What follows belongs to an exercise in optimizing a design on an open flow for a short achievable clock period and few clock cycles; a production flow would make more cautious choices.
RTL that was checked went through simulation tests only; none was proved equivalent to the original.
Some runs may be left out. An edit can pass the tests and still lose a function that they never use.
The RTL of runs 6 to 8 was laid out without a check of its function.
No activity file was given, so power comes from the tool's default toggle rates.

<file path="constraint.sdc">
create_clock -name core_clock -period 13.0 [get_ports {clk}]
set_input_delay 2.6000 -clock core_clock [delete_from_list [all_inputs] [get_ports {clk}]]
set_output_delay 2.6000 -clock core_clock [all_outputs]
set_load 0.01 [all_outputs]
</file>
<file path="config.mk">
export PLATFORM = sky130hd
export DESIGN_NAME = MultiCPU
export DESIGN_NICKNAME = MultiCPU
export VERILOG_FILES = /design/flow/design.v
export SDC_FILE = /design/flow/constraint.sdc
export NUM_CORES = 8
export LEC_CHECK = 0
export CAP_MARGIN = 30
export CELL_PAD_IN_SITES_DETAIL_PLACEMENT = 1
export CELL_PAD_IN_SITES_GLOBAL_PLACEMENT = 1
export CORE_MARGIN = 2
export CORE_UTILIZATION = 40
export PLACE_DENSITY = 0.55
export SLEW_MARGIN = 30
export SYNTH_HIERARCHICAL = 1
export SYNTH_MINIMUM_KEEP_SIZE = 0
</file>
<file path="standard.sh">
#!/bin/bash
# synth_recipe.tcl (not shown) runs the flow's synth.tcl, then flattens the netlist and writes it again
# the make line also repeats each setting of config.mk as NAME=value (left out here)
make -C /OpenROAD-flow-scripts/flow DESIGN_CONFIG=/design/flow/config.mk WORK_HOME=/design/flow/orfs CLKGATE_MAP_FILE= SYNTH_SCRIPT=/design/flow/synth_recipe.tcl "${@:-finish}"
</file>
<file path="flow/run.sh">
#!/bin/bash
set -euo pipefail
cd "$(dirname "$0")/.."
MARGIN=$(cat flow/setup_margin.txt)
bash standard.sh SETUP_SLACK_MARGIN=$MARGIN finish > flow_make.log 2>&1
</file>
<file path="flow/setup_margin.txt">
8.3
</file>
<file path="design.v">
`timescale 1ns / 1ps
module CpuInc(
    input  [31:0] pc,
    output [31:0] p2,
    output [31:0] p4
    );
    assign p2 = pc + 32'd2;
    assign p4 = pc + 32'd4;
endmodule
module CpuAdd #(parameter W = 32) (
    input  [W-1:0] a,
    input  [W-1:0] b,
    input          cin,
    output [W-1:0] s,
    output         cout
    );
    localparam L = (W <= 2) ? 1 : (W <= 4) ? 2 : (W <= 8) ? 3 : (W <= 16) ? 4 : (W <= 32) ? 5 : 6;
    wire [W-1:0] p0 = a ^ b;
    wire [W-1:0] g0 = a & b;
    wire [(L+1)*W-1:0] G, P;
    assign G[W-1:0] = {g0[W-1:1], g0[0] | (p0[0] & cin)};
    assign P[W-1:0] = p0;
    genvar k, i;
    generate
        for (k = 0; k < L; k = k + 1) begin : lvl
            for (i = 0; i < W; i = i + 1) begin : bt
                if (i >= (1 << k)) begin : comb
                    assign G[(k+1)*W + i] = G[k*W + i] | (P[k*W + i] & G[k*W + i - (1 << k)]);
                    assign P[(k+1)*W + i] = P[k*W + i] & P[k*W + i - (1 << k)];
                end else begin : ps
                    assign G[(k+1)*W + i] = G[k*W + i];
                    assign P[(k+1)*W + i] = P[k*W + i];
                end
            end
        end
    endgenerate
    wire [W-1:0] c = {G[L*W +: W-1], cin};      
    assign s    = p0 ^ c;
    assign cout = G[L*W + W-1];
endmodule
module CpuAddN(
    input  [31:0] a,
    input  [31:0] b,
    output [31:0] s
    );
    assign s = a + b;
endmodule
module CpuSubN(
    input  [31:0] a,
    input  [31:0] b,
    output [31:0] d,
    output        lo
    );
    wire [32:0] t = {1'b0, a} - {1'b0, b};
    assign d  = t[31:0];
    assign lo = t[32];
endmodule
`timescale 1ns / 1ps
module CpuExe(
    input  [31:0] opA,           
    input  [31:0] opB,
    input  [31:0] resW0,         
    input  [31:0] resW1,
    input  [31:0] cW0,           
    input  [31:0] cW1,
    input         fAw1, fAw0, fAr,   
    input         fBw1, fBw0, fBr,
    input  [4:0]  shE,           
    input         bgE,
    input         fSw1, fSw0,    
    input  [31:0] imm,           
    input         oAdd, oSub, oAnd, oOr, oXor, oNor, oSlt, oSltu, oSll, oSr, oSra, oImm,
    input         ld,            
    input  [31:0] Data_in,
    input  [5:0]  k,             
    input  [31:0] kq,
    output [31:0] res,
    output [31:0] resR,          
    output [31:0] resS,
    output [31:0] sum,           
    output        eq,            
    output        sgn,           
    output        condF          
    );
    wire [31:0] A = fAw1 ? resW1 : fAw0 ? resW0 : opA;
    wire [31:0] B = fBw1 ? resW1 : fBw0 ? resW0 : opB;
    wire [4:0]  sh  = fSw1 ? resW1[4:0] : fSw0 ? resW0[4:0] : shE;
    wire        big = fSw1 ? |resW1[31:5] : fSw0 ? |resW0[31:5] : bgE;
    wire [31:0] dif, rest;
    wire        ltu;
    CpuAddN adS(.a(A), .b(B), .s(sum));
    CpuSubN adD(.a(A), .b(B), .d(dif), .lo(ltu));
    CpuAluR alr(.A(A), .B(B), .sh(sh), .big(big), .imm(imm),
                .oAnd(oAnd), .oOr(oOr), .oXor(oXor), .oNor(oNor), .oSll(oSll), .oSr(oSr),
                .oSra(oSra), .oImm(oImm), .ld(ld), .Data_in(Data_in), .rest(rest));
    wire        lts  = (A[31] ^ B[31]) ? A[31] : dif[31];
    wire [31:0] alu  = ({32{oAdd}} & sum) | ({32{oSub}} & dif) |
                       {31'd0, (oSlt & lts) | (oSltu & ltu)} | rest;
    assign res  = alu;
    assign resR = alu;
    assign resS = alu;
    wire e_rr = (opA == opB), e_r0 = (opA == cW0), e_r1 = (opA == cW1);
    wire e_0r = (cW0 == opB), e_1r = (cW1 == opB), e_01 = (cW0 == cW1);
    assign eq = (fAr  & ((fBr & e_rr) | (fBw0 & e_r0) | (fBw1 & e_r1))) |
                (fAw0 & ((fBr & e_0r) | fBw0 | (fBw1 & e_01))) |
                (fAw1 & ((fBr & e_1r) | (fBw0 & e_01) | fBw1));
    assign sgn = A[31];
    wire kq_r = (opA == kq), kq_0 = (cW0 == kq), kq_1 = (cW1 == kq);
    wire eqK  = (fAr & kq_r) | (fAw0 & kq_0) | (fAw1 & kq_1);
    wire an_r = ((opA & opB) == 32'd0), an_0 = ((cW0 & opB) == 32'd0), an_1 = ((cW1 & opB) == 32'd0);
    wire zAB  = (fAr & an_r) | (fAw0 & an_0) | (fAw1 & an_1);
    wire ak_r = ((opA & kq) == 32'd0), ak_0 = ((cW0 & kq) == 32'd0), ak_1 = ((cW1 & kq) == 32'd0);
    wire zAK  = (fAr & ak_r) | (fAw0 & ak_0) | (fAw1 & ak_1);
    wire z_r  = (opA == 32'd0), z_0 = (cW0 == 32'd0), z_1 = (cW1 == 32'd0), zb_r = (opB == 32'd0);
    wire zA   = (fAr & z_r) | (fAw0 & z_0) | (fAw1 & z_1);
    wire zB   = (fBr & zb_r) | (fBw0 & z_0) | (fBw1 & z_1);
    assign condF = (k[5] & eq) | (k[4] & eqK) | (k[3] & zAB) | (k[2] & zAK) | (k[1] & zA & zB);
endmodule
module CpuAluR(
    input  [31:0] A,
    input  [31:0] B,
    input  [4:0]  sh,
    input         big,
    input  [31:0] imm,
    input         oAnd, oOr, oXor, oNor, oSll, oSr, oSra, oImm,
    input         ld,
    input  [31:0] Data_in,
    output [31:0] rest
    );
    wire [31:0] shl  = big ? 32'd0 : (A << sh);
    wire        fill = oSra & A[31];
    wire [63:0] srw  = {{32{fill}}, A} >> sh;
    wire [31:0] shr  = big ? {32{fill}} : srw[31:0];
    assign rest = ({32{oAnd}} & (A & B)) | ({32{oOr}} & (A | B)) |
                  ({32{oXor}} & (A ^ B)) | ({32{oNor}} & ~(A | B)) |
                  ({32{oSll}} & shl) | ({32{oSr}} & shr) |
                  ({32{oImm}} & imm) | ({32{ld}} & Data_in);
endmodule
`timescale 1ns / 1ps
module CpuRd(
    input  [32*32-1:0] rf,       
    input  [4:0]       r,
    input  [31:1]      oh,
    input  [4:0]       rdW0,
    input  [31:0]      resW0,
    input  [4:0]       rdW1,
    input  [31:0]      resW1,
    output [31:0]      v
    );
    reg [31:0] acc;
    integer k;
    always @(*) begin
        acc = 32'd0;
        for (k = 1; k < 32; k = k + 1)
            acc = acc | ({32{oh[k]}} & rf[k*32 +: 32]);
    end
    wire w1 = (rdW1 != 5'd0) && (rdW1 == r);
    wire w0 = (rdW0 != 5'd0) && (rdW0 == r) && !w1;
    assign v = w1 ? resW1 : w0 ? resW0 : acc;
endmodule
module CpuAgu(
    input  [32*32-1:0] rf,
    input  [4:0]       r,
    input  [31:1]      oh,
    input  [4:0]       rdW0,
    input  [31:0]      resW0,
    input  [4:0]       rdW1,
    input  [31:0]      resW1,
    input  [11:0]      off,
    output [31:0]      v,
    output [11:0]      ad
    );
    reg [31:0] acc;
    integer k;
    always @(*) begin
        acc = 32'd0;
        for (k = 1; k < 32; k = k + 1)
            acc = acc | ({32{oh[k]}} & rf[k*32 +: 32]);
    end
    wire w1 = (rdW1 != 5'd0) && (rdW1 == r);
    wire w0 = (rdW0 != 5'd0) && (rdW0 == r) && !w1;
    assign v  = w1 ? resW1 : w0 ? resW0 : acc;
    wire [11:0] ad1, ad0, adr;
    wire        c1, c0, cr;
    CpuAdd #(12) a1(.a(resW1[11:0]), .b(off), .cin(1'b0), .s(ad1), .cout(c1));
    CpuAdd #(12) a0(.a(resW0[11:0]), .b(off), .cin(1'b0), .s(ad0), .cout(c0));
    CpuAdd #(12) ar(.a(acc[11:0]),   .b(off), .cin(1'b0), .s(adr), .cout(cr));
    assign ad = w1 ? ad1 : w0 ? ad0 : adr;
endmodule
`timescale 1ns / 1ps
module CpuDec(
    input  [31:0] ir,
    output [4:0]  rs,
    output [4:0]  rt,
    output [4:0]  dst,           
    output        usesRs,
    output        usesRt,
    output        isLd,
    output        isSt,
    output        isJr,          
    output        isJ,           
    output        isBeq,
    output        isBne,
    output        isBgez,
    output        isBr,          
    output        isCtl,         
    output        isSh,          
    output        isIalu,
    output        isLui,
    output        oImm,          
    output [31:0] simm,
    output [2:0]  ctl,           
    output [5:0]  fk,            
    output        oAdd, oSub, oAnd, oOr, oXor, oNor, oSlt, oSltu, oSll, oSr, oSra
    );
    wire [5:0] op = ir[31:26];
    wire [5:0] fn = ir[5:0];
    assign rs   = ir[25:21];
    assign rt   = ir[20:16];
    assign simm = {{16{ir[15]}}, ir[15:0]};
    wire isR    = (op == 6'h00);
    assign isJr   = isR && (fn[5:1] == 5'b00100);
    wire   isJalr = isR && (fn == 6'h09);
    assign isSh   = isR && ((fn == 6'h00) || (fn == 6'h02) || (fn == 6'h03));
    wire   isRalu = isR && !isJr;
    assign isIalu = (op == 6'h08) || (op == 6'h0A) || (op == 6'h0B) ||
                    (op == 6'h0C) || (op == 6'h0D) || (op == 6'h0E);
    assign isLui  = (op == 6'h0F);
    assign isLd   = (op[5:3] == 3'b100);
    assign isSt   = (op[5:3] == 3'b101);
    assign isBeq  = (op == 6'h04);
    assign isBne  = (op == 6'h05);
    assign isBgez = (op == 6'h01);
    wire   isJ0   = (op == 6'h02);
    wire   isJal  = (op == 6'h03);
    assign isJ    = isJ0 | isJal;
    assign isBr   = isBeq | isBne | isBgez;
    assign isCtl  = isBr | isJ | isJr;
    assign oImm   = isLui | isJal | isJalr | isBgez;
    assign dst = isRalu ? ir[15:11] :
                 (isIalu | isLui | isLd) ? rt :
                 (isJal | isJalr | isBgez) ? 5'd31 : 5'd0;
    assign usesRs = !(isLui | isJ);
    assign usesRt = (isRalu && !isSh) | isBeq | isBne | isSt | isJr;
    reg [2:0] c;
    always @(*) begin
        case (op[2:0])
            3'b011: c = 3'b000;      
            3'b010: c = 3'b001;      
            3'b001: c = 3'b111;      
            3'b000: c = 3'b110;      
            3'b101: c = 3'b101;      
            3'b100: c = 3'b100;      
            default: c = 3'b000;
        endcase
    end
    assign ctl = c;
    reg a, s, n, o, x, nr, lt, ltu, sl, sr, sra;
    always @(*) begin
        {a, s, n, o, x, nr, lt, ltu, sl, sr, sra} = 11'b0;
        if (isRalu) begin
            case (fn)
                6'h22: s = 1'b1;
                6'h24: n = 1'b1;
                6'h25: o = 1'b1;
                6'h26: x = 1'b1;
                6'h27: nr = 1'b1;
                6'h2A: lt = 1'b1;
                6'h2B: ltu = 1'b1;
                6'h04, 6'h00: sl = 1'b1;
                6'h06, 6'h02: sr = 1'b1;
                6'h07, 6'h03: begin sr = 1'b1; sra = 1'b1; end
                default: a = 1'b1;
            endcase
        end else if (isIalu) begin
            case (op)
                6'h0A: lt = 1'b1;
                6'h0B: ltu = 1'b1;
                6'h0C: n = 1'b1;
                6'h0D: o = 1'b1;
                6'h0E: x = 1'b1;
                default: a = 1'b1;
            endcase
        end
    end
    assign fk = {s | x, a & isIalu, n & isIalu, isSh, o, 1'b0};
    assign {oAdd, oSub, oAnd, oOr, oXor, oNor, oSlt, oSltu, oSll, oSr, oSra} =
           {a, s, n, o, x, nr, lt, ltu, sl, sr, sra};
endmodule
`timescale 1ns / 1ps
module MultiCPU(
    input clk,
    input reset,
    input [31:0] Data_in,
    output mem_w,
    output [2:0] RAMCtrl,
    output [31:0] Data_out,
    output [31:0] Addr_out
    );
    localparam LB = 5;               
    localparam NB = 1 << LB;         
    localparam TW = 10 - LB;         
    localparam LIM = 40;             
    integer i, e;
    reg  [31:0] pcF;
    reg  [10:0] fa;                  
    reg         mpend;
    reg  [31:0] mpc;
    reg         memE;                
    reg  [31:0] aout;
    reg  [2:0]  ctlE;
    reg         v0, v1;
    reg  [31:0] ir0, ir1, pc0, pc1, pn0, pn1;
    reg  [31:1] os0, ot0, os1, ot1;   
    reg  [4:0]  rdE0, rdE1;
    reg  [31:0] opA0, opB0, imE0, opA1, opB1, imE1;
    reg         fA0w0, fA0w1, fB0w0, fB0w1, fA1w0, fA1w1, fB1w0, fB1w1;
    reg         fA0r, fB0r, fA1r, fB1r;   
    reg  [4:0]  shE0, shE1;          
    reg         bgE0, bgE1;
    reg         fS0w0, fS0w1, fS1w0, fS1w1;
    reg  [11:0] fnE0, fnE1;          
    reg         ldE0, ldE1, stE0, stE1;
    reg  [31:0] opD0, opD1;          
    reg         fD0w0, fD0w1, fD1w0, fD1w1;
    reg  [2:0]  ctlS;                
    reg         stW;                 
    reg  [31:0] dataW;
    reg         jrw;
    reg  [31:0] jrX, jrY;
    reg         bEq, bNe, bGez, bAlw, bJr, cslot;
    reg         bNv;                 
    reg         vE1;                 
    reg         tZ, tN, mZ, mN, sZ, sN, skE;
    reg         nc;                  
    reg  [31:0] tgtE, fallE, pnE;
    reg  [10:0] pidxE;               
    reg         fusE;
    reg  [5:0]  kE;
    reg  [31:0] kq;
    reg  [4:0]  rdW0, rdW1;
    reg  [31:0] resW0, resW1;
    reg  [4:0]  rdR0, rdR1, rdS0, rdS1;
    reg  [31:0] resR0, resR1, resS0, resS1;
    wire [31:0] resER0, resER1, resES0, resES1;
    reg  [32*32-1:0] rf;             
    reg  [32*32-1:0] rg;
    reg         rstq;
    reg  [NB-1:0]    cv0, cv1;
    reg  [TW*NB-1:0] cg0, cg1;       
    reg  [32*NB-1:0] cd0, cd1;
    localparam NE = 8;
    reg  [NE-1:0]    bv;
    reg  [11*NE-1:0] bpc, btg;
    reg  [11*NE-1:0] bpm;            
    reg  [2*NE-1:0]  bct;
    reg  [2:0]       brr;            
    reg         fv;
    reg  [10:0] fad;
    reg  [31:0] fdat;
    wire [10:0] iF   = pcF[11:1];
    wire [LB-1:0] x1 = iF[LB:1];
    wire [LB-1:0] x0 = iF[LB:1] + iF[0];
    wire [31:0] pc2F, pc4F;
    CpuInc incF(.pc(pcF), .p2(pc2F), .p4(pc4F));
    wire [TW-1:0] tg2 = iF[10:LB+1] + {{(TW-1){1'b0}}, &iF[LB:0]};   
    wire        rv0 = cv0[x0];
    wire [TW-1:0] rg0 = cg0[x0*TW +: TW];
    wire [31:0] rd0 = cd0[x0*32 +: 32];
    wire        rv1 = cv1[x1];
    wire [TW-1:0] rg1 = cg1[x1*TW +: TW];
    wire [31:0] rd1 = cd1[x1*32 +: 32];
    wire        sw   = iF[0];
    wire        ev0  = sw ? rv1 : rv0;
    wire [TW-1:0] eg0 = sw ? rg1 : rg0;
    wire [31:0] ed0  = sw ? rd1 : rd0;
    wire        ev1  = sw ? rv0 : rv1;
    wire [TW-1:0] eg1 = sw ? rg0 : rg1;
    wire [31:0] ed1  = sw ? rd0 : rd1;
    wire        hit0 = ev0 && (eg0 == iF[10:LB+1]);
    wire        hit1 = ev1 && (eg1 == tg2);
    wire        byp  = !memE && (fa == iF);
    wire        fv0  = (hit0 | byp) & !mpend;
    wire [31:0] fi0  = byp ? Data_in : ed0;
    reg  [31:1] ofs0, oft0, ofs1, oft1;
    always @(*) begin
        for (e = 1; e < 32; e = e + 1) begin
            ofs0[e] = (fi0[25:21] == e);
            oft0[e] = (fi0[20:16] == e);
            ofs1[e] = (ed1[25:21] == e);
            oft1[e] = (ed1[20:16] == e);
        end
    end
    reg         pt0, pt1;
    reg  [10:0] et0, et1;
    always @(*) begin
        pt0 = 1'b0; pt1 = 1'b0; et0 = 11'd0; et1 = 11'd0;
        for (e = 0; e < NE; e = e + 1) begin
            if (bv[e] && bpc[e*11 +: 11] == iF) begin
                pt0 = pt0 | bct[e*2+1];
                et0 = et0 | btg[e*11 +: 11];
            end
            if (bv[e] && bpm[e*11 +: 11] == iF) begin
                pt1 = pt1 | bct[e*2+1];
                et1 = et1 | btg[e*11 +: 11];
            end
        end
    end
    wire        fv1  = fv0 & !pt0 & hit1 & !byp;
    wire [31:0] pnF0 = pt0 ? {pcF[31:12], et0, 1'b0} : pc2F;
    wire [31:0] pnF1 = pt1 ? {pc2F[31:12], et1, 1'b0} : pc4F;
    wire        fpres = fa[0] ? (cv1[fa[LB:1]] && (cg1[fa[LB:1]*TW +: TW] == fa[10:LB+1]))
                              : (cv0[fa[LB:1]] && (cg0[fa[LB:1]*TW +: TW] == fa[10:LB+1]));
    wire        fillEn = !memE && !fpres;
    wire [4:0]  rsa, rta, dsa, rsb, rtb, dsb;
    wire        uRsa, uRta, ldA, stA, jrA, jA, beqA, bneA, bgzA, brA, ctA, shA, iaA, luA, imA;
    wire        uRsb, uRtb, ldB, stB, jrB, jB, beqB, bneB, bgzB, brB, ctB, shB, iaB, luB, imB;
    wire [31:0] simA, simB;
    wire [2:0]  mcA, mcB;
    wire [10:0] fnA, fnB;
    wire [5:0]  fkA, fkB;
    CpuDec decA(.ir(ir0), .rs(rsa), .rt(rta), .dst(dsa), .usesRs(uRsa), .usesRt(uRta),
                .isLd(ldA), .isSt(stA), .isJr(jrA), .isJ(jA), .isBeq(beqA), .isBne(bneA),
                .isBgez(bgzA), .isBr(brA), .isCtl(ctA), .isSh(shA), .isIalu(iaA), .isLui(luA),
                .oImm(imA), .simm(simA), .ctl(mcA), .fk(fkA),
                .oAdd(fnA[10]), .oSub(fnA[9]), .oAnd(fnA[8]), .oOr(fnA[7]), .oXor(fnA[6]),
                .oNor(fnA[5]), .oSlt(fnA[4]), .oSltu(fnA[3]), .oSll(fnA[2]), .oSr(fnA[1]),
                .oSra(fnA[0]));
    CpuDec decB(.ir(ir1), .rs(rsb), .rt(rtb), .dst(dsb), .usesRs(uRsb), .usesRt(uRtb),
                .isLd(ldB), .isSt(stB), .isJr(jrB), .isJ(jB), .isBeq(beqB), .isBne(bneB),
                .isBgez(bgzB), .isBr(brB), .isCtl(ctB), .isSh(shB), .isIalu(iaB), .isLui(luB),
                .oImm(imB), .simm(simB), .ctl(mcB), .fk(fkB),
                .oAdd(fnB[10]), .oSub(fnB[9]), .oAnd(fnB[8]), .oOr(fnB[7]), .oXor(fnB[6]),
                .oNor(fnB[5]), .oSlt(fnB[4]), .oSltu(fnB[3]), .oSll(fnB[2]), .oSr(fnB[1]),
                .oSra(fnB[0]));
    wire [31:0] rsVa, rtVa, rsVb, rtVb;
    wire [11:0] ldAdA, ldAdB;
    CpuAgu rpa(.rf(rf), .r(rsa), .oh(os0), .rdW0(rdW0), .resW0(resW0), .rdW1(rdW1), .resW1(resW1),
               .off(simA[11:0]), .v(rsVa), .ad(ldAdA));
    CpuRd rpb(.rf(rf), .r(rta), .oh(ot0), .rdW0(rdW0), .resW0(resW0), .rdW1(rdW1), .resW1(resW1), .v(rtVa));
    CpuAgu rpc(.rf(rg), .r(rsb), .oh(os1), .rdW0(rdW0), .resW0(resW0), .rdW1(rdW1), .resW1(resW1),
               .off(simB[11:0]), .v(rsVb), .ad(ldAdB));
    CpuRd rpd(.rf(rg), .r(rtb), .oh(ot1), .rdW0(rdW0), .resW0(resW0), .rdW1(rdW1), .resW1(resW1), .v(rtVb));
    wire hE0sa = (rdE0 != 5'd0) && (rdE0 == rsa);
    wire hE1sa = (rdE1 != 5'd0) && (rdE1 == rsa);
    wire hE0ta = (rdE0 != 5'd0) && (rdE0 == rta);
    wire hE1ta = (rdE1 != 5'd0) && (rdE1 == rta);
    wire hE0sb = (rdE0 != 5'd0) && (rdE0 == rsb);
    wire hE1sb = (rdE1 != 5'd0) && (rdE1 == rsb);
    wire hE0tb = (rdE0 != 5'd0) && (rdE0 == rtb);
    wire hE1tb = (rdE1 != 5'd0) && (rdE1 == rtb);
    wire stInE = stE0 | stE1;
    wire agiA = ((ldA | jrA) && (hE0sa || hE1sa || (jrA && (hE0ta || hE1ta)))) || (ldA && stInE);
    wire agiB = ((ldB | jrB) && (hE0sb || hE1sb || (jrB && (hE0tb || hE1tb)))) || (ldB && stInE);
    wire slowA = jrA && (rta != 5'd0);       
    wire slowB = jrB && (rtb != 5'd0);
    wire memA = ldA | stA;
    wire memB = ldB | stB;
    wire vsA = (fnA[2] | fnA[1]) & !shA;     
    wire vsB = (fnB[2] | fnB[1]) & !shB;
    wire rawBA = (dsa != 5'd0) && ((uRsb && rsb == dsa) || (uRtb && rtb == dsa));
    wire fuseB = (beqB | bneB) && (dsa != 5'd0) && (|fkA) &&
                 ((rsb == dsa && rtb == 5'd0) || (rtb == dsa && rsb == 5'd0));
    wire iss0 = v0 && !agiA && !(slowA && !jrw);
    wire iss1 = iss0 && v1 && !agiB && !slowB && (!rawBA || fuseB) &&
                !(memA && memB && !(ldA && stB)) && !(ctA && ctB);
    wire [31:0] jrS  = jrX + jrY;
    wire [31:0] pc2a = pc0 + 32'd2;
    wire [31:0] pc2b = pc1 + 32'd2;
    wire [31:0] btgA = {pc0[31:1], 1'b1} + {simA[30:0], 1'b1};    
    wire [31:0] btgB = {pc1[31:1], 1'b1} + {simB[30:0], 1'b1};
    wire [31:0] tgtA  = jA ? {pc2a[31:27], ir0[25:0], 1'b0} : brA ? btgA : jrw ? jrS : rsVa;
    wire [31:0] tgtB  = jB ? {pc2b[31:27], ir1[25:0], 1'b0} : brB ? btgB : rsVb;
    wire [31:0] resE0, resE1, sum0, sum1;
    wire        eq0, eq1, sg0, sg1, condF, cf1;
    CpuExe ex0(.opA(opA0), .opB(opB0), .resW0(resW0), .resW1(resW1), .cW0(resS0), .cW1(resS1),
               .fAw1(fA0w1), .fAw0(fA0w0), .fAr(fA0r), .fBw1(fB0w1), .fBw0(fB0w0), .fBr(fB0r),
               .shE(shE0), .bgE(bgE0), .fSw1(fS0w1), .fSw0(fS0w0), .imm(imE0),
               .oAdd(fnE0[11]), .oSub(fnE0[10]), .oAnd(fnE0[9]), .oOr(fnE0[8]), .oXor(fnE0[7]),
               .oNor(fnE0[6]), .oSlt(fnE0[5]), .oSltu(fnE0[4]), .oSll(fnE0[3]), .oSr(fnE0[2]),
               .oSra(fnE0[1]), .oImm(fnE0[0]), .ld(ldE0), .Data_in(Data_in), .k(kE), .kq(kq),
               .res(resE0), .resR(resER0), .resS(resES0), .sum(sum0), .eq(eq0), .sgn(sg0), .condF(condF));
    CpuExe ex1(.opA(opA1), .opB(opB1), .resW0(resW0), .resW1(resW1), .cW0(resR0), .cW1(resR1),
               .fAw1(fA1w1), .fAw0(fA1w0), .fAr(fA1r), .fBw1(fB1w1), .fBw0(fB1w0), .fBr(fB1r),
               .shE(shE1), .bgE(bgE1), .fSw1(fS1w1), .fSw0(fS1w0), .imm(imE1),
               .oAdd(fnE1[11]), .oSub(fnE1[10]), .oAnd(fnE1[9]), .oOr(fnE1[8]), .oXor(fnE1[7]),
               .oNor(fnE1[6]), .oSlt(fnE1[5]), .oSltu(fnE1[4]), .oSll(fnE1[3]), .oSr(fnE1[2]),
               .oSra(fnE1[1]), .oImm(fnE1[0]), .ld(ldE1), .Data_in(Data_in), .k(6'd0), .kq(32'd0),
               .res(resE1), .resR(resER1), .resS(resES1), .sum(sum1), .eq(eq1), .sgn(sg1), .condF(cf1));
    wire [31:0] D0    = fD0w1 ? resW1 : fD0w0 ? resW0 : opD0;
    wire [31:0] D1    = fD1w1 ? resW1 : fD1w0 ? resW0 : opD1;
    wire        eqC   = fusE ? condF : cslot ? eq1 : eq0;
    wire        sgC   = cslot ? sg1 : sg0;
    wire        cnd   = bGez ? ~sgC : eqC;
    wire        taken = cnd ? tZ : tN;
    wire        misp  = bJr ? (tgtE != pnE) : cnd ? mZ : mN;
    wire        shTk  = cnd ? sZ : sN;
    wire        shAct = skE;
    wire        null0 = shTk | nc;                    
    wire [31:0] redir = taken ? tgtE : fallE;
    wire        kill1 = misp & ~cslot;
    reg         updEn, updAlw, updTk;
    reg  [10:0] updIdx, updTgt;
    reg  [NE-1:0] um;
    reg  [1:0]  uct;
    always @(*) begin
        uct = 2'b00;
        for (e = 0; e < NE; e = e + 1) begin
            um[e] = bv[e] && (bpc[e*11 +: 11] == updIdx);
            if (um[e]) uct = uct | bct[e*2 +: 2];
        end
    end
    wire        uhit = |um;
    wire [1:0]  unew = updAlw ? 2'b11 :
                       updTk ? ((uct == 2'b11) ? 2'b11 : uct + 2'd1) :
                               ((uct == 2'b00) ? 2'b00 : uct - 2'd1);
    wire [31:0] tgtD  = cA ? tgtA : tgtB;
    wire [31:0] pnD   = cA ? pn0 : pn1;
    wire [31:0] fallD = cA ? pc2a : pc2b;
    wire [31:0] tgtDn = cA ? (jA ? {pc2a[31:27], ir0[25:0], 1'b0} : btgA) :
                             (jB ? {pc2b[31:27], ir1[25:0], 1'b0} : btgB);
    wire        eqTd  = (tgtDn == pnD);
    wire        eqFd  = (fallD == pnD);
    wire        tZd   = cA ? (jA | jrA | beqA | bgzA) : (jB | jrB | beqB | bgzB);
    wire        tNd   = cA ? (jA | jrA | bneA) : (jB | jrB | bneB);
    wire        bShD  = cA ? (brA && ir0[15:0] == 16'd1) : (brB && ir1[15:0] == 16'd1);
    wire        shD   = bShD & eqFd & (!cA | !iss1);
    wire        bnvD  = iss0 && !misp && cA && null0;
    wire keep2  = v0 && !iss0 && v1;         
    wire keepS0 = v0 && !iss0 && !v1;        
    wire shift1 = iss0 && !iss1 && v1;       
    wire r1     = keepS0 | shift1;
    wire r0     = !keep2 && !r1;
    wire e0     = r0 || r1;
    wire e1     = r0 && !byp && !pt0;
    wire [31:0] pcSpec = e1 ? pnF1 : e0 ? pnF0 : pcF;
    wire mev    = !mpend && ((e0 && !(hit0 | byp)) || (e1 && !hit1));
    wire [31:0] pcFix  = (hit0 | byp) ? pc2F : pcF;
    wire [10:0] fan = mpend ? fa :
                      (!hit0 && !byp) ? iF :
                      (e1 && !hit1) ? pc2F[11:1] :
                      (!memE && ((fa - iF) < LIM)) ? fa + 11'd1 : fa;
    wire        selLd  = (iss0 && ldA) || (iss1 && ldB);
    wire        ldSp   = ((v0 && ldA) || (v1 && ldB)) && !stInE;
    wire        selCtl = (iss0 && ctA) || (iss1 && ctB);
    wire        cA     = iss0 && ctA;        
    wire        go0    = iss0 && !misp && !null0;
    wire        go1    = iss1 && !misp;
    wire        goC    = selCtl && !misp && !(cA && null0);
    always @(posedge clk or posedge reset) begin
        if (reset) begin
            pcF  <= 32'd0;
            fa   <= 11'd0;
            fv   <= 1'b0;
            mpend <= 1'b0;
            mpc  <= 32'd0;
            memE <= 1'b0;
            aout <= 32'd0;
            ctlE <= 3'b000;
            stW  <= 1'b0;
            jrw  <= 1'b0;
            v0   <= 1'b0;
            v1   <= 1'b0;
            rdE0 <= 5'd0;
            rdE1 <= 5'd0;
            ldE0 <= 1'b0;
            ldE1 <= 1'b0;
            stE0 <= 1'b0;
            stE1 <= 1'b0;
            bEq <= 1'b0; bNe <= 1'b0; bGez <= 1'b0; bAlw <= 1'b0; bJr <= 1'b0;
            bNv <= 1'b0; vE1 <= 1'b0; nc <= 1'b0;
            updEn <= 1'b0;
            bv    <= {NE{1'b0}};
            brr   <= 3'd0;
            rdW0 <= 5'd0;
            rdW1 <= 5'd0;
            rdR0 <= 5'd0;
            rdR1 <= 5'd0;
            rdS0 <= 5'd0;
            rdS1 <= 5'd0;
            cv0  <= {NB{1'b0}};
            cv1  <= {NB{1'b0}};
        end else begin
            if (misp) begin
                pcF <= redir;
                v0  <= 1'b0;
                v1  <= 1'b0;
            end else begin
                pcF <= mpend ? mpc : pcSpec;
                v0 <= keep2 | r1 | fv0;
                v1 <= keep2 | (r1 ? fv0 : fv1);
            end
            mpend <= !misp && mev;
            mpc   <= pcFix;
            fa   <= fan;
            memE <= stInE | ldSp;
            aout <= ldSp ? {20'd0, (v0 && ldA) ? ldAdA : ldAdB} :
                    stE0 ? sum0 : stE1 ? sum1 : {20'd0, fan, 1'b0};
            ctlE <= ldSp ? ((v0 && ldA) ? mcA : mcB) : stInE ? ctlS : 3'b000;
            stW  <= stE0 | (stE1 & ~kill1);
            jrw  <= !misp && v0 && slowA && !agiA && !jrw;
            fv   <= fillEn;
            if (fv) begin
                if (fad[0]) cv1[fad[LB:1]] <= 1'b1;
                else        cv0[fad[LB:1]] <= 1'b1;
            end
            rdE0 <= go0 ? dsa : 5'd0;
            rdE1 <= go1 ? dsb : 5'd0;
            ldE0 <= go0 & ldA;
            ldE1 <= go1 & ldB;
            stE0 <= go0 & stA;
            stE1 <= go1 & stB;
            bEq  <= goC & (cA ? beqA : beqB);
            bNe  <= goC & (cA ? bneA : bneB);
            bGez <= goC & (cA ? bgzA : bgzB);
            bAlw <= goC & (cA ? (jA | jrA) : (jB | jrB));
            bJr  <= goC & (cA ? jrA : jrB);
            bNv  <= iss0 && !misp && cA && null0;
            vE1  <= go1;
            nc   <= !misp && null0 && !iss0;
            updEn <= (bEq | bNe | bGez | bAlw) & ~shAct;
            if (updEn && !uhit && updTk) begin
                bv[brr] <= 1'b1;
                brr <= brr + 3'd1;
            end
            rdW0 <= rdE0;
            rdW1 <= kill1 ? 5'd0 : rdE1;
            rdR0 <= rdE0;
            rdR1 <= kill1 ? 5'd0 : rdE1;
            rdS0 <= rdE0;
            rdS1 <= kill1 ? 5'd0 : rdE1;
        end
    end
    always @(posedge clk) begin
        rstq <= reset;
        if (rstq) begin
            rf <= {32*32{1'b0}};
            rg <= {32*32{1'b0}};
        end else
            for (i = 1; i < 32; i = i + 1) begin
                if (rdR1 == i)      rf[i*32 +: 32] <= resR1;
                else if (rdR0 == i) rf[i*32 +: 32] <= resR0;
                if (rdS1 == i)      rg[i*32 +: 32] <= resS1;
                else if (rdS0 == i) rg[i*32 +: 32] <= resS0;
            end
    end
    always @(posedge clk) begin
        if (r0) begin
            ir0 <= fi0;  pc0 <= pcF;  pn0 <= pnF0; os0 <= ofs0; ot0 <= oft0;
            ir1 <= ed1;  pc1 <= pc2F; pn1 <= pnF1; os1 <= ofs1; ot1 <= oft1;
        end else if (r1) begin
            if (shift1) begin
                ir0 <= ir1; pc0 <= pc1; pn0 <= pn1; os0 <= os1; ot0 <= ot1;
            end
            ir1 <= fi0;  pc1 <= pcF;  pn1 <= pnF0; os1 <= ofs0; ot1 <= oft0;
        end
        opA0 <= rsVa;
        opB0 <= shA ? {27'd0, ir0[10:6]} : (iaA | stA) ? simA : rtVa;
        opD0 <= rtVa;
        fD0w1 <= hE1ta;
        fD0w0 <= hE0ta && !hE1ta;
        imE0 <= luA ? {ir0[15:0], 16'd0} : pc2a;
        fA0w1 <= hE1sa;
        fA0w0 <= hE0sa && !hE1sa;
        fA0r  <= !hE0sa && !hE1sa;
        fB0w1 <= hE1ta && !(shA | iaA | stA);
        fB0w0 <= hE0ta && !hE1ta && !(shA | iaA | stA);
        fB0r  <= !(hE0ta || hE1ta) || (shA | iaA | stA);
        shE0  <= shA ? ir0[10:6] : rtVa[4:0];
        bgE0  <= !shA && (|rtVa[31:5]);
        fS0w1 <= hE1ta && vsA;
        fS0w0 <= hE0ta && !hE1ta && vsA;
        fnE0 <= {fnA, imA};
        opA1 <= rsVb;
        opB1 <= shB ? {27'd0, ir1[10:6]} : (iaB | stB) ? simB : rtVb;
        opD1 <= rtVb;
        fD1w1 <= hE1tb;
        fD1w0 <= hE0tb && !hE1tb;
        ctlS <= (iss0 && stA) ? mcA : mcB;
        if (v0 && slowA && !jrw) begin
            jrX <= rsVa;
            jrY <= rtVa;
        end
        imE1 <= luB ? {ir1[15:0], 16'd0} : pc2b;
        fA1w1 <= hE1sb;
        fA1w0 <= hE0sb && !hE1sb;
        fA1r  <= !hE0sb && !hE1sb;
        fB1w1 <= hE1tb && !(shB | iaB | stB);
        fB1w0 <= hE0tb && !hE1tb && !(shB | iaB | stB);
        fB1r  <= !(hE0tb || hE1tb) || (shB | iaB | stB);
        shE1  <= shB ? ir1[10:6] : rtVb[4:0];
        bgE1  <= !shB && (|rtVb[31:5]);
        fS1w1 <= hE1tb && vsB;
        fS1w0 <= hE0tb && !hE1tb && vsB;
        fnE1 <= {fnB, imB};
        dataW <= stE0 ? D0 : D1;
        cslot <= !cA;
        fusE  <= !cA && fuseB && !null0;
        tZ <= goC & (cA ? (jA | jrA | beqA | bgzA) : (jB | jrB | beqB | bgzB));
        tN <= goC & (cA ? (jA | jrA | bneA) : (jB | jrB | bneB));
        mZ <= bnvD ? ~eqFd : goC & (tZd ? ~eqTd & ~shD : ~eqFd);
        mN <= bnvD ? ~eqFd : goC & (tNd ? ~eqTd & ~shD : ~eqFd);
        sZ <= goC & shD & tZd;
        sN <= goC & shD & tNd;
        skE <= goC & shD;
        kE    <= fkA;
        kq    <= fkA[4] ? (32'd0 - simA) : fnA[2] ? (32'hFFFFFFFF >> ir0[10:6]) : (32'hFFFFFFFF << ir0[10:6]);
        tgtE  <= cA ? tgtA : tgtB;
        fallE <= cA ? pc2a : pc2b;
        pnE   <= cA ? pn0 : pn1;
        pidxE <= cA ? pc0[11:1] : pc1[11:1];
        resW0 <= resE0;
        resW1 <= resE1;
        resR0 <= resER0;
        resR1 <= resER1;
        resS0 <= resES0;
        resS1 <= resES1;
        for (i = 0; i < NE; i = i + 1) begin
            if (updEn && uhit && um[i]) begin
                bct[i*2 +: 2] <= unew;
                if (updTk) btg[i*11 +: 11] <= updTgt;
            end else if (updEn && !uhit && updTk && brr == i) begin
                bpc[i*11 +: 11] <= updIdx;
                bpm[i*11 +: 11] <= updIdx - 11'd1;
                btg[i*11 +: 11] <= updTgt;
                bct[i*2 +: 2]   <= updAlw ? 2'b11 : 2'b10;
            end
        end
        updAlw <= bAlw;
        updTk  <= taken;
        updIdx <= pidxE;
        updTgt <= tgtE[11:1];
        fad  <= fa;
        fdat <= Data_in;
        for (i = 0; i < NB; i = i + 1) begin
            if (fv && fad[0] == 1'b0 && fad[LB:1] == i) begin
                cd0[i*32 +: 32] <= fdat;
                cg0[i*TW +: TW] <= fad[10:LB+1];
            end
            if (fv && fad[0] == 1'b1 && fad[LB:1] == i) begin
                cd1[i*32 +: 32] <= fdat;
                cg1[i*TW +: TW] <= fad[10:LB+1];
            end
        end
    end
    assign Addr_out = aout;
    assign RAMCtrl  = ctlE;
    assign mem_w    = stW;
    assign Data_out = dataW;
endmodule
</file>
==> metrics.cfg, run 1 <==
[global_route]
grt_util_met1_pct = 57.1
grt_pass1_wl_microns = 2570000
gr-usage-met3_pct = 16.0
grt_pass1_vias = 274000
gr-usage-met2_pct = 67.4
antenna_found_initial = 317
grt_max_degree = 184

[sta]
hold_viol_final = 0
slew_violations = 0
worstMarginPinSlew_ps = 1220
relSlewSlack_pct = 18.7
fmax_mhz = 199
setup_viol = 0
fin_crit_sh_pct = 38.6
rsz0062_at_grt = true
finalClockSkew_ps = 137

[synth]
yosysWarnings = 10
synth_cells = 29000
avgSynthCellArea_sq_um = 10.9
syn_area_sq_um = 318000

[die]
die_y_microns = 895
die_x_microns = 895
core_area_sq_um = 793000
die-area_sq_um = 802000
num_rows = 327
taps = 10500
io_pins = 102
start_util_pct = 40.1

[clocking]
postCtsSetupRepairBufs = 227
post_cts_resized = 1120
cts_tree = yes
htreeDepth = 6
clockRootBuffer = clkbuf_16
path_clk_slew_ps = 60
clockBufferDepth = 4
cts_sinks = 5995
clk_latency_ps = 1250
cts_buffers = 698

[final_layout]
flops_and_latches = 5995
seq-cell-share_pct = 40.9
num-clock-buffers = 943
final-seq-area_sq_um = 152000
layout_common_cells = 3028 x edfxtp_1, 2958 x nor2_1, 2726 x mux2i_1
buf_share_pct = 5.59
multi_input_area_share_pct = 42.9
area_delta_synth_final_pct = 16.9
num_antenna_cells = 387
nets = 29600
multi_input_gates = 19800
num-nonclk-inverters = 444
largestClassByArea = multi-input combinational cells
drive_above_1_share_pct = 18.0
multiInputGateArea_sq_um = 160000
final_common_cell = edfxtp_1
clk_share_pct = 6.27
nonClockBufferCount = 1914

[detailed_routing]
drt_iter0_drc = 45800
drt-total-wl_microns = 1980000
viasPerCell = 7.21
drc = 0
dr.pass1.iters = 10
met1Wirelength_microns = 722000
dr_total_vias = 291000
ant_nets = 0
wl_met2_microns = 823000
wl_met3_microns = 230000
top_layer = met5

[critical_path]
critPathCaptureType = register
critPathTopFamily = compound AO/OA/AOI/OAI gates
critPathBufInv = 2
crit_chain = buf_6 -> mux2i_1 -> o21ai_0 -> buf_4 -> ha_1 -> a21oi_1 -> or2_2 -> nand2_1 -> a311oi_4 -> a31o_2 -> xnor2_1 -> a221o_4
crit_fanout = 11
start_kind = register
path_class = reg -> reg
critPathRequiredTime_ps = 14050
max_stage_delay_ps = 910
slowest_stage = xnor2_1
crit_arrival_ps = 6080

[placed_design]
place_inst = 38200
dp_slack_ps = 5630
port_buffers = 101
gp_congestion = 1.02
dp_hpwl_microns = 1250000

[power]
powerComb_mw = 39.6
powerSeq_mw = 24.7
power_frac_clock_pct = 24.1
switching_share_pct = 45.2
ir_drop_uv = 230
comb_power_share_pct = 46.7
p_int_mw = 46.4
power_frac_seq_pct = 29.2
p_per_area_nw_per_um2 = 228
top_power_group = combinational logic
finalPower_mw = 84.7
power_leakage_nw = 138
netSwitchingPower_mw = 38.3
clock_power_mw = 20.5

[run]
drv_cap = 0

[run_status]
status = timing/DRC/antenna clean

[min_path]
hp-class = reg -> reg

Testbench counts for the RTL of run 1, summed over its fixed seeds: cycles 26,377.
## run 1: metrics by stage
stage | instance area, sq um | hold WS [ps]
6_report | 371000 | 327
5_1_grt | 371000 | 340
4_1_cts | 365000 | 329
3_5_place_dp | 334000 | 314
3_3_place_gp | 333000 | 313
2_1_floorplan | 318000 | 310
## run 1: state kept, by name (all words and copies together), names as in the netlist, 88 cells and up
signal / flops
cd0: 1024
cd1: 1024
rf: 992
rg: 992
cg0: 160
cg1: 160
bpc: 88
bpm: 88
btg: 88
## run 1: worst register-to-register path, delay by kind of cell, from the launching register on
family	cells	cell delay (ps)
AO/OA/AOI/OAI	5	1350
XOR/XNOR	1	910
adder cells (fa/ha/maj)	1	400
buffers and inverters	2	450
flip-flops	1	410
multiplexers	1	840
AND/OR/NAND/NOR	2	510
## run 1: final timing paths
check	startpoint	endpoint	slack [ps]	cells after the start
max in group asynchronous	reset	pcF[11]	8520	5
worst min-delay path	pidxE[7]	updIdx[7]	330	0
worst max-delay path	resW0[6]	resS0[21]	7980	12
min in group asynchronous	reset	cv0[9]	2610	3
worst max register to register	resW0[6]	resS0[21]	7980	12
worst min register to register	pidxE[7]	updIdx[7]	330	0
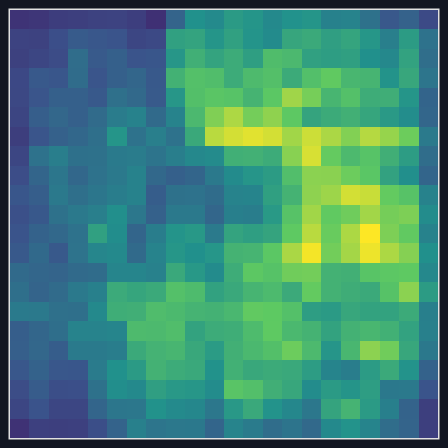
(run_1/wire_density.png)
22 x 22 tiles, from dark purple (low) to yellow (high), scaled to the fullest tile. Values are wire area over tile area, all layers added.
The fullest tile reaches 0.87. The mean over all tiles is 0.44. 50% of the tiles are over half the peak. The emptiest ninth of the die: top left. The densest ninth of the die: right middle.
GRT Util Overall: 47.1%
routed length per instance: 49.0 microns

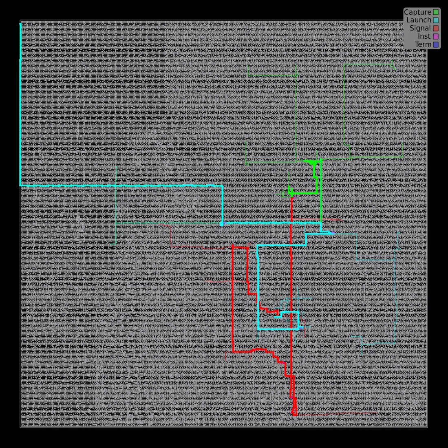
(run_1/final_worst_path.png)
Final Core Density: 46.9%
fin worst setup slack: 7980 ps
crit path time final: 5020 ps
Fin Setup TNS: 0 ps
fin cells: 40400

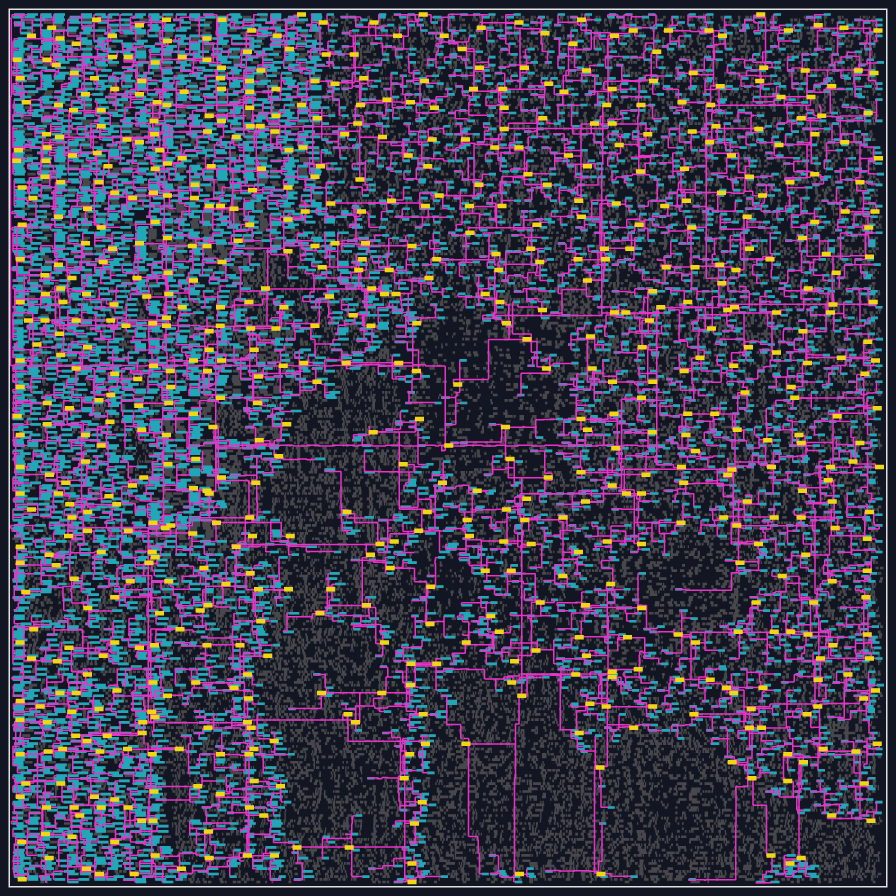
(run_1/clock_map.png)
Key: cyan = flip-flops [count 5995]; magenta = clock wires [length 87.8 mm]; yellow = cells driving clock nets [count 698]
Position of the flops: widely spread.

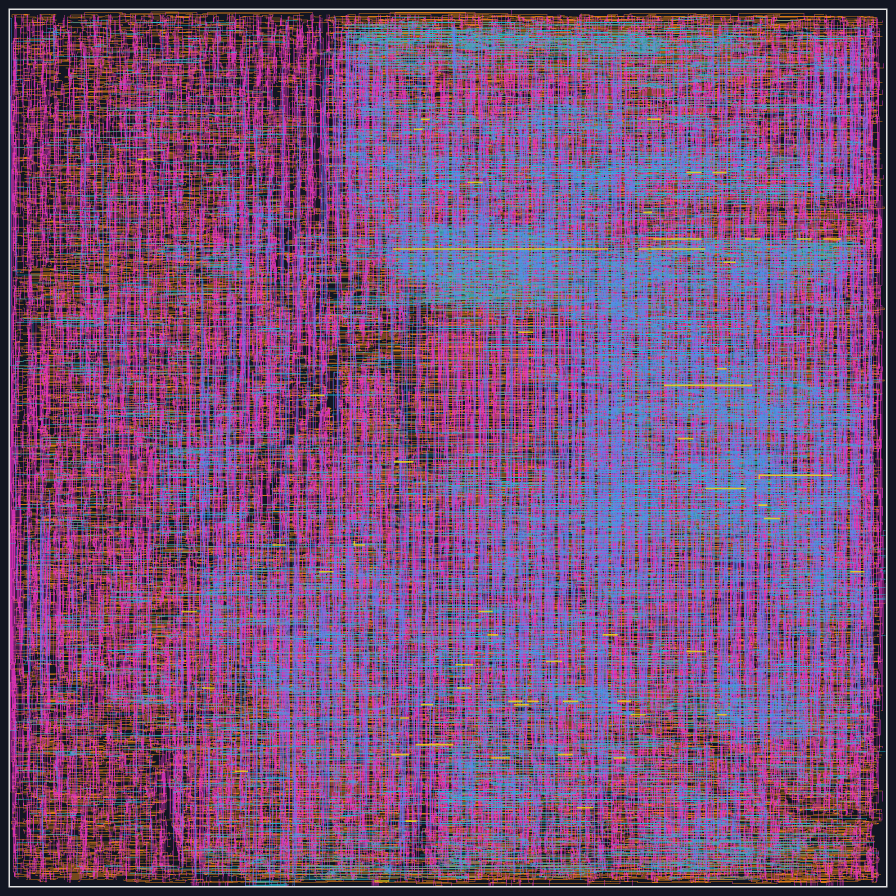
(run_1/metal_stack.png)
Key: magenta = met2 [wire length 823 mm]; yellow = met5 [wire length 1200 microns]; orange = met1 [wire length 722 mm]; cyan = met3 [wire length 230 mm]; blue = met4 [wire length 201 mm]

--- run 2 (diff from run 1) ---
==> flow/setup_margin.txt (replaced) <==
8.5
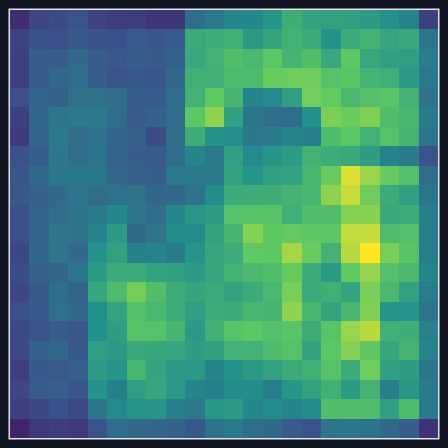
(run_2/wire_density.png)
22 x 22 tiles, from dark purple (low) to yellow (high), scaled to the fullest tile. Values are wire area over tile area, all layers added.
The emptiest ninth of the die: top left. The densest ninth of the die: right middle. 52% of the tiles are over half the peak. The fullest tile reaches 0.89.

==> run 2 against run 1 <==
  * Cell count up 0.59%
  * Sequential power about the same
  * Global-route usage up 0.19 points
  * Clock skew down 0.87 ps
  * Critical path type unchanged
  * Largest cell class unchanged
  * Highest routed layer unchanged
==> metrics.cfg, run 2 <==
[clocking]
clockRootBuffer = clkbuf_16
clk_latency_ps = 1290
clockBufferDepth = 4
cts_tree = yes
cts_buffers = 694
htreeDepth = 6
cts_sinks = 5995
path_clk_slew_ps = 60

[sta]
setup_viol = 0
fin_crit_sh_pct = 37.1
slew_violations = 0
worstMarginPinSlew_ps = 1290
worst_slack_ps = 8170
hold_viol_final = 0
relSlewSlack_pct = 14.3
rsz0062_at_grt = true
fmax_mhz = 207
holdWs_ps = 328
setup_tns_ps = 0
finalClockSkew_ps = 137
layout_min_cycle_time_ps = 4830

[detailed_routing]
drc = 0
wire_per_inst_microns = 48.9
dr_total_vias = 292000
drt_iter0_drc = 42800
ant_nets = 0
drt-total-wl_microns = 1990000
dr.pass1.iters = 9
viasPerCell = 7.19

[global_route]
gr-usage-met2_pct = 68.6
grt_overflow_total = 0
grt_pass1_wl_microns = 2580000
gr-usage-met3_pct = 15.2
top_usage_layer = met2
track_usage_pct = 47.3
grt_pass1_vias = 277000
grt_max_degree = 197
antenna_found_initial = 266
grt_util_met1_pct = 55.8

[critical_path]
crit_chain = buf_4 -> buf_4 -> a22oi_1 -> nand4_1 -> nor2_4 -> nand2_2 -> ha_4 -> and4_1 -> a21o_1 -> o21a_1 -> nor2_1 -> xnor2_1 -> mux2i_1 -> o21ai_2 -> mux2i_4 -> a21oi_2 -> a21oi_2 -> o21ai_1 -> buf_4 -> o221a_2
start_kind = register
crit_fanout = 12
crit_start = os0[23]
cp_common_cell = buf_4
cp.depth = 20
critPathRequiredTime_ps = 14120
timing.rr.start = os0[23]
slowest_stage = buf_4
path_class = reg -> reg
max_stage_delay_ps = 430
crit_arrival_ps = 5950
critPathBufInv = 3
critPathTopFamily = compound AO/OA/AOI/OAI gates
r2r_cells = 20
critPathCaptureType = register

[final_layout]
nets = 29900
fill_cells = 82200
area_delta_synth_final_pct = 18.5
stdcell_count = 40600
final_core_util_pct = 47.5
final-seq-area_sq_um = 152000
drive_above_1_share_pct = 19.4
fin_area_sq_um = 377000
multiInputGateArea_sq_um = 161000
layout_common_cells = 3028 x edfxtp_1, 2925 x nor2_1, 2758 x mux2i_1
final_common_cell = edfxtp_1
top_regs = cd0: 1024 flops, cd1: 1024 flops

[power]
comb_power_share_pct = 47.8
switching_share_pct = 45.1
power_leakage_nw = 141
p_int_mw = 47.7
power_frac_clock_pct = 23.8
netSwitchingPower_mw = 39.1
clock_power_mw = 20.7
powerSeq_mw = 24.6
ir_drop_uv = 187
top_power_group = combinational logic
finalPower_mw = 86.8
p_per_area_nw_per_um2 = 230
power_frac_seq_pct = 28.4
powerComb_mw = 41.5

[die]
core_area_sq_um = 793000
num_rows = 327
io_pins = 102
die_y_microns = 895
start_util_pct = 40.1
die_x_microns = 895
die-area_sq_um = 802000

[min_path]
hp-class = reg -> reg
worstHoldStart = pidxE[7]
hold_depth = 0

[placed_design]
place_inst = 38200
dp_hpwl_microns = 1260000
gp_congestion = 1.06
place_area_sq_um = 334000
dp_slack_ps = 5700
port_buffers = 101

[synth]
synth_cells = 29000
yosysWarnings = 10
avgSynthCellArea_sq_um = 10.9
syn_area_sq_um = 318000

[run]
drv_cap = 0

[run_status]
status = timing/DRC/antenna clean

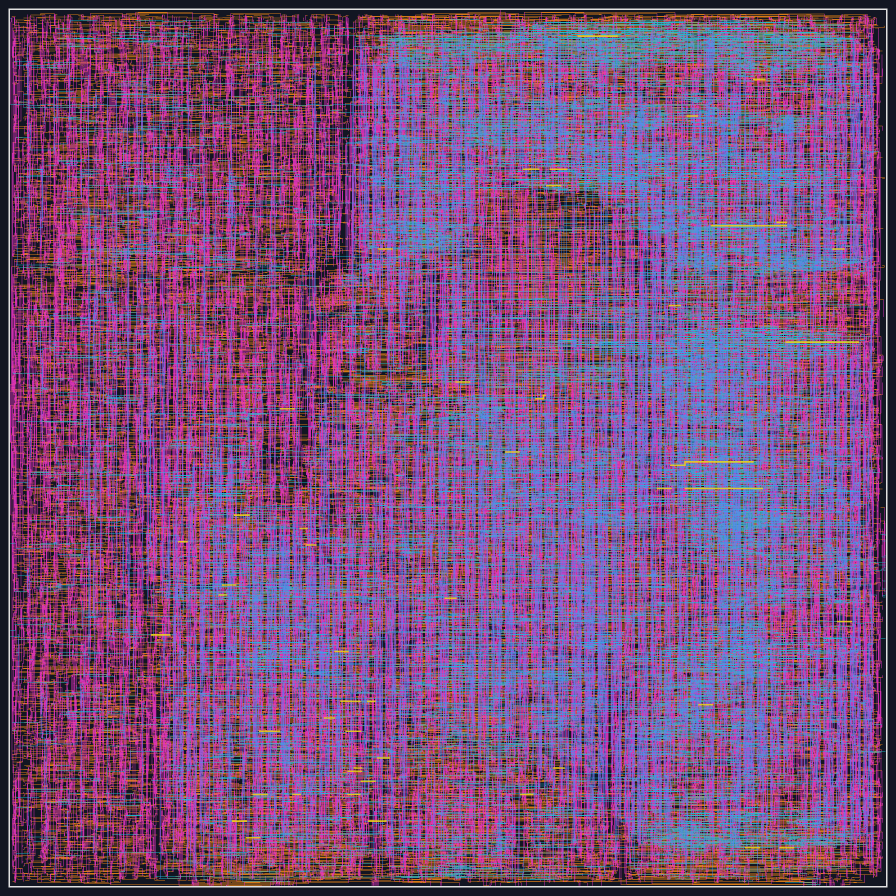
(run_2/metal_stack.png)
Key: blue = met4 [wire length 219 mm]; orange = met1 [wire length 711 mm]; magenta = met2 [wire length 834 mm]; cyan = met3 [wire length 221 mm]; yellow = met5 [wire length 911 microns]

## run 2: per-layer routing
layer,routed length (microns),share of wire (%)
met3,221000,11
met5,911,0.046
met2,834000,42
met4,219000,11
met1,711000,36
## run 2: cell type report
cell class / count / area share [%]
Multi-Input combinational cell: 19800 / 42.7
Sequential cell: 5995 / 40.3
Timing Repair Buffer: 2184 / 6.45
Clock buffer: 923 / 5.06
Tap cell: 10500 / 3.50
Clock inverter: 356 / 1.20
Inverter: 443 / 0.459
Antenna cell: 365 / 0.242
Timing Repair inverter: 2 / 0.00432
## run 2: what timing repair did
action                                   CTS  global route
setup buffers                            422           192
cloned                                    70            50
resized for setup                       1567           580
hold buffers                               0             0
endpoints found under the setup margin  1017           555
pin swaps                                182           161
## run 2: worst paths after layout
kind                                   to  slack [ps]
min in group asynchronous         cv0[20]        1830
worst min register to register  updIdx[7]         330
worst max-delay path              aout[7]        8170
worst min-delay path            updIdx[7]         330
max in group asynchronous         rdR1[4]        9120
worst max register to register    aout[7]        8170
--- run 3 (diff from run 2) ---
--- a/design.v
+++ b/design.v
@@ -77,6 +77,7 @@
     output [31:0] res,
     output [31:0] resR,          
     output [31:0] resS,
+    output [31:0] resC,          
     output [31:0] sum,           
     output        eq,            
     output        sgn,           
@@ -99,6 +100,7 @@
     assign res  = alu;
     assign resR = alu;
     assign resS = alu;
+    assign resC = alu;
     wire e_rr = (opA == opB), e_r0 = (opA == cW0), e_r1 = (opA == cW1);
     wire e_0r = (cW0 == opB), e_1r = (cW1 == opB), e_01 = (cW0 == cW1);
     assign eq = (fAr  & ((fBr & e_rr) | (fBw0 & e_r0) | (fBw1 & e_r1))) |
@@ -343,6 +345,8 @@
     reg  [4:0]  rdR0, rdR1, rdS0, rdS1;
     reg  [31:0] resR0, resR1, resS0, resS1;
     wire [31:0] resER0, resER1, resES0, resES1;
+    reg  [31:0] resC0, resC1;        
+    wire [31:0] resEC0, resEC1;
     reg  [32*32-1:0] rf;             
     reg  [32*32-1:0] rg;
     reg         rstq;
@@ -473,20 +477,20 @@
     wire [31:0] tgtB  = jB ? {pc2b[31:27], ir1[25:0], 1'b0} : brB ? btgB : rsVb;
     wire [31:0] resE0, resE1, sum0, sum1;
     wire        eq0, eq1, sg0, sg1, condF, cf1;
-    CpuExe ex0(.opA(opA0), .opB(opB0), .resW0(resW0), .resW1(resW1), .cW0(resS0), .cW1(resS1),
+    CpuExe ex0(.opA(opA0), .opB(opB0), .resW0(resW0), .resW1(resW1), .cW0(resC0), .cW1(resC1),
                .fAw1(fA0w1), .fAw0(fA0w0), .fAr(fA0r), .fBw1(fB0w1), .fBw0(fB0w0), .fBr(fB0r),
                .shE(shE0), .bgE(bgE0), .fSw1(fS0w1), .fSw0(fS0w0), .imm(imE0),
                .oAdd(fnE0[11]), .oSub(fnE0[10]), .oAnd(fnE0[9]), .oOr(fnE0[8]), .oXor(fnE0[7]),
                .oNor(fnE0[6]), .oSlt(fnE0[5]), .oSltu(fnE0[4]), .oSll(fnE0[3]), .oSr(fnE0[2]),
                .oSra(fnE0[1]), .oImm(fnE0[0]), .ld(ldE0), .Data_in(Data_in), .k(kE), .kq(kq),
-               .res(resE0), .resR(resER0), .resS(resES0), .sum(sum0), .eq(eq0), .sgn(sg0), .condF(condF));
-    CpuExe ex1(.opA(opA1), .opB(opB1), .resW0(resW0), .resW1(resW1), .cW0(resR0), .cW1(resR1),
+               .res(resE0), .resR(resER0), .resS(resES0), .resC(resEC0), .sum(sum0), .eq(eq0), .sgn(sg0), .condF(condF));
+    CpuExe ex1(.opA(opA1), .opB(opB1), .resW0(resW0), .resW1(resW1), .cW0(resC0), .cW1(resC1),
                .fAw1(fA1w1), .fAw0(fA1w0), .fAr(fA1r), .fBw1(fB1w1), .fBw0(fB1w0), .fBr(fB1r),
                .shE(shE1), .bgE(bgE1), .fSw1(fS1w1), .fSw0(fS1w0), .imm(imE1),
                .oAdd(fnE1[11]), .oSub(fnE1[10]), .oAnd(fnE1[9]), .oOr(fnE1[8]), .oXor(fnE1[7]),
                .oNor(fnE1[6]), .oSlt(fnE1[5]), .oSltu(fnE1[4]), .oSll(fnE1[3]), .oSr(fnE1[2]),
                .oSra(fnE1[1]), .oImm(fnE1[0]), .ld(ldE1), .Data_in(Data_in), .k(6'd0), .kq(32'd0),
-               .res(resE1), .resR(resER1), .resS(resES1), .sum(sum1), .eq(eq1), .sgn(sg1), .condF(cf1));
+               .res(resE1), .resR(resER1), .resS(resES1), .resC(resEC1), .sum(sum1), .eq(eq1), .sgn(sg1), .condF(cf1));
     wire [31:0] D0    = fD0w1 ? resW1 : fD0w0 ? resW0 : opD0;
     wire [31:0] D1    = fD1w1 ? resW1 : fD1w0 ? resW0 : opD1;
     wire        eqC   = fusE ? condF : cslot ? eq1 : eq0;
@@ -534,6 +538,10 @@
     wire e0     = r0 || r1;
     wire e1     = r0 && !byp && !pt0;
     wire [31:0] pcSpec = e1 ? pnF1 : e0 ? pnF0 : pcF;
+    wire        jrM   = bJr & (tgtE != pnE);
+    wire [31:0] pcNx  = mpend ? mpc : pcSpec;
+    wire [31:0] pcZ   = (!bJr & mZ) ? (tZ ? tgtE : fallE) : pcNx;
+    wire [31:0] pcN   = (!bJr & mN) ? (tN ? tgtE : fallE) : pcNx;
     wire mev    = !mpend && ((e0 && !(hit0 | byp)) || (e1 && !hit1));
     wire [31:0] pcFix  = (hit0 | byp) ? pc2F : pcF;
     wire [10:0] fan = mpend ? fa :
@@ -581,12 +589,11 @@
             cv0  <= {NB{1'b0}};
             cv1  <= {NB{1'b0}};
         end else begin
+            pcF <= jrM ? tgtE : cnd ? pcZ : pcN;
             if (misp) begin
-                pcF <= redir;
                 v0  <= 1'b0;
                 v1  <= 1'b0;
             end else begin
-                pcF <= mpend ? mpc : pcSpec;
                 v0 <= keep2 | r1 | fv0;
                 v1 <= keep2 | (r1 ? fv0 : fv1);
             end
@@ -715,6 +722,8 @@
         resR1 <= resER1;
         resS0 <= resES0;
         resS1 <= resES1;
+        resC0 <= resEC0;
+        resC1 <= resEC1;
         for (i = 0; i < NE; i = i + 1) begin
             if (updEn && uhit && um[i]) begin
                 bct[i*2 +: 2] <= unew;
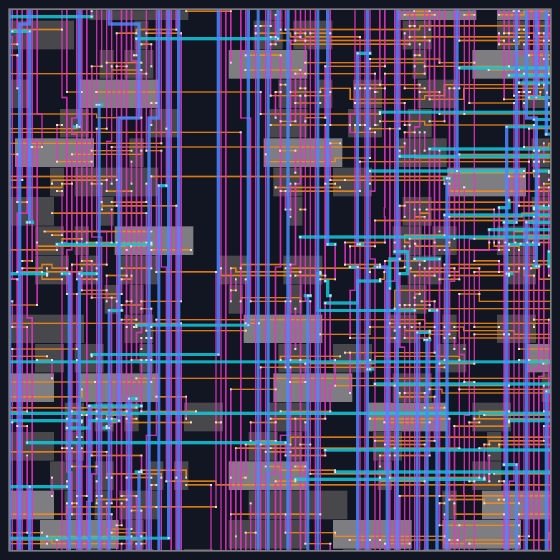
(run_3/zoom.png)
Window x 650 to 700, y 650 to 700 microns. Cells in grey, sequential cells in the stronger grey; small squares are vias.
Key: magenta = met2; cyan = met3; blue = met4; orange = met1
Netlist names of flops here include rg (11), opD1 (3), resW0 (3). 103 logic cells have their middle in the window. Most frequent: nor2_1 (18), dfxtp_1 (18), mux2i_1 (13). Sequential cells in the window: 18.

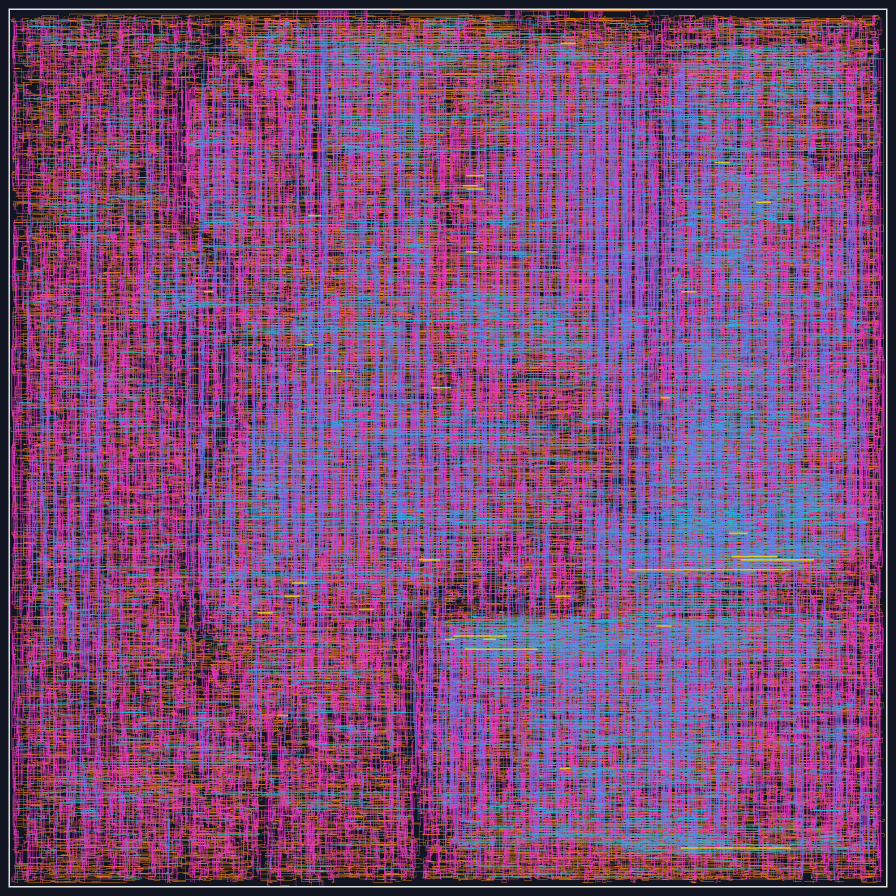
(run_3/metal_stack.png)
Key: orange = met1 [wire length 708 mm]; yellow = met5 [wire length 860 microns]; blue = met4 [wire length 194 mm]; magenta = met2 [wire length 831 mm]; cyan = met3 [wire length 192 mm]

==> run 3 against run 2 <==
  * Cell count about the same
  * First-iteration DRC count decreased by 5.7%
  * Synthesized cell count increased by 1.1%
  * Clock power about the same
  * Largest power group unchanged
  * Register-to-register slack improved by 30 ps
  * Hold slack about the same
  * Flip-flop and latch count increased by 64
  * Still clean
  * Critical path type unchanged
  * Synthesized area increased by 0.94%
  * Core utilization decreased by 0.58 points
  * Critical endpoint is now bgE1
  * Clock-buffer cell count increased by 4
  * Maximum frequency increased by 0.66%
==> metrics.cfg, run 3 <==
[critical_path]
critPathBufInv = 1
crit_chain = buf_12 -> a22o_1 -> a221oi_1 -> nand4_1 -> nor4_1 -> o31ai_1 -> nor4_2 -> and4_1 -> a41oi_1
slowest_stage = nor4_1
start_kind = register
critPathCaptureType = register
path_class = reg -> reg
max_stage_delay_ps = 900
critPathRequiredTime_ps = 13930
crit_arrival_ps = 5730
critPathTopFamily = simple AND/OR/NAND/NOR gates
crit_fanout = 29

[detailed_routing]
dr_total_vias = 288000
wl_met2_microns = 831000
drt_iter0_drc = 40300
dr.pass1.iters = 10
drc = 0
ant_nets = 0
top_layer = met5
met1Wirelength_microns = 708000
drt-total-wl_microns = 1930000
wl_met3_microns = 192000
viasPerCell = 7.09
wire_per_inst_microns = 47.4

[clocking]
path_clk_slew_ps = 60
clockRootBuffer = clkbuf_16
clockBufferDepth = 4
post_cts_resized = 1257
postCtsSetupRepairBufs = 272
cts_sinks = 6059
cts_buffers = 692
htreeDepth = 6
clk_latency_ps = 1270
cts_hold_buf = 0
cts_tree = yes

[global_route]
track_usage_pct = 45.4
antenna_found_initial = 196
grt_overflow_total = 0
top_usage_layer = met2
grt_max_degree = 196
grt_pass1_wl_microns = 2530000
gr-usage-met2_pct = 67.8
grt_util_met1_pct = 55.3
gr-usage-met3_pct = 11.5
grt_pass1_vias = 276000

[final_layout]
num-clock-buffers = 927
nets = 29900
final_core_util_pct = 47.0
clk_share_pct = 6.20
final_common_cell = edfxtp_1
top_regs = cd0: 1024 flops, cd1: 1024 flops
largestClassByArea = multi-input combinational cells
flops_and_latches = 6059
buf_share_pct = 5.55
num-nonclk-inverters = 429
multiInputGateArea_sq_um = 162000
nonClockBufferCount = 1920
drive_above_1_share_pct = 18.2
area_delta_synth_final_pct = 16.9
seq-cell-share_pct = 40.8
multi_input_area_share_pct = 43.2
num_antenna_cells = 408
stdcell_count = 40600
fill_cells = 83100
layout_common_cells = 3028 x edfxtp_1, 2926 x nor2_1, 2841 x mux2i_1
multi_input_gates = 20000
final-seq-area_sq_um = 153000

[sta]
slew_violations = 0
setup_tns_ps = 0
fmax_mhz = 208
fin_crit_sh_pct = 36.9
setup_viol = 0
hold_viol_final = 0
worstMarginPinSlew_ps = 1210
rsz0062_at_grt = true
layout_min_cycle_time_ps = 4800
finalClockSkew_ps = 131
relSlewSlack_pct = 19.0
holdWs_ps = 328

[placed_design]
gp_congestion = 1.03
dp_hpwl_microns = 1240000
place_inst = 38400
port_buffers = 101

[die]
core_area_sq_um = 799000
num_rows = 328
io_pins = 102
taps = 10600
die_y_microns = 900
die_x_microns = 900
start_util_pct = 40.2
die-area_sq_um = 809000

[power]
power_frac_clock_pct = 23.7
switching_share_pct = 44.9
netSwitchingPower_mw = 38.9
power_frac_seq_pct = 29.7
comb_power_share_pct = 46.7
power_leakage_nw = 139
p_per_area_nw_per_um2 = 231
finalPower_mw = 86.5
p_int_mw = 47.6
ir_drop_uv = 196

[synth]
avgSynthCellArea_sq_um = 10.9
syn_area_sq_um = 321000
synth_cells = 29300
yosysWarnings = 10

[min_path]
hp-class = reg -> reg

[run_status]
status = timing/DRC/antenna clean

[run]
drv_cap = 0

Testbench counts for the RTL of run 3, summed over its fixed seeds: cycles 26,377.
## run 3: cell types whose count changed in the layout (fill, tap and decap cells not counted), sizes merged, moves of 43 or more
cell and change:
buf -225, mux2i +86, dfxtp +64, a21oi +56, o21ai +55, a22oi +54, a31oi -43, diode +43
## run 3: worst paths after layout
path,start,end,slack [ps],cells past startpoint
max,ot1[7],bgE1,8200,9
min,pidxE[5],updIdx[5],330,0
max reg2reg,ot1[7],bgE1,8200,9
min reg2reg,pidxE[5],updIdx[5],330,0
max in group asynchronous,reset,cv0[7],8770,6
min in group asynchronous,reset,aout[26],2100,3
## run 3: stage by stage
stage | worst slack, ps | cell area [sq um]
5_1_grt | 8270 | 375000
6_report | 8200 | 375000
3_3_place_gp | 5020 | 335000
3_5_place_dp | 5640 | 336000
2_1_floorplan | 7490 | 321000
4_1_cts | 8320 | 368000
## run 3: power by group through the flow
stage / sequential (mW) / clock, mW / combinational, mW
6_report: 25.7 / 20.5 / 40.4
5_1_grt: 25.6 / 21.3 / 40.8
4_1_cts: 25.5 / 20.6 / 36.9
3_5_place_dp: 26.1 / 0 / 32.8
3_3_place_gp: 26.1 / 0 / 32.5
2_1_floorplan: 23.9 / 0 / 18.8
==> run_3/final_routing.png <==
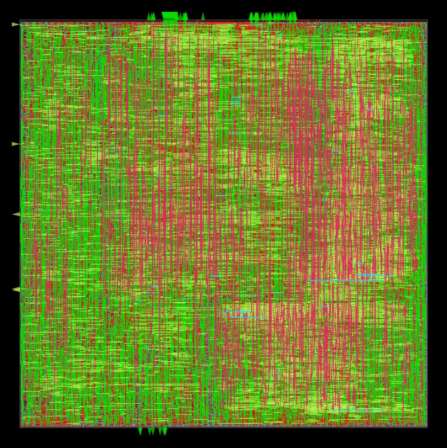

--- run 4 (diff from run 3) ---
--- a/config.mk
+++ b/config.mk
@@ -10,7 +10,7 @@
 export CELL_PAD_IN_SITES_GLOBAL_PLACEMENT = 1
 export CORE_MARGIN = 2
 export CORE_UTILIZATION = 40
-export PLACE_DENSITY = 0.55
+export PLACE_DENSITY = 0.45
 export SLEW_MARGIN = 30
 export SYNTH_HIERARCHICAL = 1
 export SYNTH_MINIMUM_KEEP_SIZE = 0
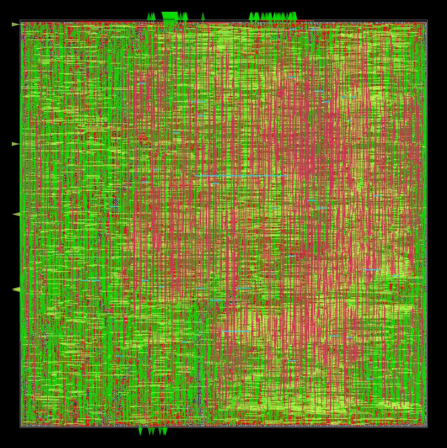
(run_4/final_routing.png)
routed length per instance: 47.0 microns
GRT Util Overall: 45.3%
routed length on met1: 701000 microns
final wirelength: 1910000 microns
highest routed layer: met5

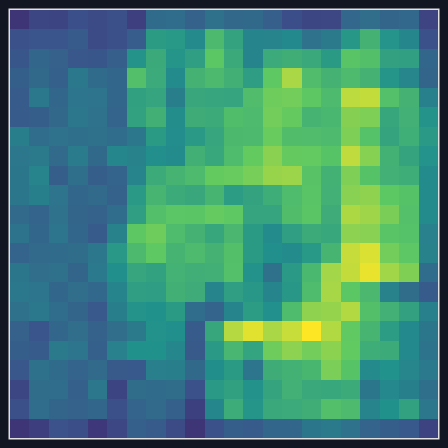
(run_4/wire_density.png)
22 x 22 tiles, from dark purple (low) to yellow (high), scaled to the fullest tile. Values are wire area over tile area, all layers added.
50% of the tiles are over half the peak. The mean over all tiles is 0.42. The densest ninth of the die: right middle. The fullest tile reaches 0.82.
via count: 287000

==> run 4 against run 3 <==
  * Critical path depth increased by 4
  * First-iteration DRC count is 3.9% higher
  * Power fell by 1.1%
  * Die area is the same
  * Global-route usage decreased by 0.18 points
  * Flip-flop and latch count did not move
  * Clock skew is 36 ps lower
  * Hold slack got worse by 0.50 ps
  * Synthesized cell count did not move
  * Register-to-register slack better by 20 ps
==> metrics.cfg, run 4 <==
[die]
start_util_pct = 40.2
core_area_sq_um = 799000
die_x_microns = 900
io_pins = 102
die_y_microns = 900

[critical_path]
path_class = reg -> reg
crit_fanout = 13
max_stage_delay_ps = 510
crit_chain = buf_4 -> nor4_4 -> nand4_1 -> o22a_1 -> buf_4 -> nor3b_1 -> buf_4 -> nand2_1 -> o21ai_2 -> nor2_1 -> a31oi_1 -> a221o_1 -> buf_4
crit_arrival_ps = 5800
critPathTopFamily = simple AND/OR/NAND/NOR gates
critPathCaptureType = register

[final_layout]
final_common_cell = edfxtp_1
layout_common_cells = 3028 x edfxtp_1, 2935 x nor2_1, 2842 x mux2i_1
flops_and_latches = 6059
multi_input_area_share_pct = 43.1
buf_share_pct = 5.31
num-clock-buffers = 984
nonClockBufferCount = 1949
drive_above_1_share_pct = 17.8
num_antenna_cells = 457
top_regs = cd0: 1024 flops, cd1: 1024 flops
final-seq-area_sq_um = 153000
multi_input_gates = 20000
num-nonclk-inverters = 430
largestClassByArea = multi-input combinational cells
area_delta_synth_final_pct = 16.4

[clocking]
cts_hold_buf = 0
clockBufferDepth = 4
postCtsSetupRepairBufs = 261
cts_tree = yes
post_cts_resized = 1190
clockRootBuffer = clkbuf_16
htreeDepth = 6

[sta]
fmax_mhz = 209
slew_violations = 0
holdWs_ps = 328
relSlewSlack_pct = 19.6
setup_tns_ps = 0
setup_viol = 0
layout_min_cycle_time_ps = 4780
fin_crit_sh_pct = 36.7
hold_viol_final = 0

[power]
clock_power_mw = 20.6
p_int_mw = 47.4
power_leakage_nw = 139
p_per_area_nw_per_um2 = 229
ir_drop_uv = 173
netSwitchingPower_mw = 38.1
finalPower_mw = 85.5

[detailed_routing]
drc = 0
ant_nets = 0
drt_iter0_drc = 41900
viasPerCell = 7.05

[global_route]
grt_pass1_wl_microns = 2520000
antenna_found_initial = 253
grt_pass1_vias = 274000
grt_max_degree = 181

[synth]
yosysWarnings = 10
synth_cells = 29300
avgSynthCellArea_sq_um = 10.9

[placed_design]
port_buffers = 101
dp_hpwl_microns = 1230000
gp_congestion = 1.05

[min_path]
hp-class = reg -> reg

[run_status]
status = timing/DRC/antenna clean

[run]
drv_cap = 0

-- run 4: changes by cell type in the layout (fill, tap and decap cells not counted), moves of 24 or more --
cell,delta
o22ai_1,+24
nor4_2,-29
clkbuf_8,+37
buf_12,-30
nor4_1,+26
dfxtp_1,+26
diode_2,+49
buf_4,+101
-- run 4: stage by stage --
stage,cell area [sq um],utilization (%)
2_1_floorplan,321000,-
3_3_place_gp,335000,42.0
3_5_place_dp,336000,42.1
4_1_cts,368000,46.1
5_1_grt,373000,46.7
6_report,373000,46.8
-- run 4: final timing paths --
path / start / end / slack (ps) / cells after the start
worst max-delay path: resW1[5] / resS1[7] / 8220 / 13
worst min register to register: pidxE[8] / updIdx[8] / 330 / 0
worst min-delay path: pidxE[8] / updIdx[8] / 330 / 0
max in group asynchronous: reset / pcF[1] / 8830 / 5
min in group asynchronous: reset / aout[18] / 2030 / 2
worst max register to register: resW1[5] / resS1[7] / 8220 / 13
-- run 4: layer usage --
metal | wire, microns | global-route usage [%] | part of all wire, %
met3 | 195000 | 12.5 | 10
met4 | 189000 | 37.5 | 9.9
met1 | 701000 | 54.7 | 37
met2 | 826000 | 67.4 | 43
met5 | 783 | 0.0294 | 0.041
--- run 5 (diff from run 4) ---
--- a/config.mk
+++ b/config.mk
@@ -10,7 +10,7 @@
 export CELL_PAD_IN_SITES_GLOBAL_PLACEMENT = 1
 export CORE_MARGIN = 2
 export CORE_UTILIZATION = 40
-export PLACE_DENSITY = 0.45
+export PLACE_DENSITY = 0.5
 export SLEW_MARGIN = 30
 export SYNTH_HIERARCHICAL = 1
 export SYNTH_MINIMUM_KEEP_SIZE = 0
==> run 5 against run 4 <==
  * Core utilization stayed put
  * Power did not move
  * Clock power about the same
  * Combinational power about the same
  * Clock-buffer cell count is the same
  * Critical path depth unchanged
  * Global-route usage stayed put
  * Flip-flop and latch count unchanged
  * Sequential power hardly changed
  * Critical endpoint unchanged
==> metrics.cfg, run 5 <==
[final_layout]
drive_above_1_share_pct = 17.8
area_delta_synth_final_pct = 16.4
fin_area_sq_um = 373000
layout_common_cells = 3028 x edfxtp_1, 2935 x nor2_1, 2842 x mux2i_1
final_common_cell = edfxtp_1
top_regs = cd0: 1024 flops, cd1: 1024 flops

[detailed_routing]
drc = 0
dr.pass1.iters = 7
top_layer = met5
drt-total-wl_microns = 1910000
ant_nets = 0
viasPerCell = 7.05
wl_met2_microns = 826000
wl_met3_microns = 195000
dr_total_vias = 287000

[global_route]
antenna_found_initial = 253
track_usage_pct = 45.3
gr-usage-met2_pct = 67.4
top_usage_layer = met2
grt_max_degree = 181
grt_util_met1_pct = 54.7
gr-usage-met3_pct = 12.5
grt_pass1_wl_microns = 2520000
grt_pass1_vias = 274000

[power]
comb_power_share_pct = 46.3
finalPower_mw = 85.5
netSwitchingPower_mw = 38.1
power_leakage_nw = 139
switching_share_pct = 44.6
p_per_area_nw_per_um2 = 229
p_int_mw = 47.4
ir_drop_uv = 173
power_frac_seq_pct = 29.7

[die]
start_util_pct = 40.2
core_area_sq_um = 799000
die-area_sq_um = 809000
die_x_microns = 900
io_pins = 102
num_rows = 328

[sta]
slew_violations = 0
rsz0062_at_grt = true
relSlewSlack_pct = 19.6
setup_tns_ps = 0
fin_crit_sh_pct = 36.7
holdWs_ps = 328
setup_viol = 0
fmax_mhz = 209
worstMarginPinSlew_ps = 1200

[min_path]
hold_depth = 0
worstHoldEndpoint = updIdx[8]
hp-class = reg -> reg
worstHoldStart = pidxE[8]

[run_status]
status = timing/DRC/antenna clean

[clocking]
clockRootBuffer = clkbuf_16
cts_buffers = 698
postCtsSetupRepairBufs = 261
clockBufferDepth = 4
post_cts_resized = 1190
cts_tree = yes
path_clk_slew_ps = 70

[critical_path]
start_kind = register
r2r-end = resS1[7]
r2r_cells = 13
worst-r2r-setup-slack_ps = 8220
critPathCaptureType = register
path_class = reg -> reg
crit_arrival_ps = 5800
crit_fanout = 13

[placed_design]
dp_hpwl_microns = 1230000
place_area_sq_um = 336000
gp_congestion = 1.05
place_inst = 38500

[run]
drv_cap = 0

[synth]
synth_cells = 29300
yosysWarnings = 10
syn_area_sq_um = 321000
avgSynthCellArea_sq_um = 10.9

run 5: power by group through the flow:
stage                     clock, mW  combinational, mW  sequential (mW)
after global placement            0               32.8             25.8
after detailed placement          0               33.2             25.8
final                          20.6               39.6             25.4
after CTS                      20.6               36.8             25.2
after global routing           21.4               40.2             25.3
after floorplan                   0               18.8             23.9
run 5: worst max-delay path, cell delays in order (launching register included):
cell	delay, ps
dfxtp_1	310
buf_4	240
nor4_4	510
nand4_1	480
o22a_1	400
buf_4	250
nor3b_1	250
buf_4	220
nand2_1	300
o21ai_2	370
nor2_1	70
a31oi_1	500
a221o_1	220
buf_4	380
run 5: layout make-up:
class                           count  area [sq um]
Antenna cell                      457          1140
Timing Repair inverter              2          13.8
Multi-Input combinational cell  20000        161000
Sequential cell                  6059        153000
Inverter                          428          1680
Tap cell                        10600         13200
Clock inverter                    305          3580
Clock buffer                      984         19900
Timing Repair Buffer             1949         19800
Fill cell                       83400        425000
run 5: worst max path at each step:
stage / end / from / cells after the start
after detailed placement: os1[11] / pcF[2] / 15
after floorplan: aout[0] / reset / 1
after global routing: pcF[20] / ir0[30] / 23
after global placement: os0[11] / pcF[2] / 13
after CTS: Addr_out[2] / aout[2] / 1
final: resS1[7] / resW1[5] / 13
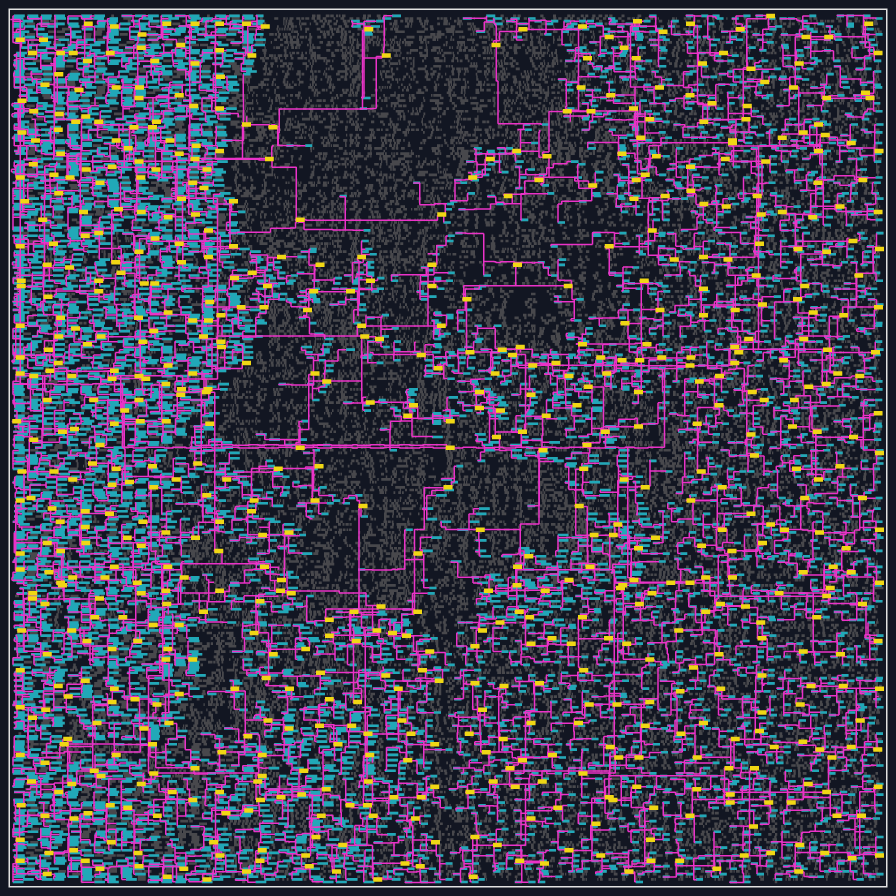
(run_5/clock_map.png)
Key: yellow = cells driving clock nets [count 698]; magenta = clock wires [length 88.4 mm]; cyan = flip-flops [count 6059]
There are 699 routed clock nets. Position of the flops: widely spread.
clock group power: 20.6 mW
Clock power frac: 24.1%
clock insertion delay at the later pin of the skew report: 1230 ps
Max Clock Skew: 94.6 ps

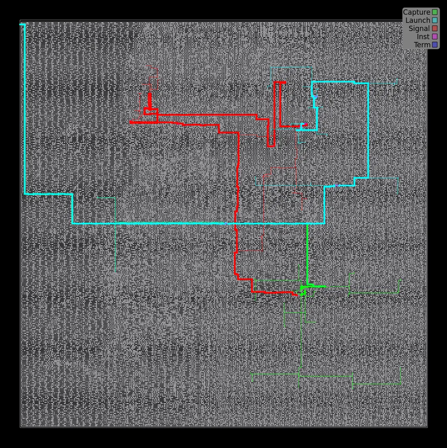
(run_5/final_worst_path.png)
fin worst setup slack: 8220 ps
Final Core Density: 46.8%
crit path time final: 4780 ps
fin cells: 40700

--- run 6 (diff from run 5) ---
--- a/design.v
+++ b/design.v
@@ -336,6 +336,7 @@
     reg         tZ, tN, mZ, mN, sZ, sN, skE;
     reg         nc;                  
     reg  [31:0] tgtE, fallE, pnE;
+    reg  [31:0] tgtJ;                
     reg  [10:0] pidxE;               
     reg         fusE;
     reg  [5:0]  kE;
@@ -473,8 +474,8 @@
     wire [31:0] pc2b = pc1 + 32'd2;
     wire [31:0] btgA = {pc0[31:1], 1'b1} + {simA[30:0], 1'b1};    
     wire [31:0] btgB = {pc1[31:1], 1'b1} + {simB[30:0], 1'b1};
-    wire [31:0] tgtA  = jA ? {pc2a[31:27], ir0[25:0], 1'b0} : brA ? btgA : jrw ? jrS : rsVa;
-    wire [31:0] tgtB  = jB ? {pc2b[31:27], ir1[25:0], 1'b0} : brB ? btgB : rsVb;
+    wire [31:0] tgtA  = jA ? {pc2a[31:27], ir0[25:0], 1'b0} : btgA;
+    wire [31:0] tgtB  = jB ? {pc2b[31:27], ir1[25:0], 1'b0} : btgB;
     wire [31:0] resE0, resE1, sum0, sum1;
     wire        eq0, eq1, sg0, sg1, condF, cf1;
     CpuExe ex0(.opA(opA0), .opB(opB0), .resW0(resW0), .resW1(resW1), .cW0(resC0), .cW1(resC1),
@@ -497,7 +498,7 @@
     wire        sgC   = cslot ? sg1 : sg0;
     wire        cnd   = bGez ? ~sgC : eqC;
     wire        taken = cnd ? tZ : tN;
-    wire        misp  = bJr ? (tgtE != pnE) : cnd ? mZ : mN;
+    wire        misp  = bJr ? (tgtJ != pnE) : cnd ? mZ : mN;
     wire        shTk  = cnd ? sZ : sN;
     wire        shAct = skE;
     wire        null0 = shTk | nc;                    
@@ -538,7 +539,7 @@
     wire e0     = r0 || r1;
     wire e1     = r0 && !byp && !pt0;
     wire [31:0] pcSpec = e1 ? pnF1 : e0 ? pnF0 : pcF;
-    wire        jrM   = bJr & (tgtE != pnE);
+    wire        jrM   = bJr & (tgtJ != pnE);
     wire [31:0] pcNx  = mpend ? mpc : pcSpec;
     wire [31:0] pcZ   = (!bJr & mZ) ? (tZ ? tgtE : fallE) : pcNx;
     wire [31:0] pcN   = (!bJr & mN) ? (tN ? tgtE : fallE) : pcNx;
@@ -589,7 +590,7 @@
             cv0  <= {NB{1'b0}};
             cv1  <= {NB{1'b0}};
         end else begin
-            pcF <= jrM ? tgtE : cnd ? pcZ : pcN;
+            pcF <= jrM ? tgtJ : cnd ? pcZ : pcN;
             if (misp) begin
                 v0  <= 1'b0;
                 v1  <= 1'b0;
@@ -713,6 +714,7 @@
         kE    <= fkA;
         kq    <= fkA[4] ? (32'd0 - simA) : fnA[2] ? (32'hFFFFFFFF >> ir0[10:6]) : (32'hFFFFFFFF << ir0[10:6]);
         tgtE  <= cA ? tgtA : tgtB;
+        tgtJ  <= cA ? (jrw ? jrS : rsVa) : rsVb;
         fallE <= cA ? pc2a : pc2b;
         pnE   <= cA ? pn0 : pn1;
         pidxE <= cA ? pc0[11:1] : pc1[11:1];
@@ -738,7 +740,7 @@
         updAlw <= bAlw;
         updTk  <= taken;
         updIdx <= pidxE;
-        updTgt <= tgtE[11:1];
+        updTgt <= bJr ? tgtJ[11:1] : tgtE[11:1];
         fad  <= fa;
         fdat <= Data_in;
         for (i = 0; i < NB; i = i + 1) begin
--- a/config.mk
+++ b/config.mk
@@ -10,7 +10,7 @@
 export CELL_PAD_IN_SITES_GLOBAL_PLACEMENT = 1
 export CORE_MARGIN = 2
 export CORE_UTILIZATION = 40
-export PLACE_DENSITY = 0.5
+export PLACE_DENSITY = 0.55
 export SLEW_MARGIN = 30
 export SYNTH_HIERARCHICAL = 1
 export SYNTH_MINIMUM_KEEP_SIZE = 0
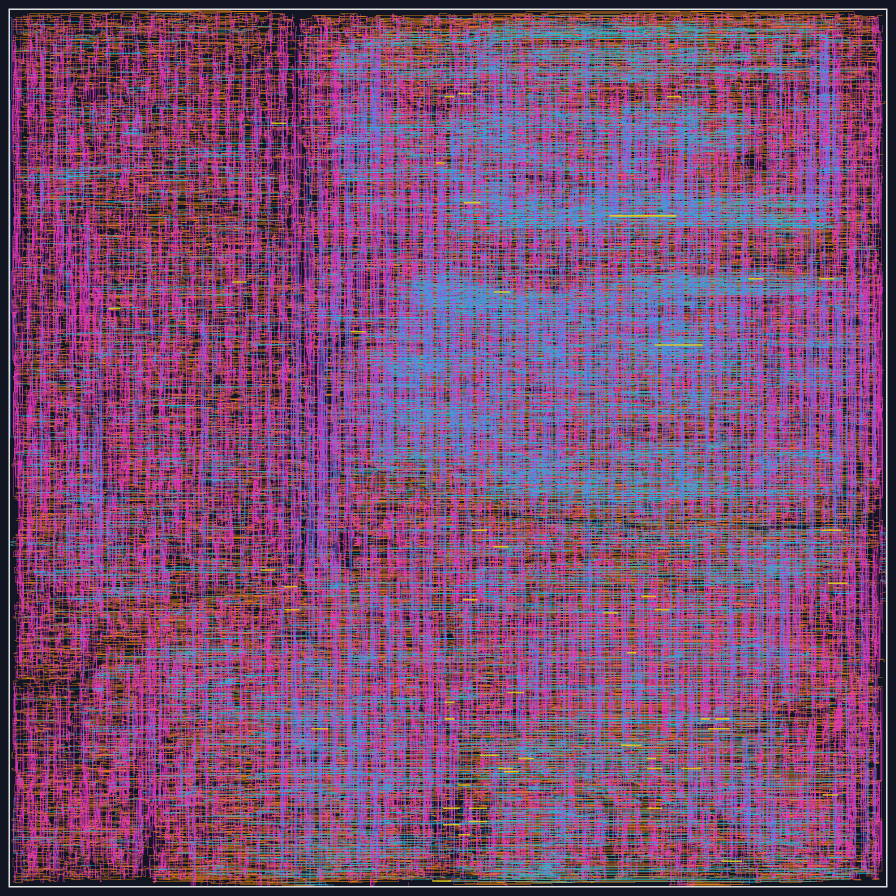
(run_6/metal_stack.png)
Key: magenta = met2 [wire length 770 mm]; blue = met4 [wire length 143 mm]; orange = met1 [wire length 750 mm]; cyan = met3 [wire length 218 mm]; yellow = met5 [wire length 794 microns]

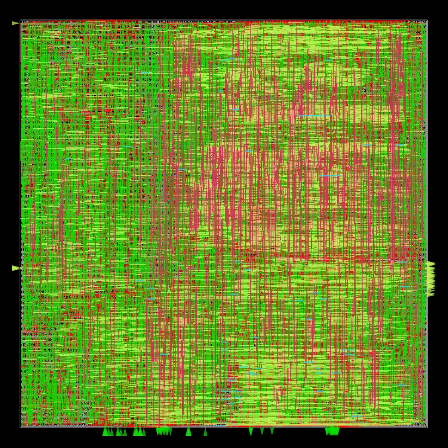
(run_6/final_routing.png)
final wirelength: 1880000 microns
routed length per instance: 46.5 microns
metal2 WL: 770000 microns

==> run 6 against run 5 <==
  * Now fails the layout checks on antenna rules
  * Flip-flop and latch count increased by 31
  * Synthesized area about the same
  * Maximum frequency decreased by 2.4%
  * Clock power about the same
  * Register-to-register slack got worse by 120 ps
  * First-iteration DRC count increased by 6.8%
  * Cell area decreased by 0.38%
  * Worst setup slack got worse by 120 ps
==> metrics.cfg, run 6 <==
[run_status]
so_faults = antenna rules
status = complete, but fails checks

[final_layout]
stdcell_count = 40500
top_regs = cd0: 1024 flops, cd1: 1024 flops
final_common_cell = edfxtp_1
area_delta_synth_final_pct = 15.8
drive_above_1_share_pct = 18.0
layout_common_cells = 3028 x edfxtp_1, 2892 x nor2_1, 2868 x mux2i_1
fin_area_sq_um = 372000
nets = 29800

[placed_design]
dp_hpwl_microns = 1220000
gp_congestion = 1.00
place_area_sq_um = 337000
place_inst = 38400
port_buffers = 101

[critical_path]
crit_arrival_ps = 5950
crit_path_end = aout[11]
r2r-end = aout[11]
r2r_cells = 18
slowest_stage = nor2_4
timing.rr.start = os0[19]
critPathTopFamily = simple AND/OR/NAND/NOR gates
crit_fanout = 21
critPathRequiredTime_ps = 14060
critPathCaptureType = register
cp.depth = 18
crit_start = os0[19]
crit_chain = buf_4 -> buf_6 -> a22oi_1 -> nand4_1 -> nor2_4 -> nand2_1 -> ha_1 -> and4_1 -> a21o_1 -> nor2_2 -> nand4b_1 -> o311ai_2 -> mux2i_1 -> o21ai_2 -> nand2_1 -> a31oi_4 -> o21ai_0 -> o21ai_1
worst-r2r-setup-slack_ps = 8110
path_class = reg -> reg
start_kind = register
cp_common_cell = nand2_1
max_stage_delay_ps = 450
critPathBufInv = 2

[power]
netSwitchingPower_mw = 38.9
ir_drop_uv = 204
power_frac_seq_pct = 29.7
p_per_area_nw_per_um2 = 233
comb_power_share_pct = 46.6
power_frac_clock_pct = 23.7
switching_share_pct = 44.9
finalPower_mw = 86.7
power_leakage_nw = 138
p_int_mw = 47.7

[die]
io_pins = 102
die-area_sq_um = 810000
die_y_microns = 900
die_x_microns = 900
core_area_sq_um = 801000
num_rows = 329
start_util_pct = 40.1

[clocking]
cts_tree = yes
cts_buffers = 701
cts_sinks = 6090
htreeDepth = 6
clk_latency_ps = 1210
clockBufferDepth = 4
path_clk_slew_ps = 70
clockRootBuffer = clkbuf_16
postCtsSetupRepairBufs = 286
cts_hold_buf = 0
post_cts_resized = 1183

[detailed_routing]
dr_total_vias = 286000
met1Wirelength_microns = 750000
dr.pass1.iters = 25
drt_iter0_drc = 44700
ant_nets = 1
drc = 0
top_layer = met5
viasPerCell = 7.07
wl_met3_microns = 218000

[synth]
synth_cells = 29300
avgSynthCellArea_sq_um = 11.0
yosysWarnings = 10
syn_area_sq_um = 321000

[sta]
slew_violations = 0
fmax_mhz = 204
setup_viol = 0
layout_min_cycle_time_ps = 4890
setup_tns_ps = 0
worstMarginPinSlew_ps = 1210
fin_crit_sh_pct = 37.6
holdWs_ps = 332
hold_viol_final = 0
rsz0062_at_grt = true
finalClockSkew_ps = 111
relSlewSlack_pct = 18.3

[global_route]
antenna_found_initial = 227
grt_pass1_vias = 271000
grt_max_degree = 195
grt_pass1_wl_microns = 2480000
grt_overflow_total = 0
track_usage_pct = 44.4

[min_path]
worstHoldStart = pidxE[6]
hp-class = reg -> reg
worstHoldEndpoint = updIdx[6]
hold_depth = 0

[run]
drv_cap = 0

[run 6: through the flow]
stage / utilization (%) / setup WS [ps]
global route: 46.3 / 8070
detailed placement: 42.0 / 5890
CTS: 45.9 / 8450
floorplan: - / 7140
finish: 46.4 / 8110
global placement: 41.8 / 5480
[run 6: metal layers]
| metal | GRT usage, % | vias up |
|---|---|---|
| met4 | 28.2 | 103 |
| met2 | 62.2 | 19900 |
| li1 | - | 112000 |
| met1 | 59.5 | 149000 |
| met5 | 0.117 | - |
| met3 | 13.6 | 4728 |
[run 6: final cells by class]
type / instances / area (sq um)
Fill cell: 83700 / 429000
Multi-Input combinational cell: 19900 / 160000
Sequential cell: 6090 / 154000
Clock buffer: 976 / 19800
Timing Repair Buffer: 1849 / 18400
Tap cell: 10600 / 13300
Clock inverter: 328 / 3590
Inverter: 428 / 1650
Antenna cell: 278 / 696
Timing Repair inverter: 3 / 26.3
[run 6: power groups by stage]
stage          registers [mW]  logic [mW]  clock network (mW)
2_1_floorplan            24.2        19.7                   0
3_5_place_dp             26.3        34.1                   0
5_1_grt                  25.7        40.9                21.4
4_1_cts                  25.5        37.6                20.7
6_report                 25.7        40.3                20.6
3_3_place_gp             26.3        33.7                   0
--- run 7 (diff from run 6) ---
--- a/design.v
+++ b/design.v
@@ -164,6 +164,7 @@
     input  [32*32-1:0] rf,
     input  [4:0]       r,
     input  [31:1]      oh,
+    input  [31:1]      ohL,      
     input  [4:0]       rdW0,
     input  [31:0]      resW0,
     input  [4:0]       rdW1,
@@ -182,13 +183,36 @@
     wire w1 = (rdW1 != 5'd0) && (rdW1 == r);
     wire w0 = (rdW0 != 5'd0) && (rdW0 == r) && !w1;
     assign v  = w1 ? resW1 : w0 ? resW0 : acc;
+    reg [11:0] accL;
+    always @(*) begin
+        accL = 12'd0;
+        for (k = 1; k < 32; k = k + 1)
+            accL = accL | ({12{ohL[k]}} & rf[k*32 +: 12]);
+    end
     wire [11:0] ad1, ad0, adr;
-    wire        c1, c0, cr;
-    CpuAdd #(12) a1(.a(resW1[11:0]), .b(off), .cin(1'b0), .s(ad1), .cout(c1));
-    CpuAdd #(12) a0(.a(resW0[11:0]), .b(off), .cin(1'b0), .s(ad0), .cout(c0));
-    CpuAdd #(12) ar(.a(acc[11:0]),   .b(off), .cin(1'b0), .s(adr), .cout(cr));
+    CpuAdd12 a1(.a(resW1[11:0]), .b(off), .s(ad1));
+    CpuAdd12 a0(.a(resW0[11:0]), .b(off), .s(ad0));
+    CpuAdd12 ar(.a(accL),        .b(off), .s(adr));
     assign ad = w1 ? ad1 : w0 ? ad0 : adr;
 endmodule
+module CpuAdd12(
+    input  [11:0] a,
+    input  [11:0] b,
+    output [11:0] s
+    );
+    assign s = a + b;
+endmodule
+module CpuOh(
+    input  [4:0]  r,
+    output [31:1] oh
+    );
+    genvar k;
+    generate
+        for (k = 1; k < 32; k = k + 1) begin : d
+            assign oh[k] = (r == k);
+        end
+    endgenerate
+endmodule
 `timescale 1ns / 1ps
 module CpuDec(
     input  [31:0] ir,
@@ -314,6 +338,7 @@
     reg         v0, v1;
     reg  [31:0] ir0, ir1, pc0, pc1, pn0, pn1;
     reg  [31:1] os0, ot0, os1, ot1;   
+    reg  [31:1] ol0, ol1;             
     reg  [4:0]  rdE0, rdE1;
     reg  [31:0] opA0, opB0, imE0, opA1, opB1, imE1;
     reg         fA0w0, fA0w1, fB0w0, fB0w1, fA1w0, fA1w1, fB1w0, fB1w1;
@@ -336,7 +361,6 @@
     reg         tZ, tN, mZ, mN, sZ, sN, skE;
     reg         nc;                  
     reg  [31:0] tgtE, fallE, pnE;
-    reg  [31:0] tgtJ;                
     reg  [10:0] pidxE;               
     reg         fusE;
     reg  [5:0]  kE;
@@ -388,6 +412,9 @@
     wire        fv0  = (hit0 | byp) & !mpend;
     wire [31:0] fi0  = byp ? Data_in : ed0;
     reg  [31:1] ofs0, oft0, ofs1, oft1;
+    wire [31:1] ofl0, ofl1;
+    CpuOh ohl0(.r(fi0[25:21]), .oh(ofl0));
+    CpuOh ohl1(.r(ed1[25:21]), .oh(ofl1));
     always @(*) begin
         for (e = 1; e < 32; e = e + 1) begin
             ofs0[e] = (fi0[25:21] == e);
@@ -440,10 +467,10 @@
                 .oSra(fnB[0]));
     wire [31:0] rsVa, rtVa, rsVb, rtVb;
     wire [11:0] ldAdA, ldAdB;
-    CpuAgu rpa(.rf(rf), .r(rsa), .oh(os0), .rdW0(rdW0), .resW0(resW0), .rdW1(rdW1), .resW1(resW1),
+    CpuAgu rpa(.rf(rf), .r(rsa), .oh(os0), .ohL(ol0), .rdW0(rdW0), .resW0(resW0), .rdW1(rdW1), .resW1(resW1),
                .off(simA[11:0]), .v(rsVa), .ad(ldAdA));
     CpuRd rpb(.rf(rf), .r(rta), .oh(ot0), .rdW0(rdW0), .resW0(resW0), .rdW1(rdW1), .resW1(resW1), .v(rtVa));
-    CpuAgu rpc(.rf(rg), .r(rsb), .oh(os1), .rdW0(rdW0), .resW0(resW0), .rdW1(rdW1), .resW1(resW1),
+    CpuAgu rpc(.rf(rg), .r(rsb), .oh(os1), .ohL(ol1), .rdW0(rdW0), .resW0(resW0), .rdW1(rdW1), .resW1(resW1),
                .off(simB[11:0]), .v(rsVb), .ad(ldAdB));
     CpuRd rpd(.rf(rg), .r(rtb), .oh(ot1), .rdW0(rdW0), .resW0(resW0), .rdW1(rdW1), .resW1(resW1), .v(rtVb));
     wire hE0sa = (rdE0 != 5'd0) && (rdE0 == rsa);
@@ -474,8 +501,8 @@
     wire [31:0] pc2b = pc1 + 32'd2;
     wire [31:0] btgA = {pc0[31:1], 1'b1} + {simA[30:0], 1'b1};    
     wire [31:0] btgB = {pc1[31:1], 1'b1} + {simB[30:0], 1'b1};
-    wire [31:0] tgtA  = jA ? {pc2a[31:27], ir0[25:0], 1'b0} : btgA;
-    wire [31:0] tgtB  = jB ? {pc2b[31:27], ir1[25:0], 1'b0} : btgB;
+    wire [31:0] tgtA  = jA ? {pc2a[31:27], ir0[25:0], 1'b0} : brA ? btgA : jrw ? jrS : rsVa;
+    wire [31:0] tgtB  = jB ? {pc2b[31:27], ir1[25:0], 1'b0} : brB ? btgB : rsVb;
     wire [31:0] resE0, resE1, sum0, sum1;
     wire        eq0, eq1, sg0, sg1, condF, cf1;
     CpuExe ex0(.opA(opA0), .opB(opB0), .resW0(resW0), .resW1(resW1), .cW0(resC0), .cW1(resC1),
@@ -498,7 +525,7 @@
     wire        sgC   = cslot ? sg1 : sg0;
     wire        cnd   = bGez ? ~sgC : eqC;
     wire        taken = cnd ? tZ : tN;
-    wire        misp  = bJr ? (tgtJ != pnE) : cnd ? mZ : mN;
+    wire        misp  = bJr ? (tgtE != pnE) : cnd ? mZ : mN;
     wire        shTk  = cnd ? sZ : sN;
     wire        shAct = skE;
     wire        null0 = shTk | nc;                    
@@ -539,7 +566,7 @@
     wire e0     = r0 || r1;
     wire e1     = r0 && !byp && !pt0;
     wire [31:0] pcSpec = e1 ? pnF1 : e0 ? pnF0 : pcF;
-    wire        jrM   = bJr & (tgtJ != pnE);
+    wire        jrM   = bJr & (tgtE != pnE);
     wire [31:0] pcNx  = mpend ? mpc : pcSpec;
     wire [31:0] pcZ   = (!bJr & mZ) ? (tZ ? tgtE : fallE) : pcNx;
     wire [31:0] pcN   = (!bJr & mN) ? (tN ? tgtE : fallE) : pcNx;
@@ -590,7 +617,7 @@
             cv0  <= {NB{1'b0}};
             cv1  <= {NB{1'b0}};
         end else begin
-            pcF <= jrM ? tgtJ : cnd ? pcZ : pcN;
+            pcF <= jrM ? tgtE : cnd ? pcZ : pcN;
             if (misp) begin
                 v0  <= 1'b0;
                 v1  <= 1'b0;
@@ -654,13 +681,13 @@
     end
     always @(posedge clk) begin
         if (r0) begin
-            ir0 <= fi0;  pc0 <= pcF;  pn0 <= pnF0; os0 <= ofs0; ot0 <= oft0;
-            ir1 <= ed1;  pc1 <= pc2F; pn1 <= pnF1; os1 <= ofs1; ot1 <= oft1;
+            ir0 <= fi0;  pc0 <= pcF;  pn0 <= pnF0; os0 <= ofs0; ot0 <= oft0; ol0 <= ofl0;
+            ir1 <= ed1;  pc1 <= pc2F; pn1 <= pnF1; os1 <= ofs1; ot1 <= oft1; ol1 <= ofl1;
         end else if (r1) begin
             if (shift1) begin
-                ir0 <= ir1; pc0 <= pc1; pn0 <= pn1; os0 <= os1; ot0 <= ot1;
+                ir0 <= ir1; pc0 <= pc1; pn0 <= pn1; os0 <= os1; ot0 <= ot1; ol0 <= ol1;
             end
-            ir1 <= fi0;  pc1 <= pcF;  pn1 <= pnF0; os1 <= ofs0; ot1 <= oft0;
+            ir1 <= fi0;  pc1 <= pcF;  pn1 <= pnF0; os1 <= ofs0; ot1 <= oft0; ol1 <= ofl0;
         end
         opA0 <= rsVa;
         opB0 <= shA ? {27'd0, ir0[10:6]} : (iaA | stA) ? simA : rtVa;
@@ -714,7 +741,6 @@
         kE    <= fkA;
         kq    <= fkA[4] ? (32'd0 - simA) : fnA[2] ? (32'hFFFFFFFF >> ir0[10:6]) : (32'hFFFFFFFF << ir0[10:6]);
         tgtE  <= cA ? tgtA : tgtB;
-        tgtJ  <= cA ? (jrw ? jrS : rsVa) : rsVb;
         fallE <= cA ? pc2a : pc2b;
         pnE   <= cA ? pn0 : pn1;
         pidxE <= cA ? pc0[11:1] : pc1[11:1];
@@ -740,7 +766,7 @@
         updAlw <= bAlw;
         updTk  <= taken;
         updIdx <= pidxE;
-        updTgt <= bJr ? tgtJ[11:1] : tgtE[11:1];
+        updTgt <= tgtE[11:1];
         fad  <= fa;
         fdat <= Data_in;
         for (i = 0; i < NB; i = i + 1) begin
==> run 7 against run 6 <==
  * Non-clock buffer count increased by 246
  * Highest routed layer unchanged
  * The run now finishes clean
  * Largest cell class unchanged
  * Die area increased by 1.2%
  * Clock skew increased by 19 ps
  * Cell count increased by 2.8%
==> metrics.cfg, run 7 <==
[final_layout]
num-clock-buffers = 968
buf_share_pct = 5.83
stdcell_count = 41600
seq-cell-share_pct = 40.6
fin_area_sq_um = 382000
nonClockBufferCount = 2095
multi_input_area_share_pct = 43.2
final-seq-area_sq_um = 155000
num-nonclk-inverters = 429
flops_and_latches = 6121
multi_input_gates = 20400
drive_above_1_share_pct = 18.8
area_delta_synth_final_pct = 17.5
num_antenna_cells = 455
layout_common_cells = 3090 x edfxtp_1, 2847 x nor2_1, 2801 x mux2i_1
nets = 30500
multiInputGateArea_sq_um = 165000
clk_share_pct = 6.12

[placed_design]
dp_slack_ps = 5660
place_inst = 39200
gp_congestion = 1.03
port_buffers = 101
place_area_sq_um = 341000
dp_hpwl_microns = 1260000

[global_route]
grt_overflow_total = 0
track_usage_pct = 45.8
grt_pass1_wl_microns = 2580000
grt_pass1_vias = 281000
antenna_found_initial = 344
grt_max_degree = 183

[die]
die_y_microns = 905
die_x_microns = 905
die-area_sq_um = 820000
taps = 10800
num_rows = 331

[critical_path]
crit_arrival_ps = 6020
crit_start = ol1[14]
start_kind = register
crit_fanout = 4
critPathRequiredTime_ps = 14060
critPathCaptureType = register
path_class = reg -> reg

[clocking]
clockRootBuffer = clkbuf_16
clockBufferDepth = 4
clk_latency_ps = 1250
cts_sinks = 6121
cts_hold_buf = 0
cts_tree = yes
htreeDepth = 6
path_clk_slew_ps = 60
cts_buffers = 707

[sta]
relSlewSlack_pct = 12.4
setup_tns_ps = 0
finalClockSkew_ps = 130
layout_min_cycle_time_ps = 4960
rsz0062_at_grt = true
fmax_mhz = 202
worstMarginPinSlew_ps = 1310
slew_violations = 0
holdWs_ps = 297
setup_viol = 0

[power]
power_frac_clock_pct = 23.3
ir_drop_uv = 186
p_int_mw = 48.7
powerSeq_mw = 25.9
finalPower_mw = 88.7
powerComb_mw = 42.1
p_per_area_nw_per_um2 = 232
power_leakage_nw = 143
top_power_group = combinational logic
netSwitchingPower_mw = 39.9
switching_share_pct = 45.0
comb_power_share_pct = 47.5

[detailed_routing]
drt_iter0_drc = 44600
viasPerCell = 7.13
drc = 0
dr.pass1.iters = 13
ant_nets = 0

[synth]
yosysWarnings = 10
avgSynthCellArea_sq_um = 10.9
syn_area_sq_um = 325000

[run]
drv_cap = 0

[min_path]
worstHoldStart = pidxE[0]
hp-class = reg -> reg

[run_status]
status = timing/DRC/antenna clean

-- run 7: repair_timing --
| item | CTS | global route |
|---|---|---|
| cloned | 98 | 24 |
| setup buffers | 356 | 123 |
| setup endpoints to repair | 1202 | 679 |
| gates resized for setup | 1434 | 712 |
| pin swaps | 270 | 231 |
-- run 7: path summary, 6_finish.rpt --
check,cells past startpoint,slack (ps),end
worst max-delay path,19,8040,aout[10]
worst min-delay path,0,300,updIdx[0]
worst max register to register,19,8040,aout[10]
worst min register to register,0,300,updIdx[0]
max in group asynchronous,4,9010,pcF[3]
min in group asynchronous,2,1900,aout[0]
-- run 7: worst max-delay path, stage by stage (launching register included) --
cell      delay (ps)
edfxtp_1         520
buf_12           210
buf_4            170
a22oi_1          250
nand4_1          210
or4_4            600
ha_4             230
fa_2             440
a211oi_4         280
nor3_1            90
nand3b_1         210
a21oi_2          170
xnor2_1          110
mux2i_4          370
o21ai_1          100
nand2_1          130
nand2_4           90
a222oi_1         290
buf_4            250
nand2_2           70
-- run 7: layer usage --
layer,up-vias,share of wire [%],track usage [%]
li1,115000,-,-
met4,119,9.6,37.3
met3,7025,11,15.2
met5,-,0.071,0.885
met1,152000,37,56.2
met2,21700,42,65.4
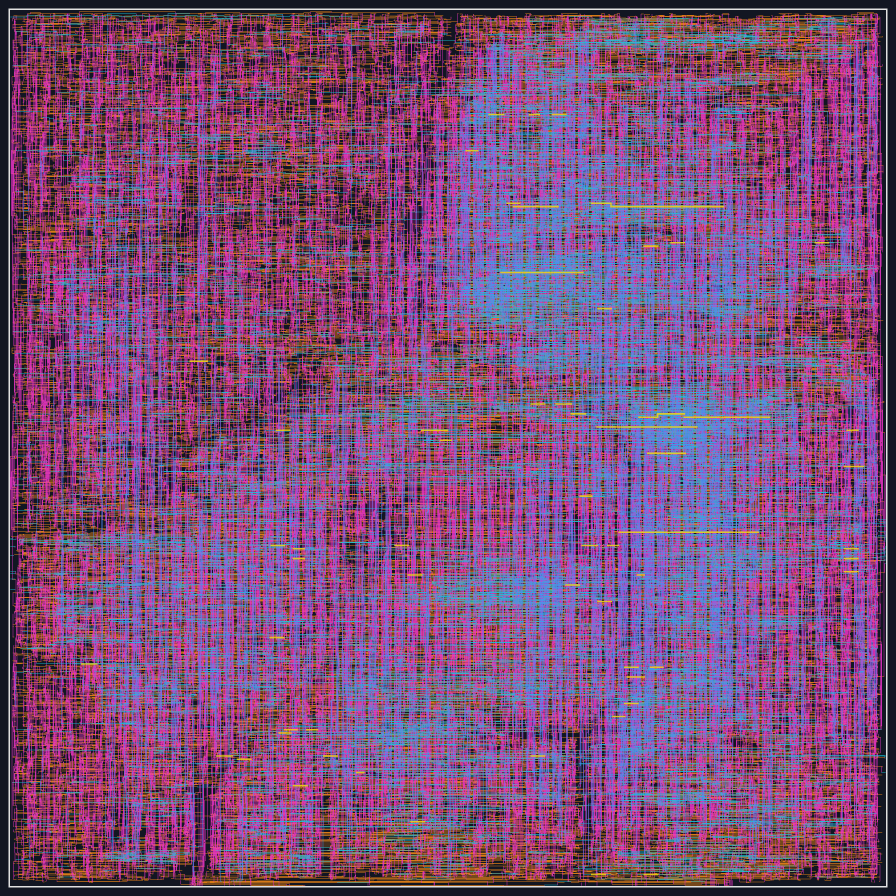
(run_7/metal_stack.png)
Key: orange = met1 [wire length 729 mm]; yellow = met5 [wire length 1390 microns]; magenta = met2 [wire length 824 mm]; blue = met4 [wire length 188 mm]; cyan = met3 [wire length 220 mm]
routed length per instance: 47.2 microns
via count: 296000
final wirelength: 1960000 microns

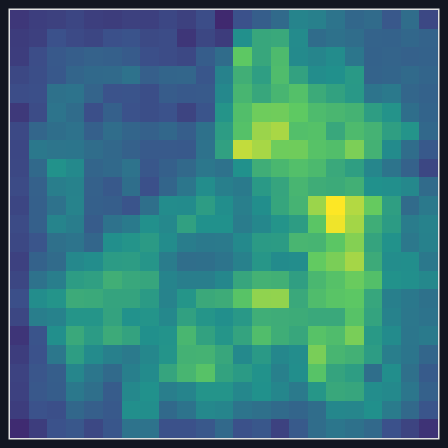
(run_7/wire_density.png)
23 x 23 tiles, from dark purple (low) to yellow (high), scaled to the fullest tile. Values are wire area over tile area, all layers added.
The emptiest ninth of the die: top left. The densest ninth of the die: right middle. The mean over all tiles is 0.43. The fullest tile reaches 0.96. 35% of the tiles are over half the peak.

==> run_7/final_routing.png <==
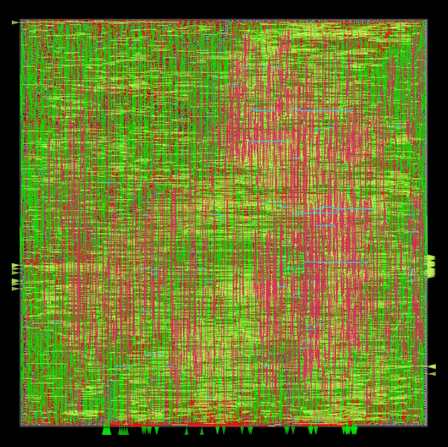

--- run 8: outline of the changes from run 7 ---
design.v: 787 -> 798 lines; modules unchanged: 8
  CpuAgu: edited, 35 -> 29 lines
  CpuPre: new, 19 lines
  MultiCPU: edited, 471 -> 487 lines
  removed: CpuAdd12, CpuOh
==> module CpuPre as of run 8 <==
module CpuPre(
    input  [31:0] ir,
    output [12:0] pd
    );
    wire [4:0] rs, rt, dst;
    wire uRs, uRt, ld, st, jr, j, beq, bne, bgz, br, ctl, sh, ia, lu, im;
    wire [31:0] sim;
    wire [2:0] c;
    wire [5:0] fk;
    wire [10:0] fn;
    CpuDec d(.ir(ir), .rs(rs), .rt(rt), .dst(dst), .usesRs(uRs), .usesRt(uRt),
             .isLd(ld), .isSt(st), .isJr(jr), .isJ(j), .isBeq(beq), .isBne(bne),
             .isBgez(bgz), .isBr(br), .isCtl(ctl), .isSh(sh), .isIalu(ia), .isLui(lu),
             .oImm(im), .simm(sim), .ctl(c), .fk(fk),
             .oAdd(fn[10]), .oSub(fn[9]), .oAnd(fn[8]), .oOr(fn[7]), .oXor(fn[6]),
             .oNor(fn[5]), .oSlt(fn[4]), .oSltu(fn[3]), .oSll(fn[2]), .oSr(fn[1]),
             .oSra(fn[0]));
    assign pd = {dst, uRs, uRt, ld, st, jr, ctl, beq | bne, |fk};
endmodule
==> module CpuAgu as of run 8 <==
module CpuAgu(
    input  [32*32-1:0] rf,
    input  [4:0]       r,
    input  [31:1]      oh,
    input  [4:0]       rdW0,
    input  [31:0]      resW0,
    input  [4:0]       rdW1,
    input  [31:0]      resW1,
    input  [11:0]      off,
    output [31:0]      v,
    output [11:0]      ad
    );
    reg [31:0] acc;
    integer k;
    always @(*) begin
        acc = 32'd0;
        for (k = 1; k < 32; k = k + 1)
            acc = acc | ({32{oh[k]}} & rf[k*32 +: 32]);
    end
    wire w1 = (rdW1 != 5'd0) && (rdW1 == r);
    wire w0 = (rdW0 != 5'd0) && (rdW0 == r) && !w1;
    assign v  = w1 ? resW1 : w0 ? resW0 : acc;
    wire [11:0] ad1, ad0, adr;
    wire        c1, c0, cr;
    CpuAdd #(12) a1(.a(resW1[11:0]), .b(off), .cin(1'b0), .s(ad1), .cout(c1));
    CpuAdd #(12) a0(.a(resW0[11:0]), .b(off), .cin(1'b0), .s(ad0), .cout(c0));
    CpuAdd #(12) ar(.a(acc[11:0]),   .b(off), .cin(1'b0), .s(adr), .cout(cr));
    assign ad = w1 ? ad1 : w0 ? ad0 : adr;
endmodule
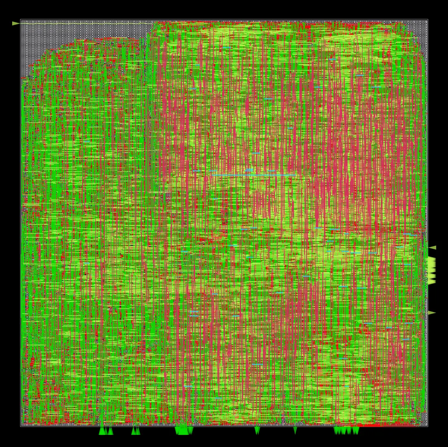
(run_8/final_routing.png)
met3 wire length: 216000 microns
via count: 305000
metal2 WL: 853000 microns
GRT Util Overall: 43.7%
routed length on met1: 773000 microns

==> run 8 against run 7 <==
  * Power rose by 1.6%
  * Worst setup slack improved by 23 ps
  * Clock power rose by 13%
  * Flip-flop and latch count rose by 824
  * Die area rose by 8.9%
  * Clock skew fell by 9.1 ps
  * Via count rose by 2.9%
  * Non-clock buffer count fell by 256
  * Synthesized cell count rose by 3.2%
  * Largest cell class is now sequential cells
==> metrics.cfg, run 8 <==
[clocking]
clockBufferDepth = 5
clk_latency_ps = 1200
clockRootBuffer = clkbuf_16
cts_buffers = 811
path_clk_slew_ps = 60
cts_sinks = 6945
htreeDepth = 6

[final_layout]
nonClockBufferCount = 1839
final_common_cell = edfxtp_1
buf_share_pct = 4.53
clk_share_pct = 6.43
area_delta_synth_final_pct = 15.2
multi_input_area_share_pct = 40.8
flops_and_latches = 6945
drive_above_1_share_pct = 17.8
num-nonclk-inverters = 427
seq-cell-share_pct = 44.0
nets = 31300
layout_common_cells = 3883 x edfxtp_1, 2950 x nor2_1, 2882 x mux2i_1
largestClassByArea = sequential cells
multi_input_gates = 20500
top_regs = cd0: 1024 flops, cd1: 1024 flops
final-seq-area_sq_um = 179000
num_antenna_cells = 280
multiInputGateArea_sq_um = 166000
final_core_util_pct = 46.2

[critical_path]
timing.rr.start = os0[13]
worst-r2r-setup-slack_ps = 8060
crit_start = os0[13]
crit_fanout = 16
crit_chain = buf_4 -> a22oi_1 -> nand4_1 -> nor2_4 -> nand2_1 -> ha_1 -> nand4_1 -> nand4b_1 -> o2111a_1 -> o311ai_1 -> mux2i_1 -> o21ai_2 -> mux2i_1 -> o21ai_1 -> a221o_1
crit_arrival_ps = 5950
start_kind = register
critPathRequiredTime_ps = 14010
path_class = reg -> reg
max_stage_delay_ps = 570

[global_route]
grt_pass1_wl_microns = 2670000
gr-usage-met2_pct = 63.2
grt_pass1_vias = 289000
antenna_found_initial = 243
gr-usage-met3_pct = 11.9
grt_util_met1_pct = 55.8
top_usage_layer = met2
grt_overflow_total = 0

[die]
start_util_pct = 40.1
die_x_microns = 945
io_pins = 102
num_rows = 345
taps = 11800
die-area_sq_um = 892000

[detailed_routing]
drc = 0
ant_nets = 0
dr.pass1.iters = 10
viasPerCell = 7.06
top_layer = met5

[sta]
finalClockSkew_ps = 121
slew_violations = 0
worstMarginPinSlew_ps = 1230
fmax_mhz = 203
setup_tns_ps = 0
fin_crit_sh_pct = 38.0
setup_viol = 0
layout_min_cycle_time_ps = 4940
hold_viol_final = 0
relSlewSlack_pct = 17.8

[power]
finalPower_mw = 90.1
power_leakage_nw = 149
p_per_area_nw_per_um2 = 221
ir_drop_uv = 186

[placed_design]
port_buffers = 101
dp_hpwl_microns = 1280000
gp_congestion = 0.994

[synth]
synth_cells = 30800
avgSynthCellArea_sq_um = 11.5
yosysWarnings = 10
syn_area_sq_um = 354000

[run_status]
status = timing/DRC/antenna clean

[min_path]
hp-class = reg -> reg
worstHoldStart = pidxE[2]

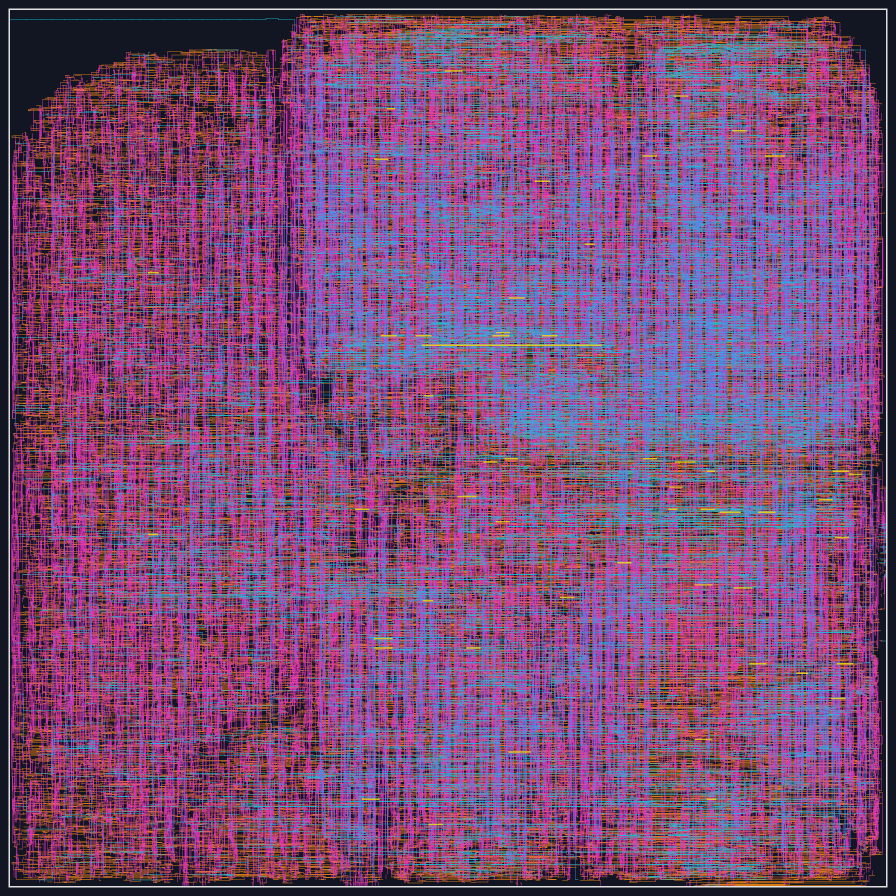
(run_8/metal_stack.png)
Key: yellow = met5 [wire length 943 microns]; magenta = met2 [wire length 853 mm]; cyan = met3 [wire length 216 mm]; blue = met4 [wire length 182 mm]; orange = met1 [wire length 773 mm]
final wirelength: 2020000 microns
routed length per instance: 46.8 microns

==> run 8: stage by stage <==
stage	instance area [sq um]	setup slack (ps)	hold slack, ps
after floorplan	354000	7490	310
after global placement	370000	5580	316
after detailed placement	371000	5580	313
after CTS	404000	8350	337
after global routing	407000	8180	335
final	408000	8060	331
==> run 8: worst paths after layout <==
path | cells past startpoint | endpoint
setup / recovery | 15 | aout[11]
hold / removal | 0 | updIdx[2]
setup reg to reg | 15 | aout[11]
hold reg to reg | 0 | updIdx[2]
max in group asynchronous | 4 | fa[2]
min in group asynchronous | 2 | stW
==> run 8: report_power, final <==
part	internal [mW]	switching, mW
sequential	25.5	2.54
combinational	13.3	25.4
clock	13.4	9.96
total	52.2	37.9
==> run 8: what timing repair did <==
action                                   CTS  global route
pin swaps                                 75            70
resized for setup                       1007           440
cloned                                    50            12
setup buffers                            195            92
endpoints found under the setup margin  1005           400
==> run 8: worst max-delay path: cells and delay by family, from the launching register on <==
kind            cells  cell delay (ps)
mux                 2              540
fa+ha+maj           1              480
simple gates        5             1300
flops               1              570
buf+inv             1              380
compound gates      6             1360

==> layout pictures side by side <==
Clock wires, drivers and flops.
panel A
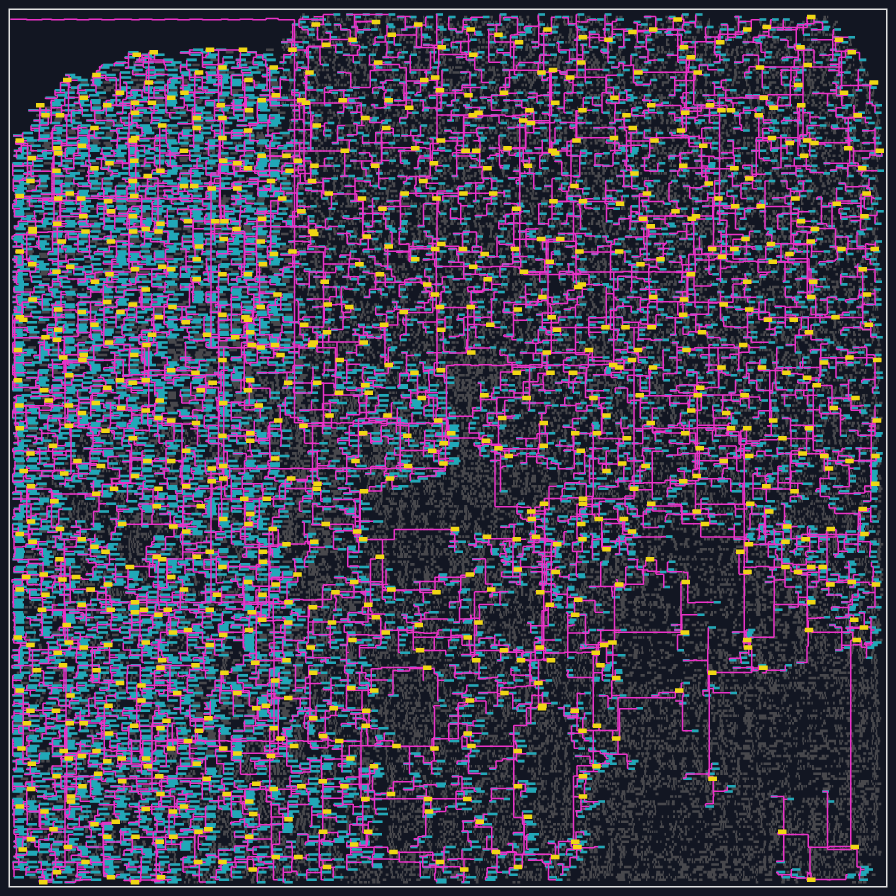
panel B
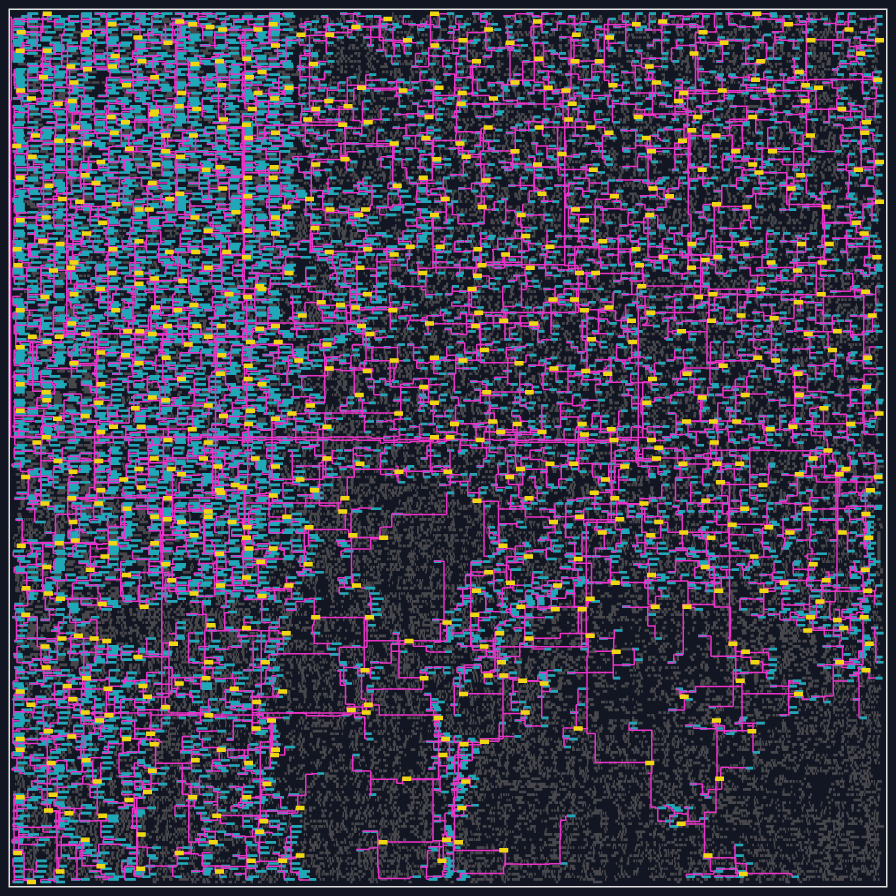
panel C
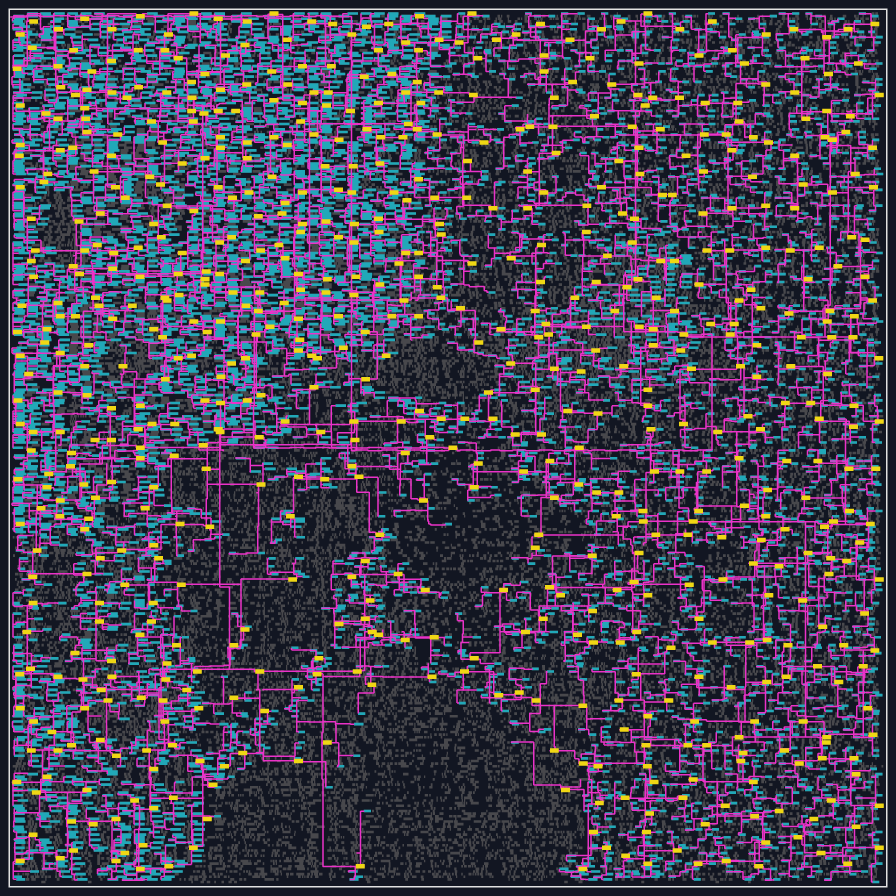
panel D
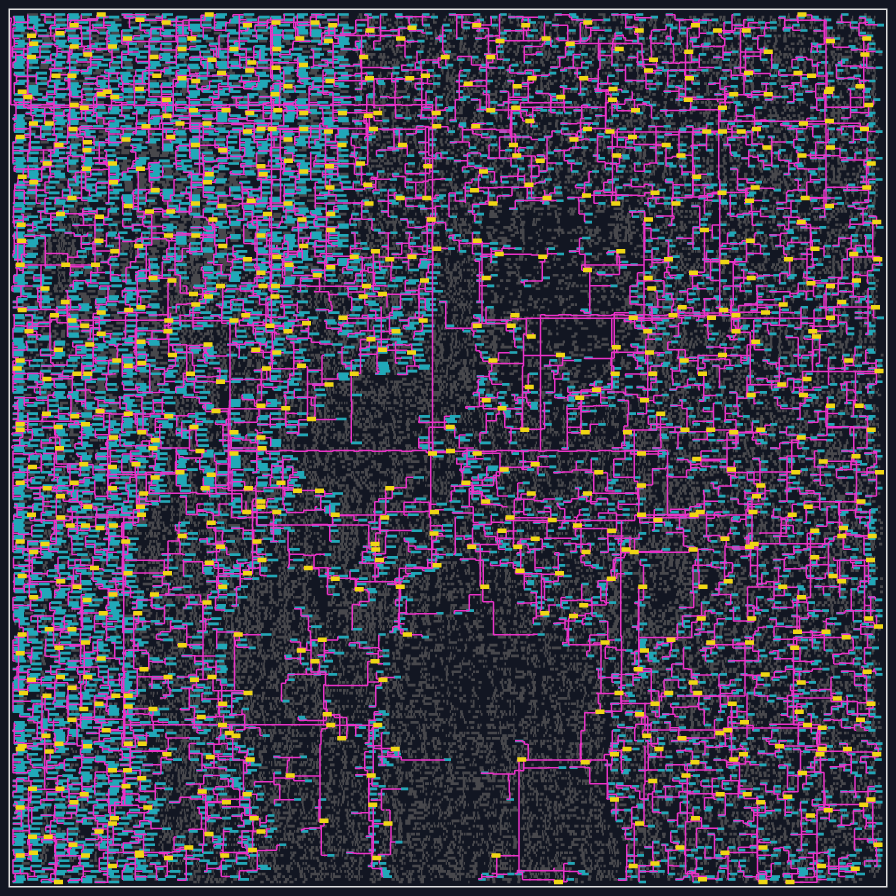
panel E
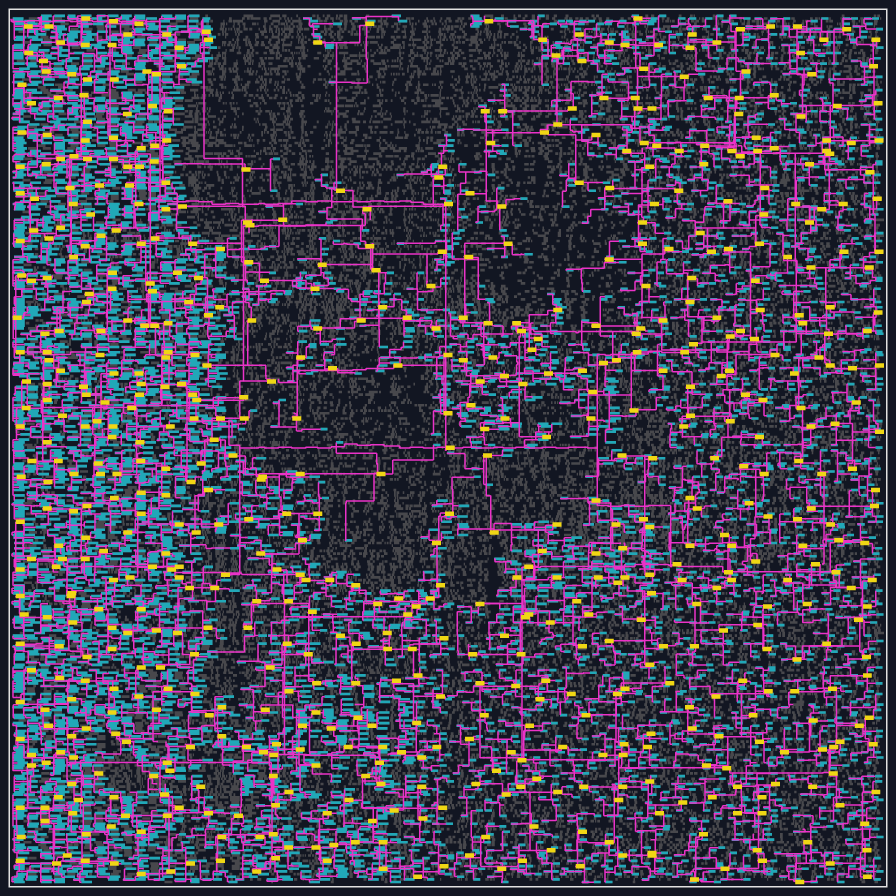
- run 7 = panel C
- run 2 = panel D
- run 6 = panel B
- run 3 = panel E
- run 8 = panel A

Key to panel B:
Key: magenta = clock wires [length 88.9 mm]; yellow = cells driving clock nets [count 701]; cyan = flip-flops [count 6090]
There are 702 routed clock nets. Position of the flops: widely spread.

[afterwards: timing with drivers on the ports]
The flow's constraints put no driver on any port. The routed layouts listed below were extracted and timed again, unchanged, in two steps. Step 1 sets driving cells, clkbuf_16 on the clock port and buf_2 on the other inputs (assumed; they add their load-dependent delay and slew). Step 2 adds t to the input delays and takes it off the output delays; t is the mean of the earliest and latest rising clock arrival at the registers after step 1. Input paths then give back, and output paths get back, about the clock's delay inside the block. a / b / c = ideal ports / drivers / drivers and shift; a / b = the first two.
run | t, ns | setup slack, ns | clock arrival spread, ns
run 1 | 1.350 | 7.978 / 7.978 / 7.070 | 0.147 / 0.147
run 2 | 1.373 | 8.171 / 8.171 / 7.127 | 0.141 / 0.141
run 3 | 1.383 | 8.203 / 8.203 / 7.094 | 0.136 / 0.136
run 4 | 1.356 | 8.225 / 8.225 / 7.225 | 0.102 / 0.103
run 5 | 1.356 | 8.225 / 8.225 / 7.225 | 0.102 / 0.103
run 6 | 1.310 | 8.106 / 8.106 / 7.284 | 0.118 / 0.118
run 7 | 1.353 | 8.040 / 8.040 / 7.071 | 0.133 / 0.134
run 8 | 1.304 | 8.062 / 8.062 / 7.390 | 0.126 / 0.127
For run 3, which loses most, drivers alone change the setup slack by 0.000 ns; drivers and shift together by -1.109 ns.
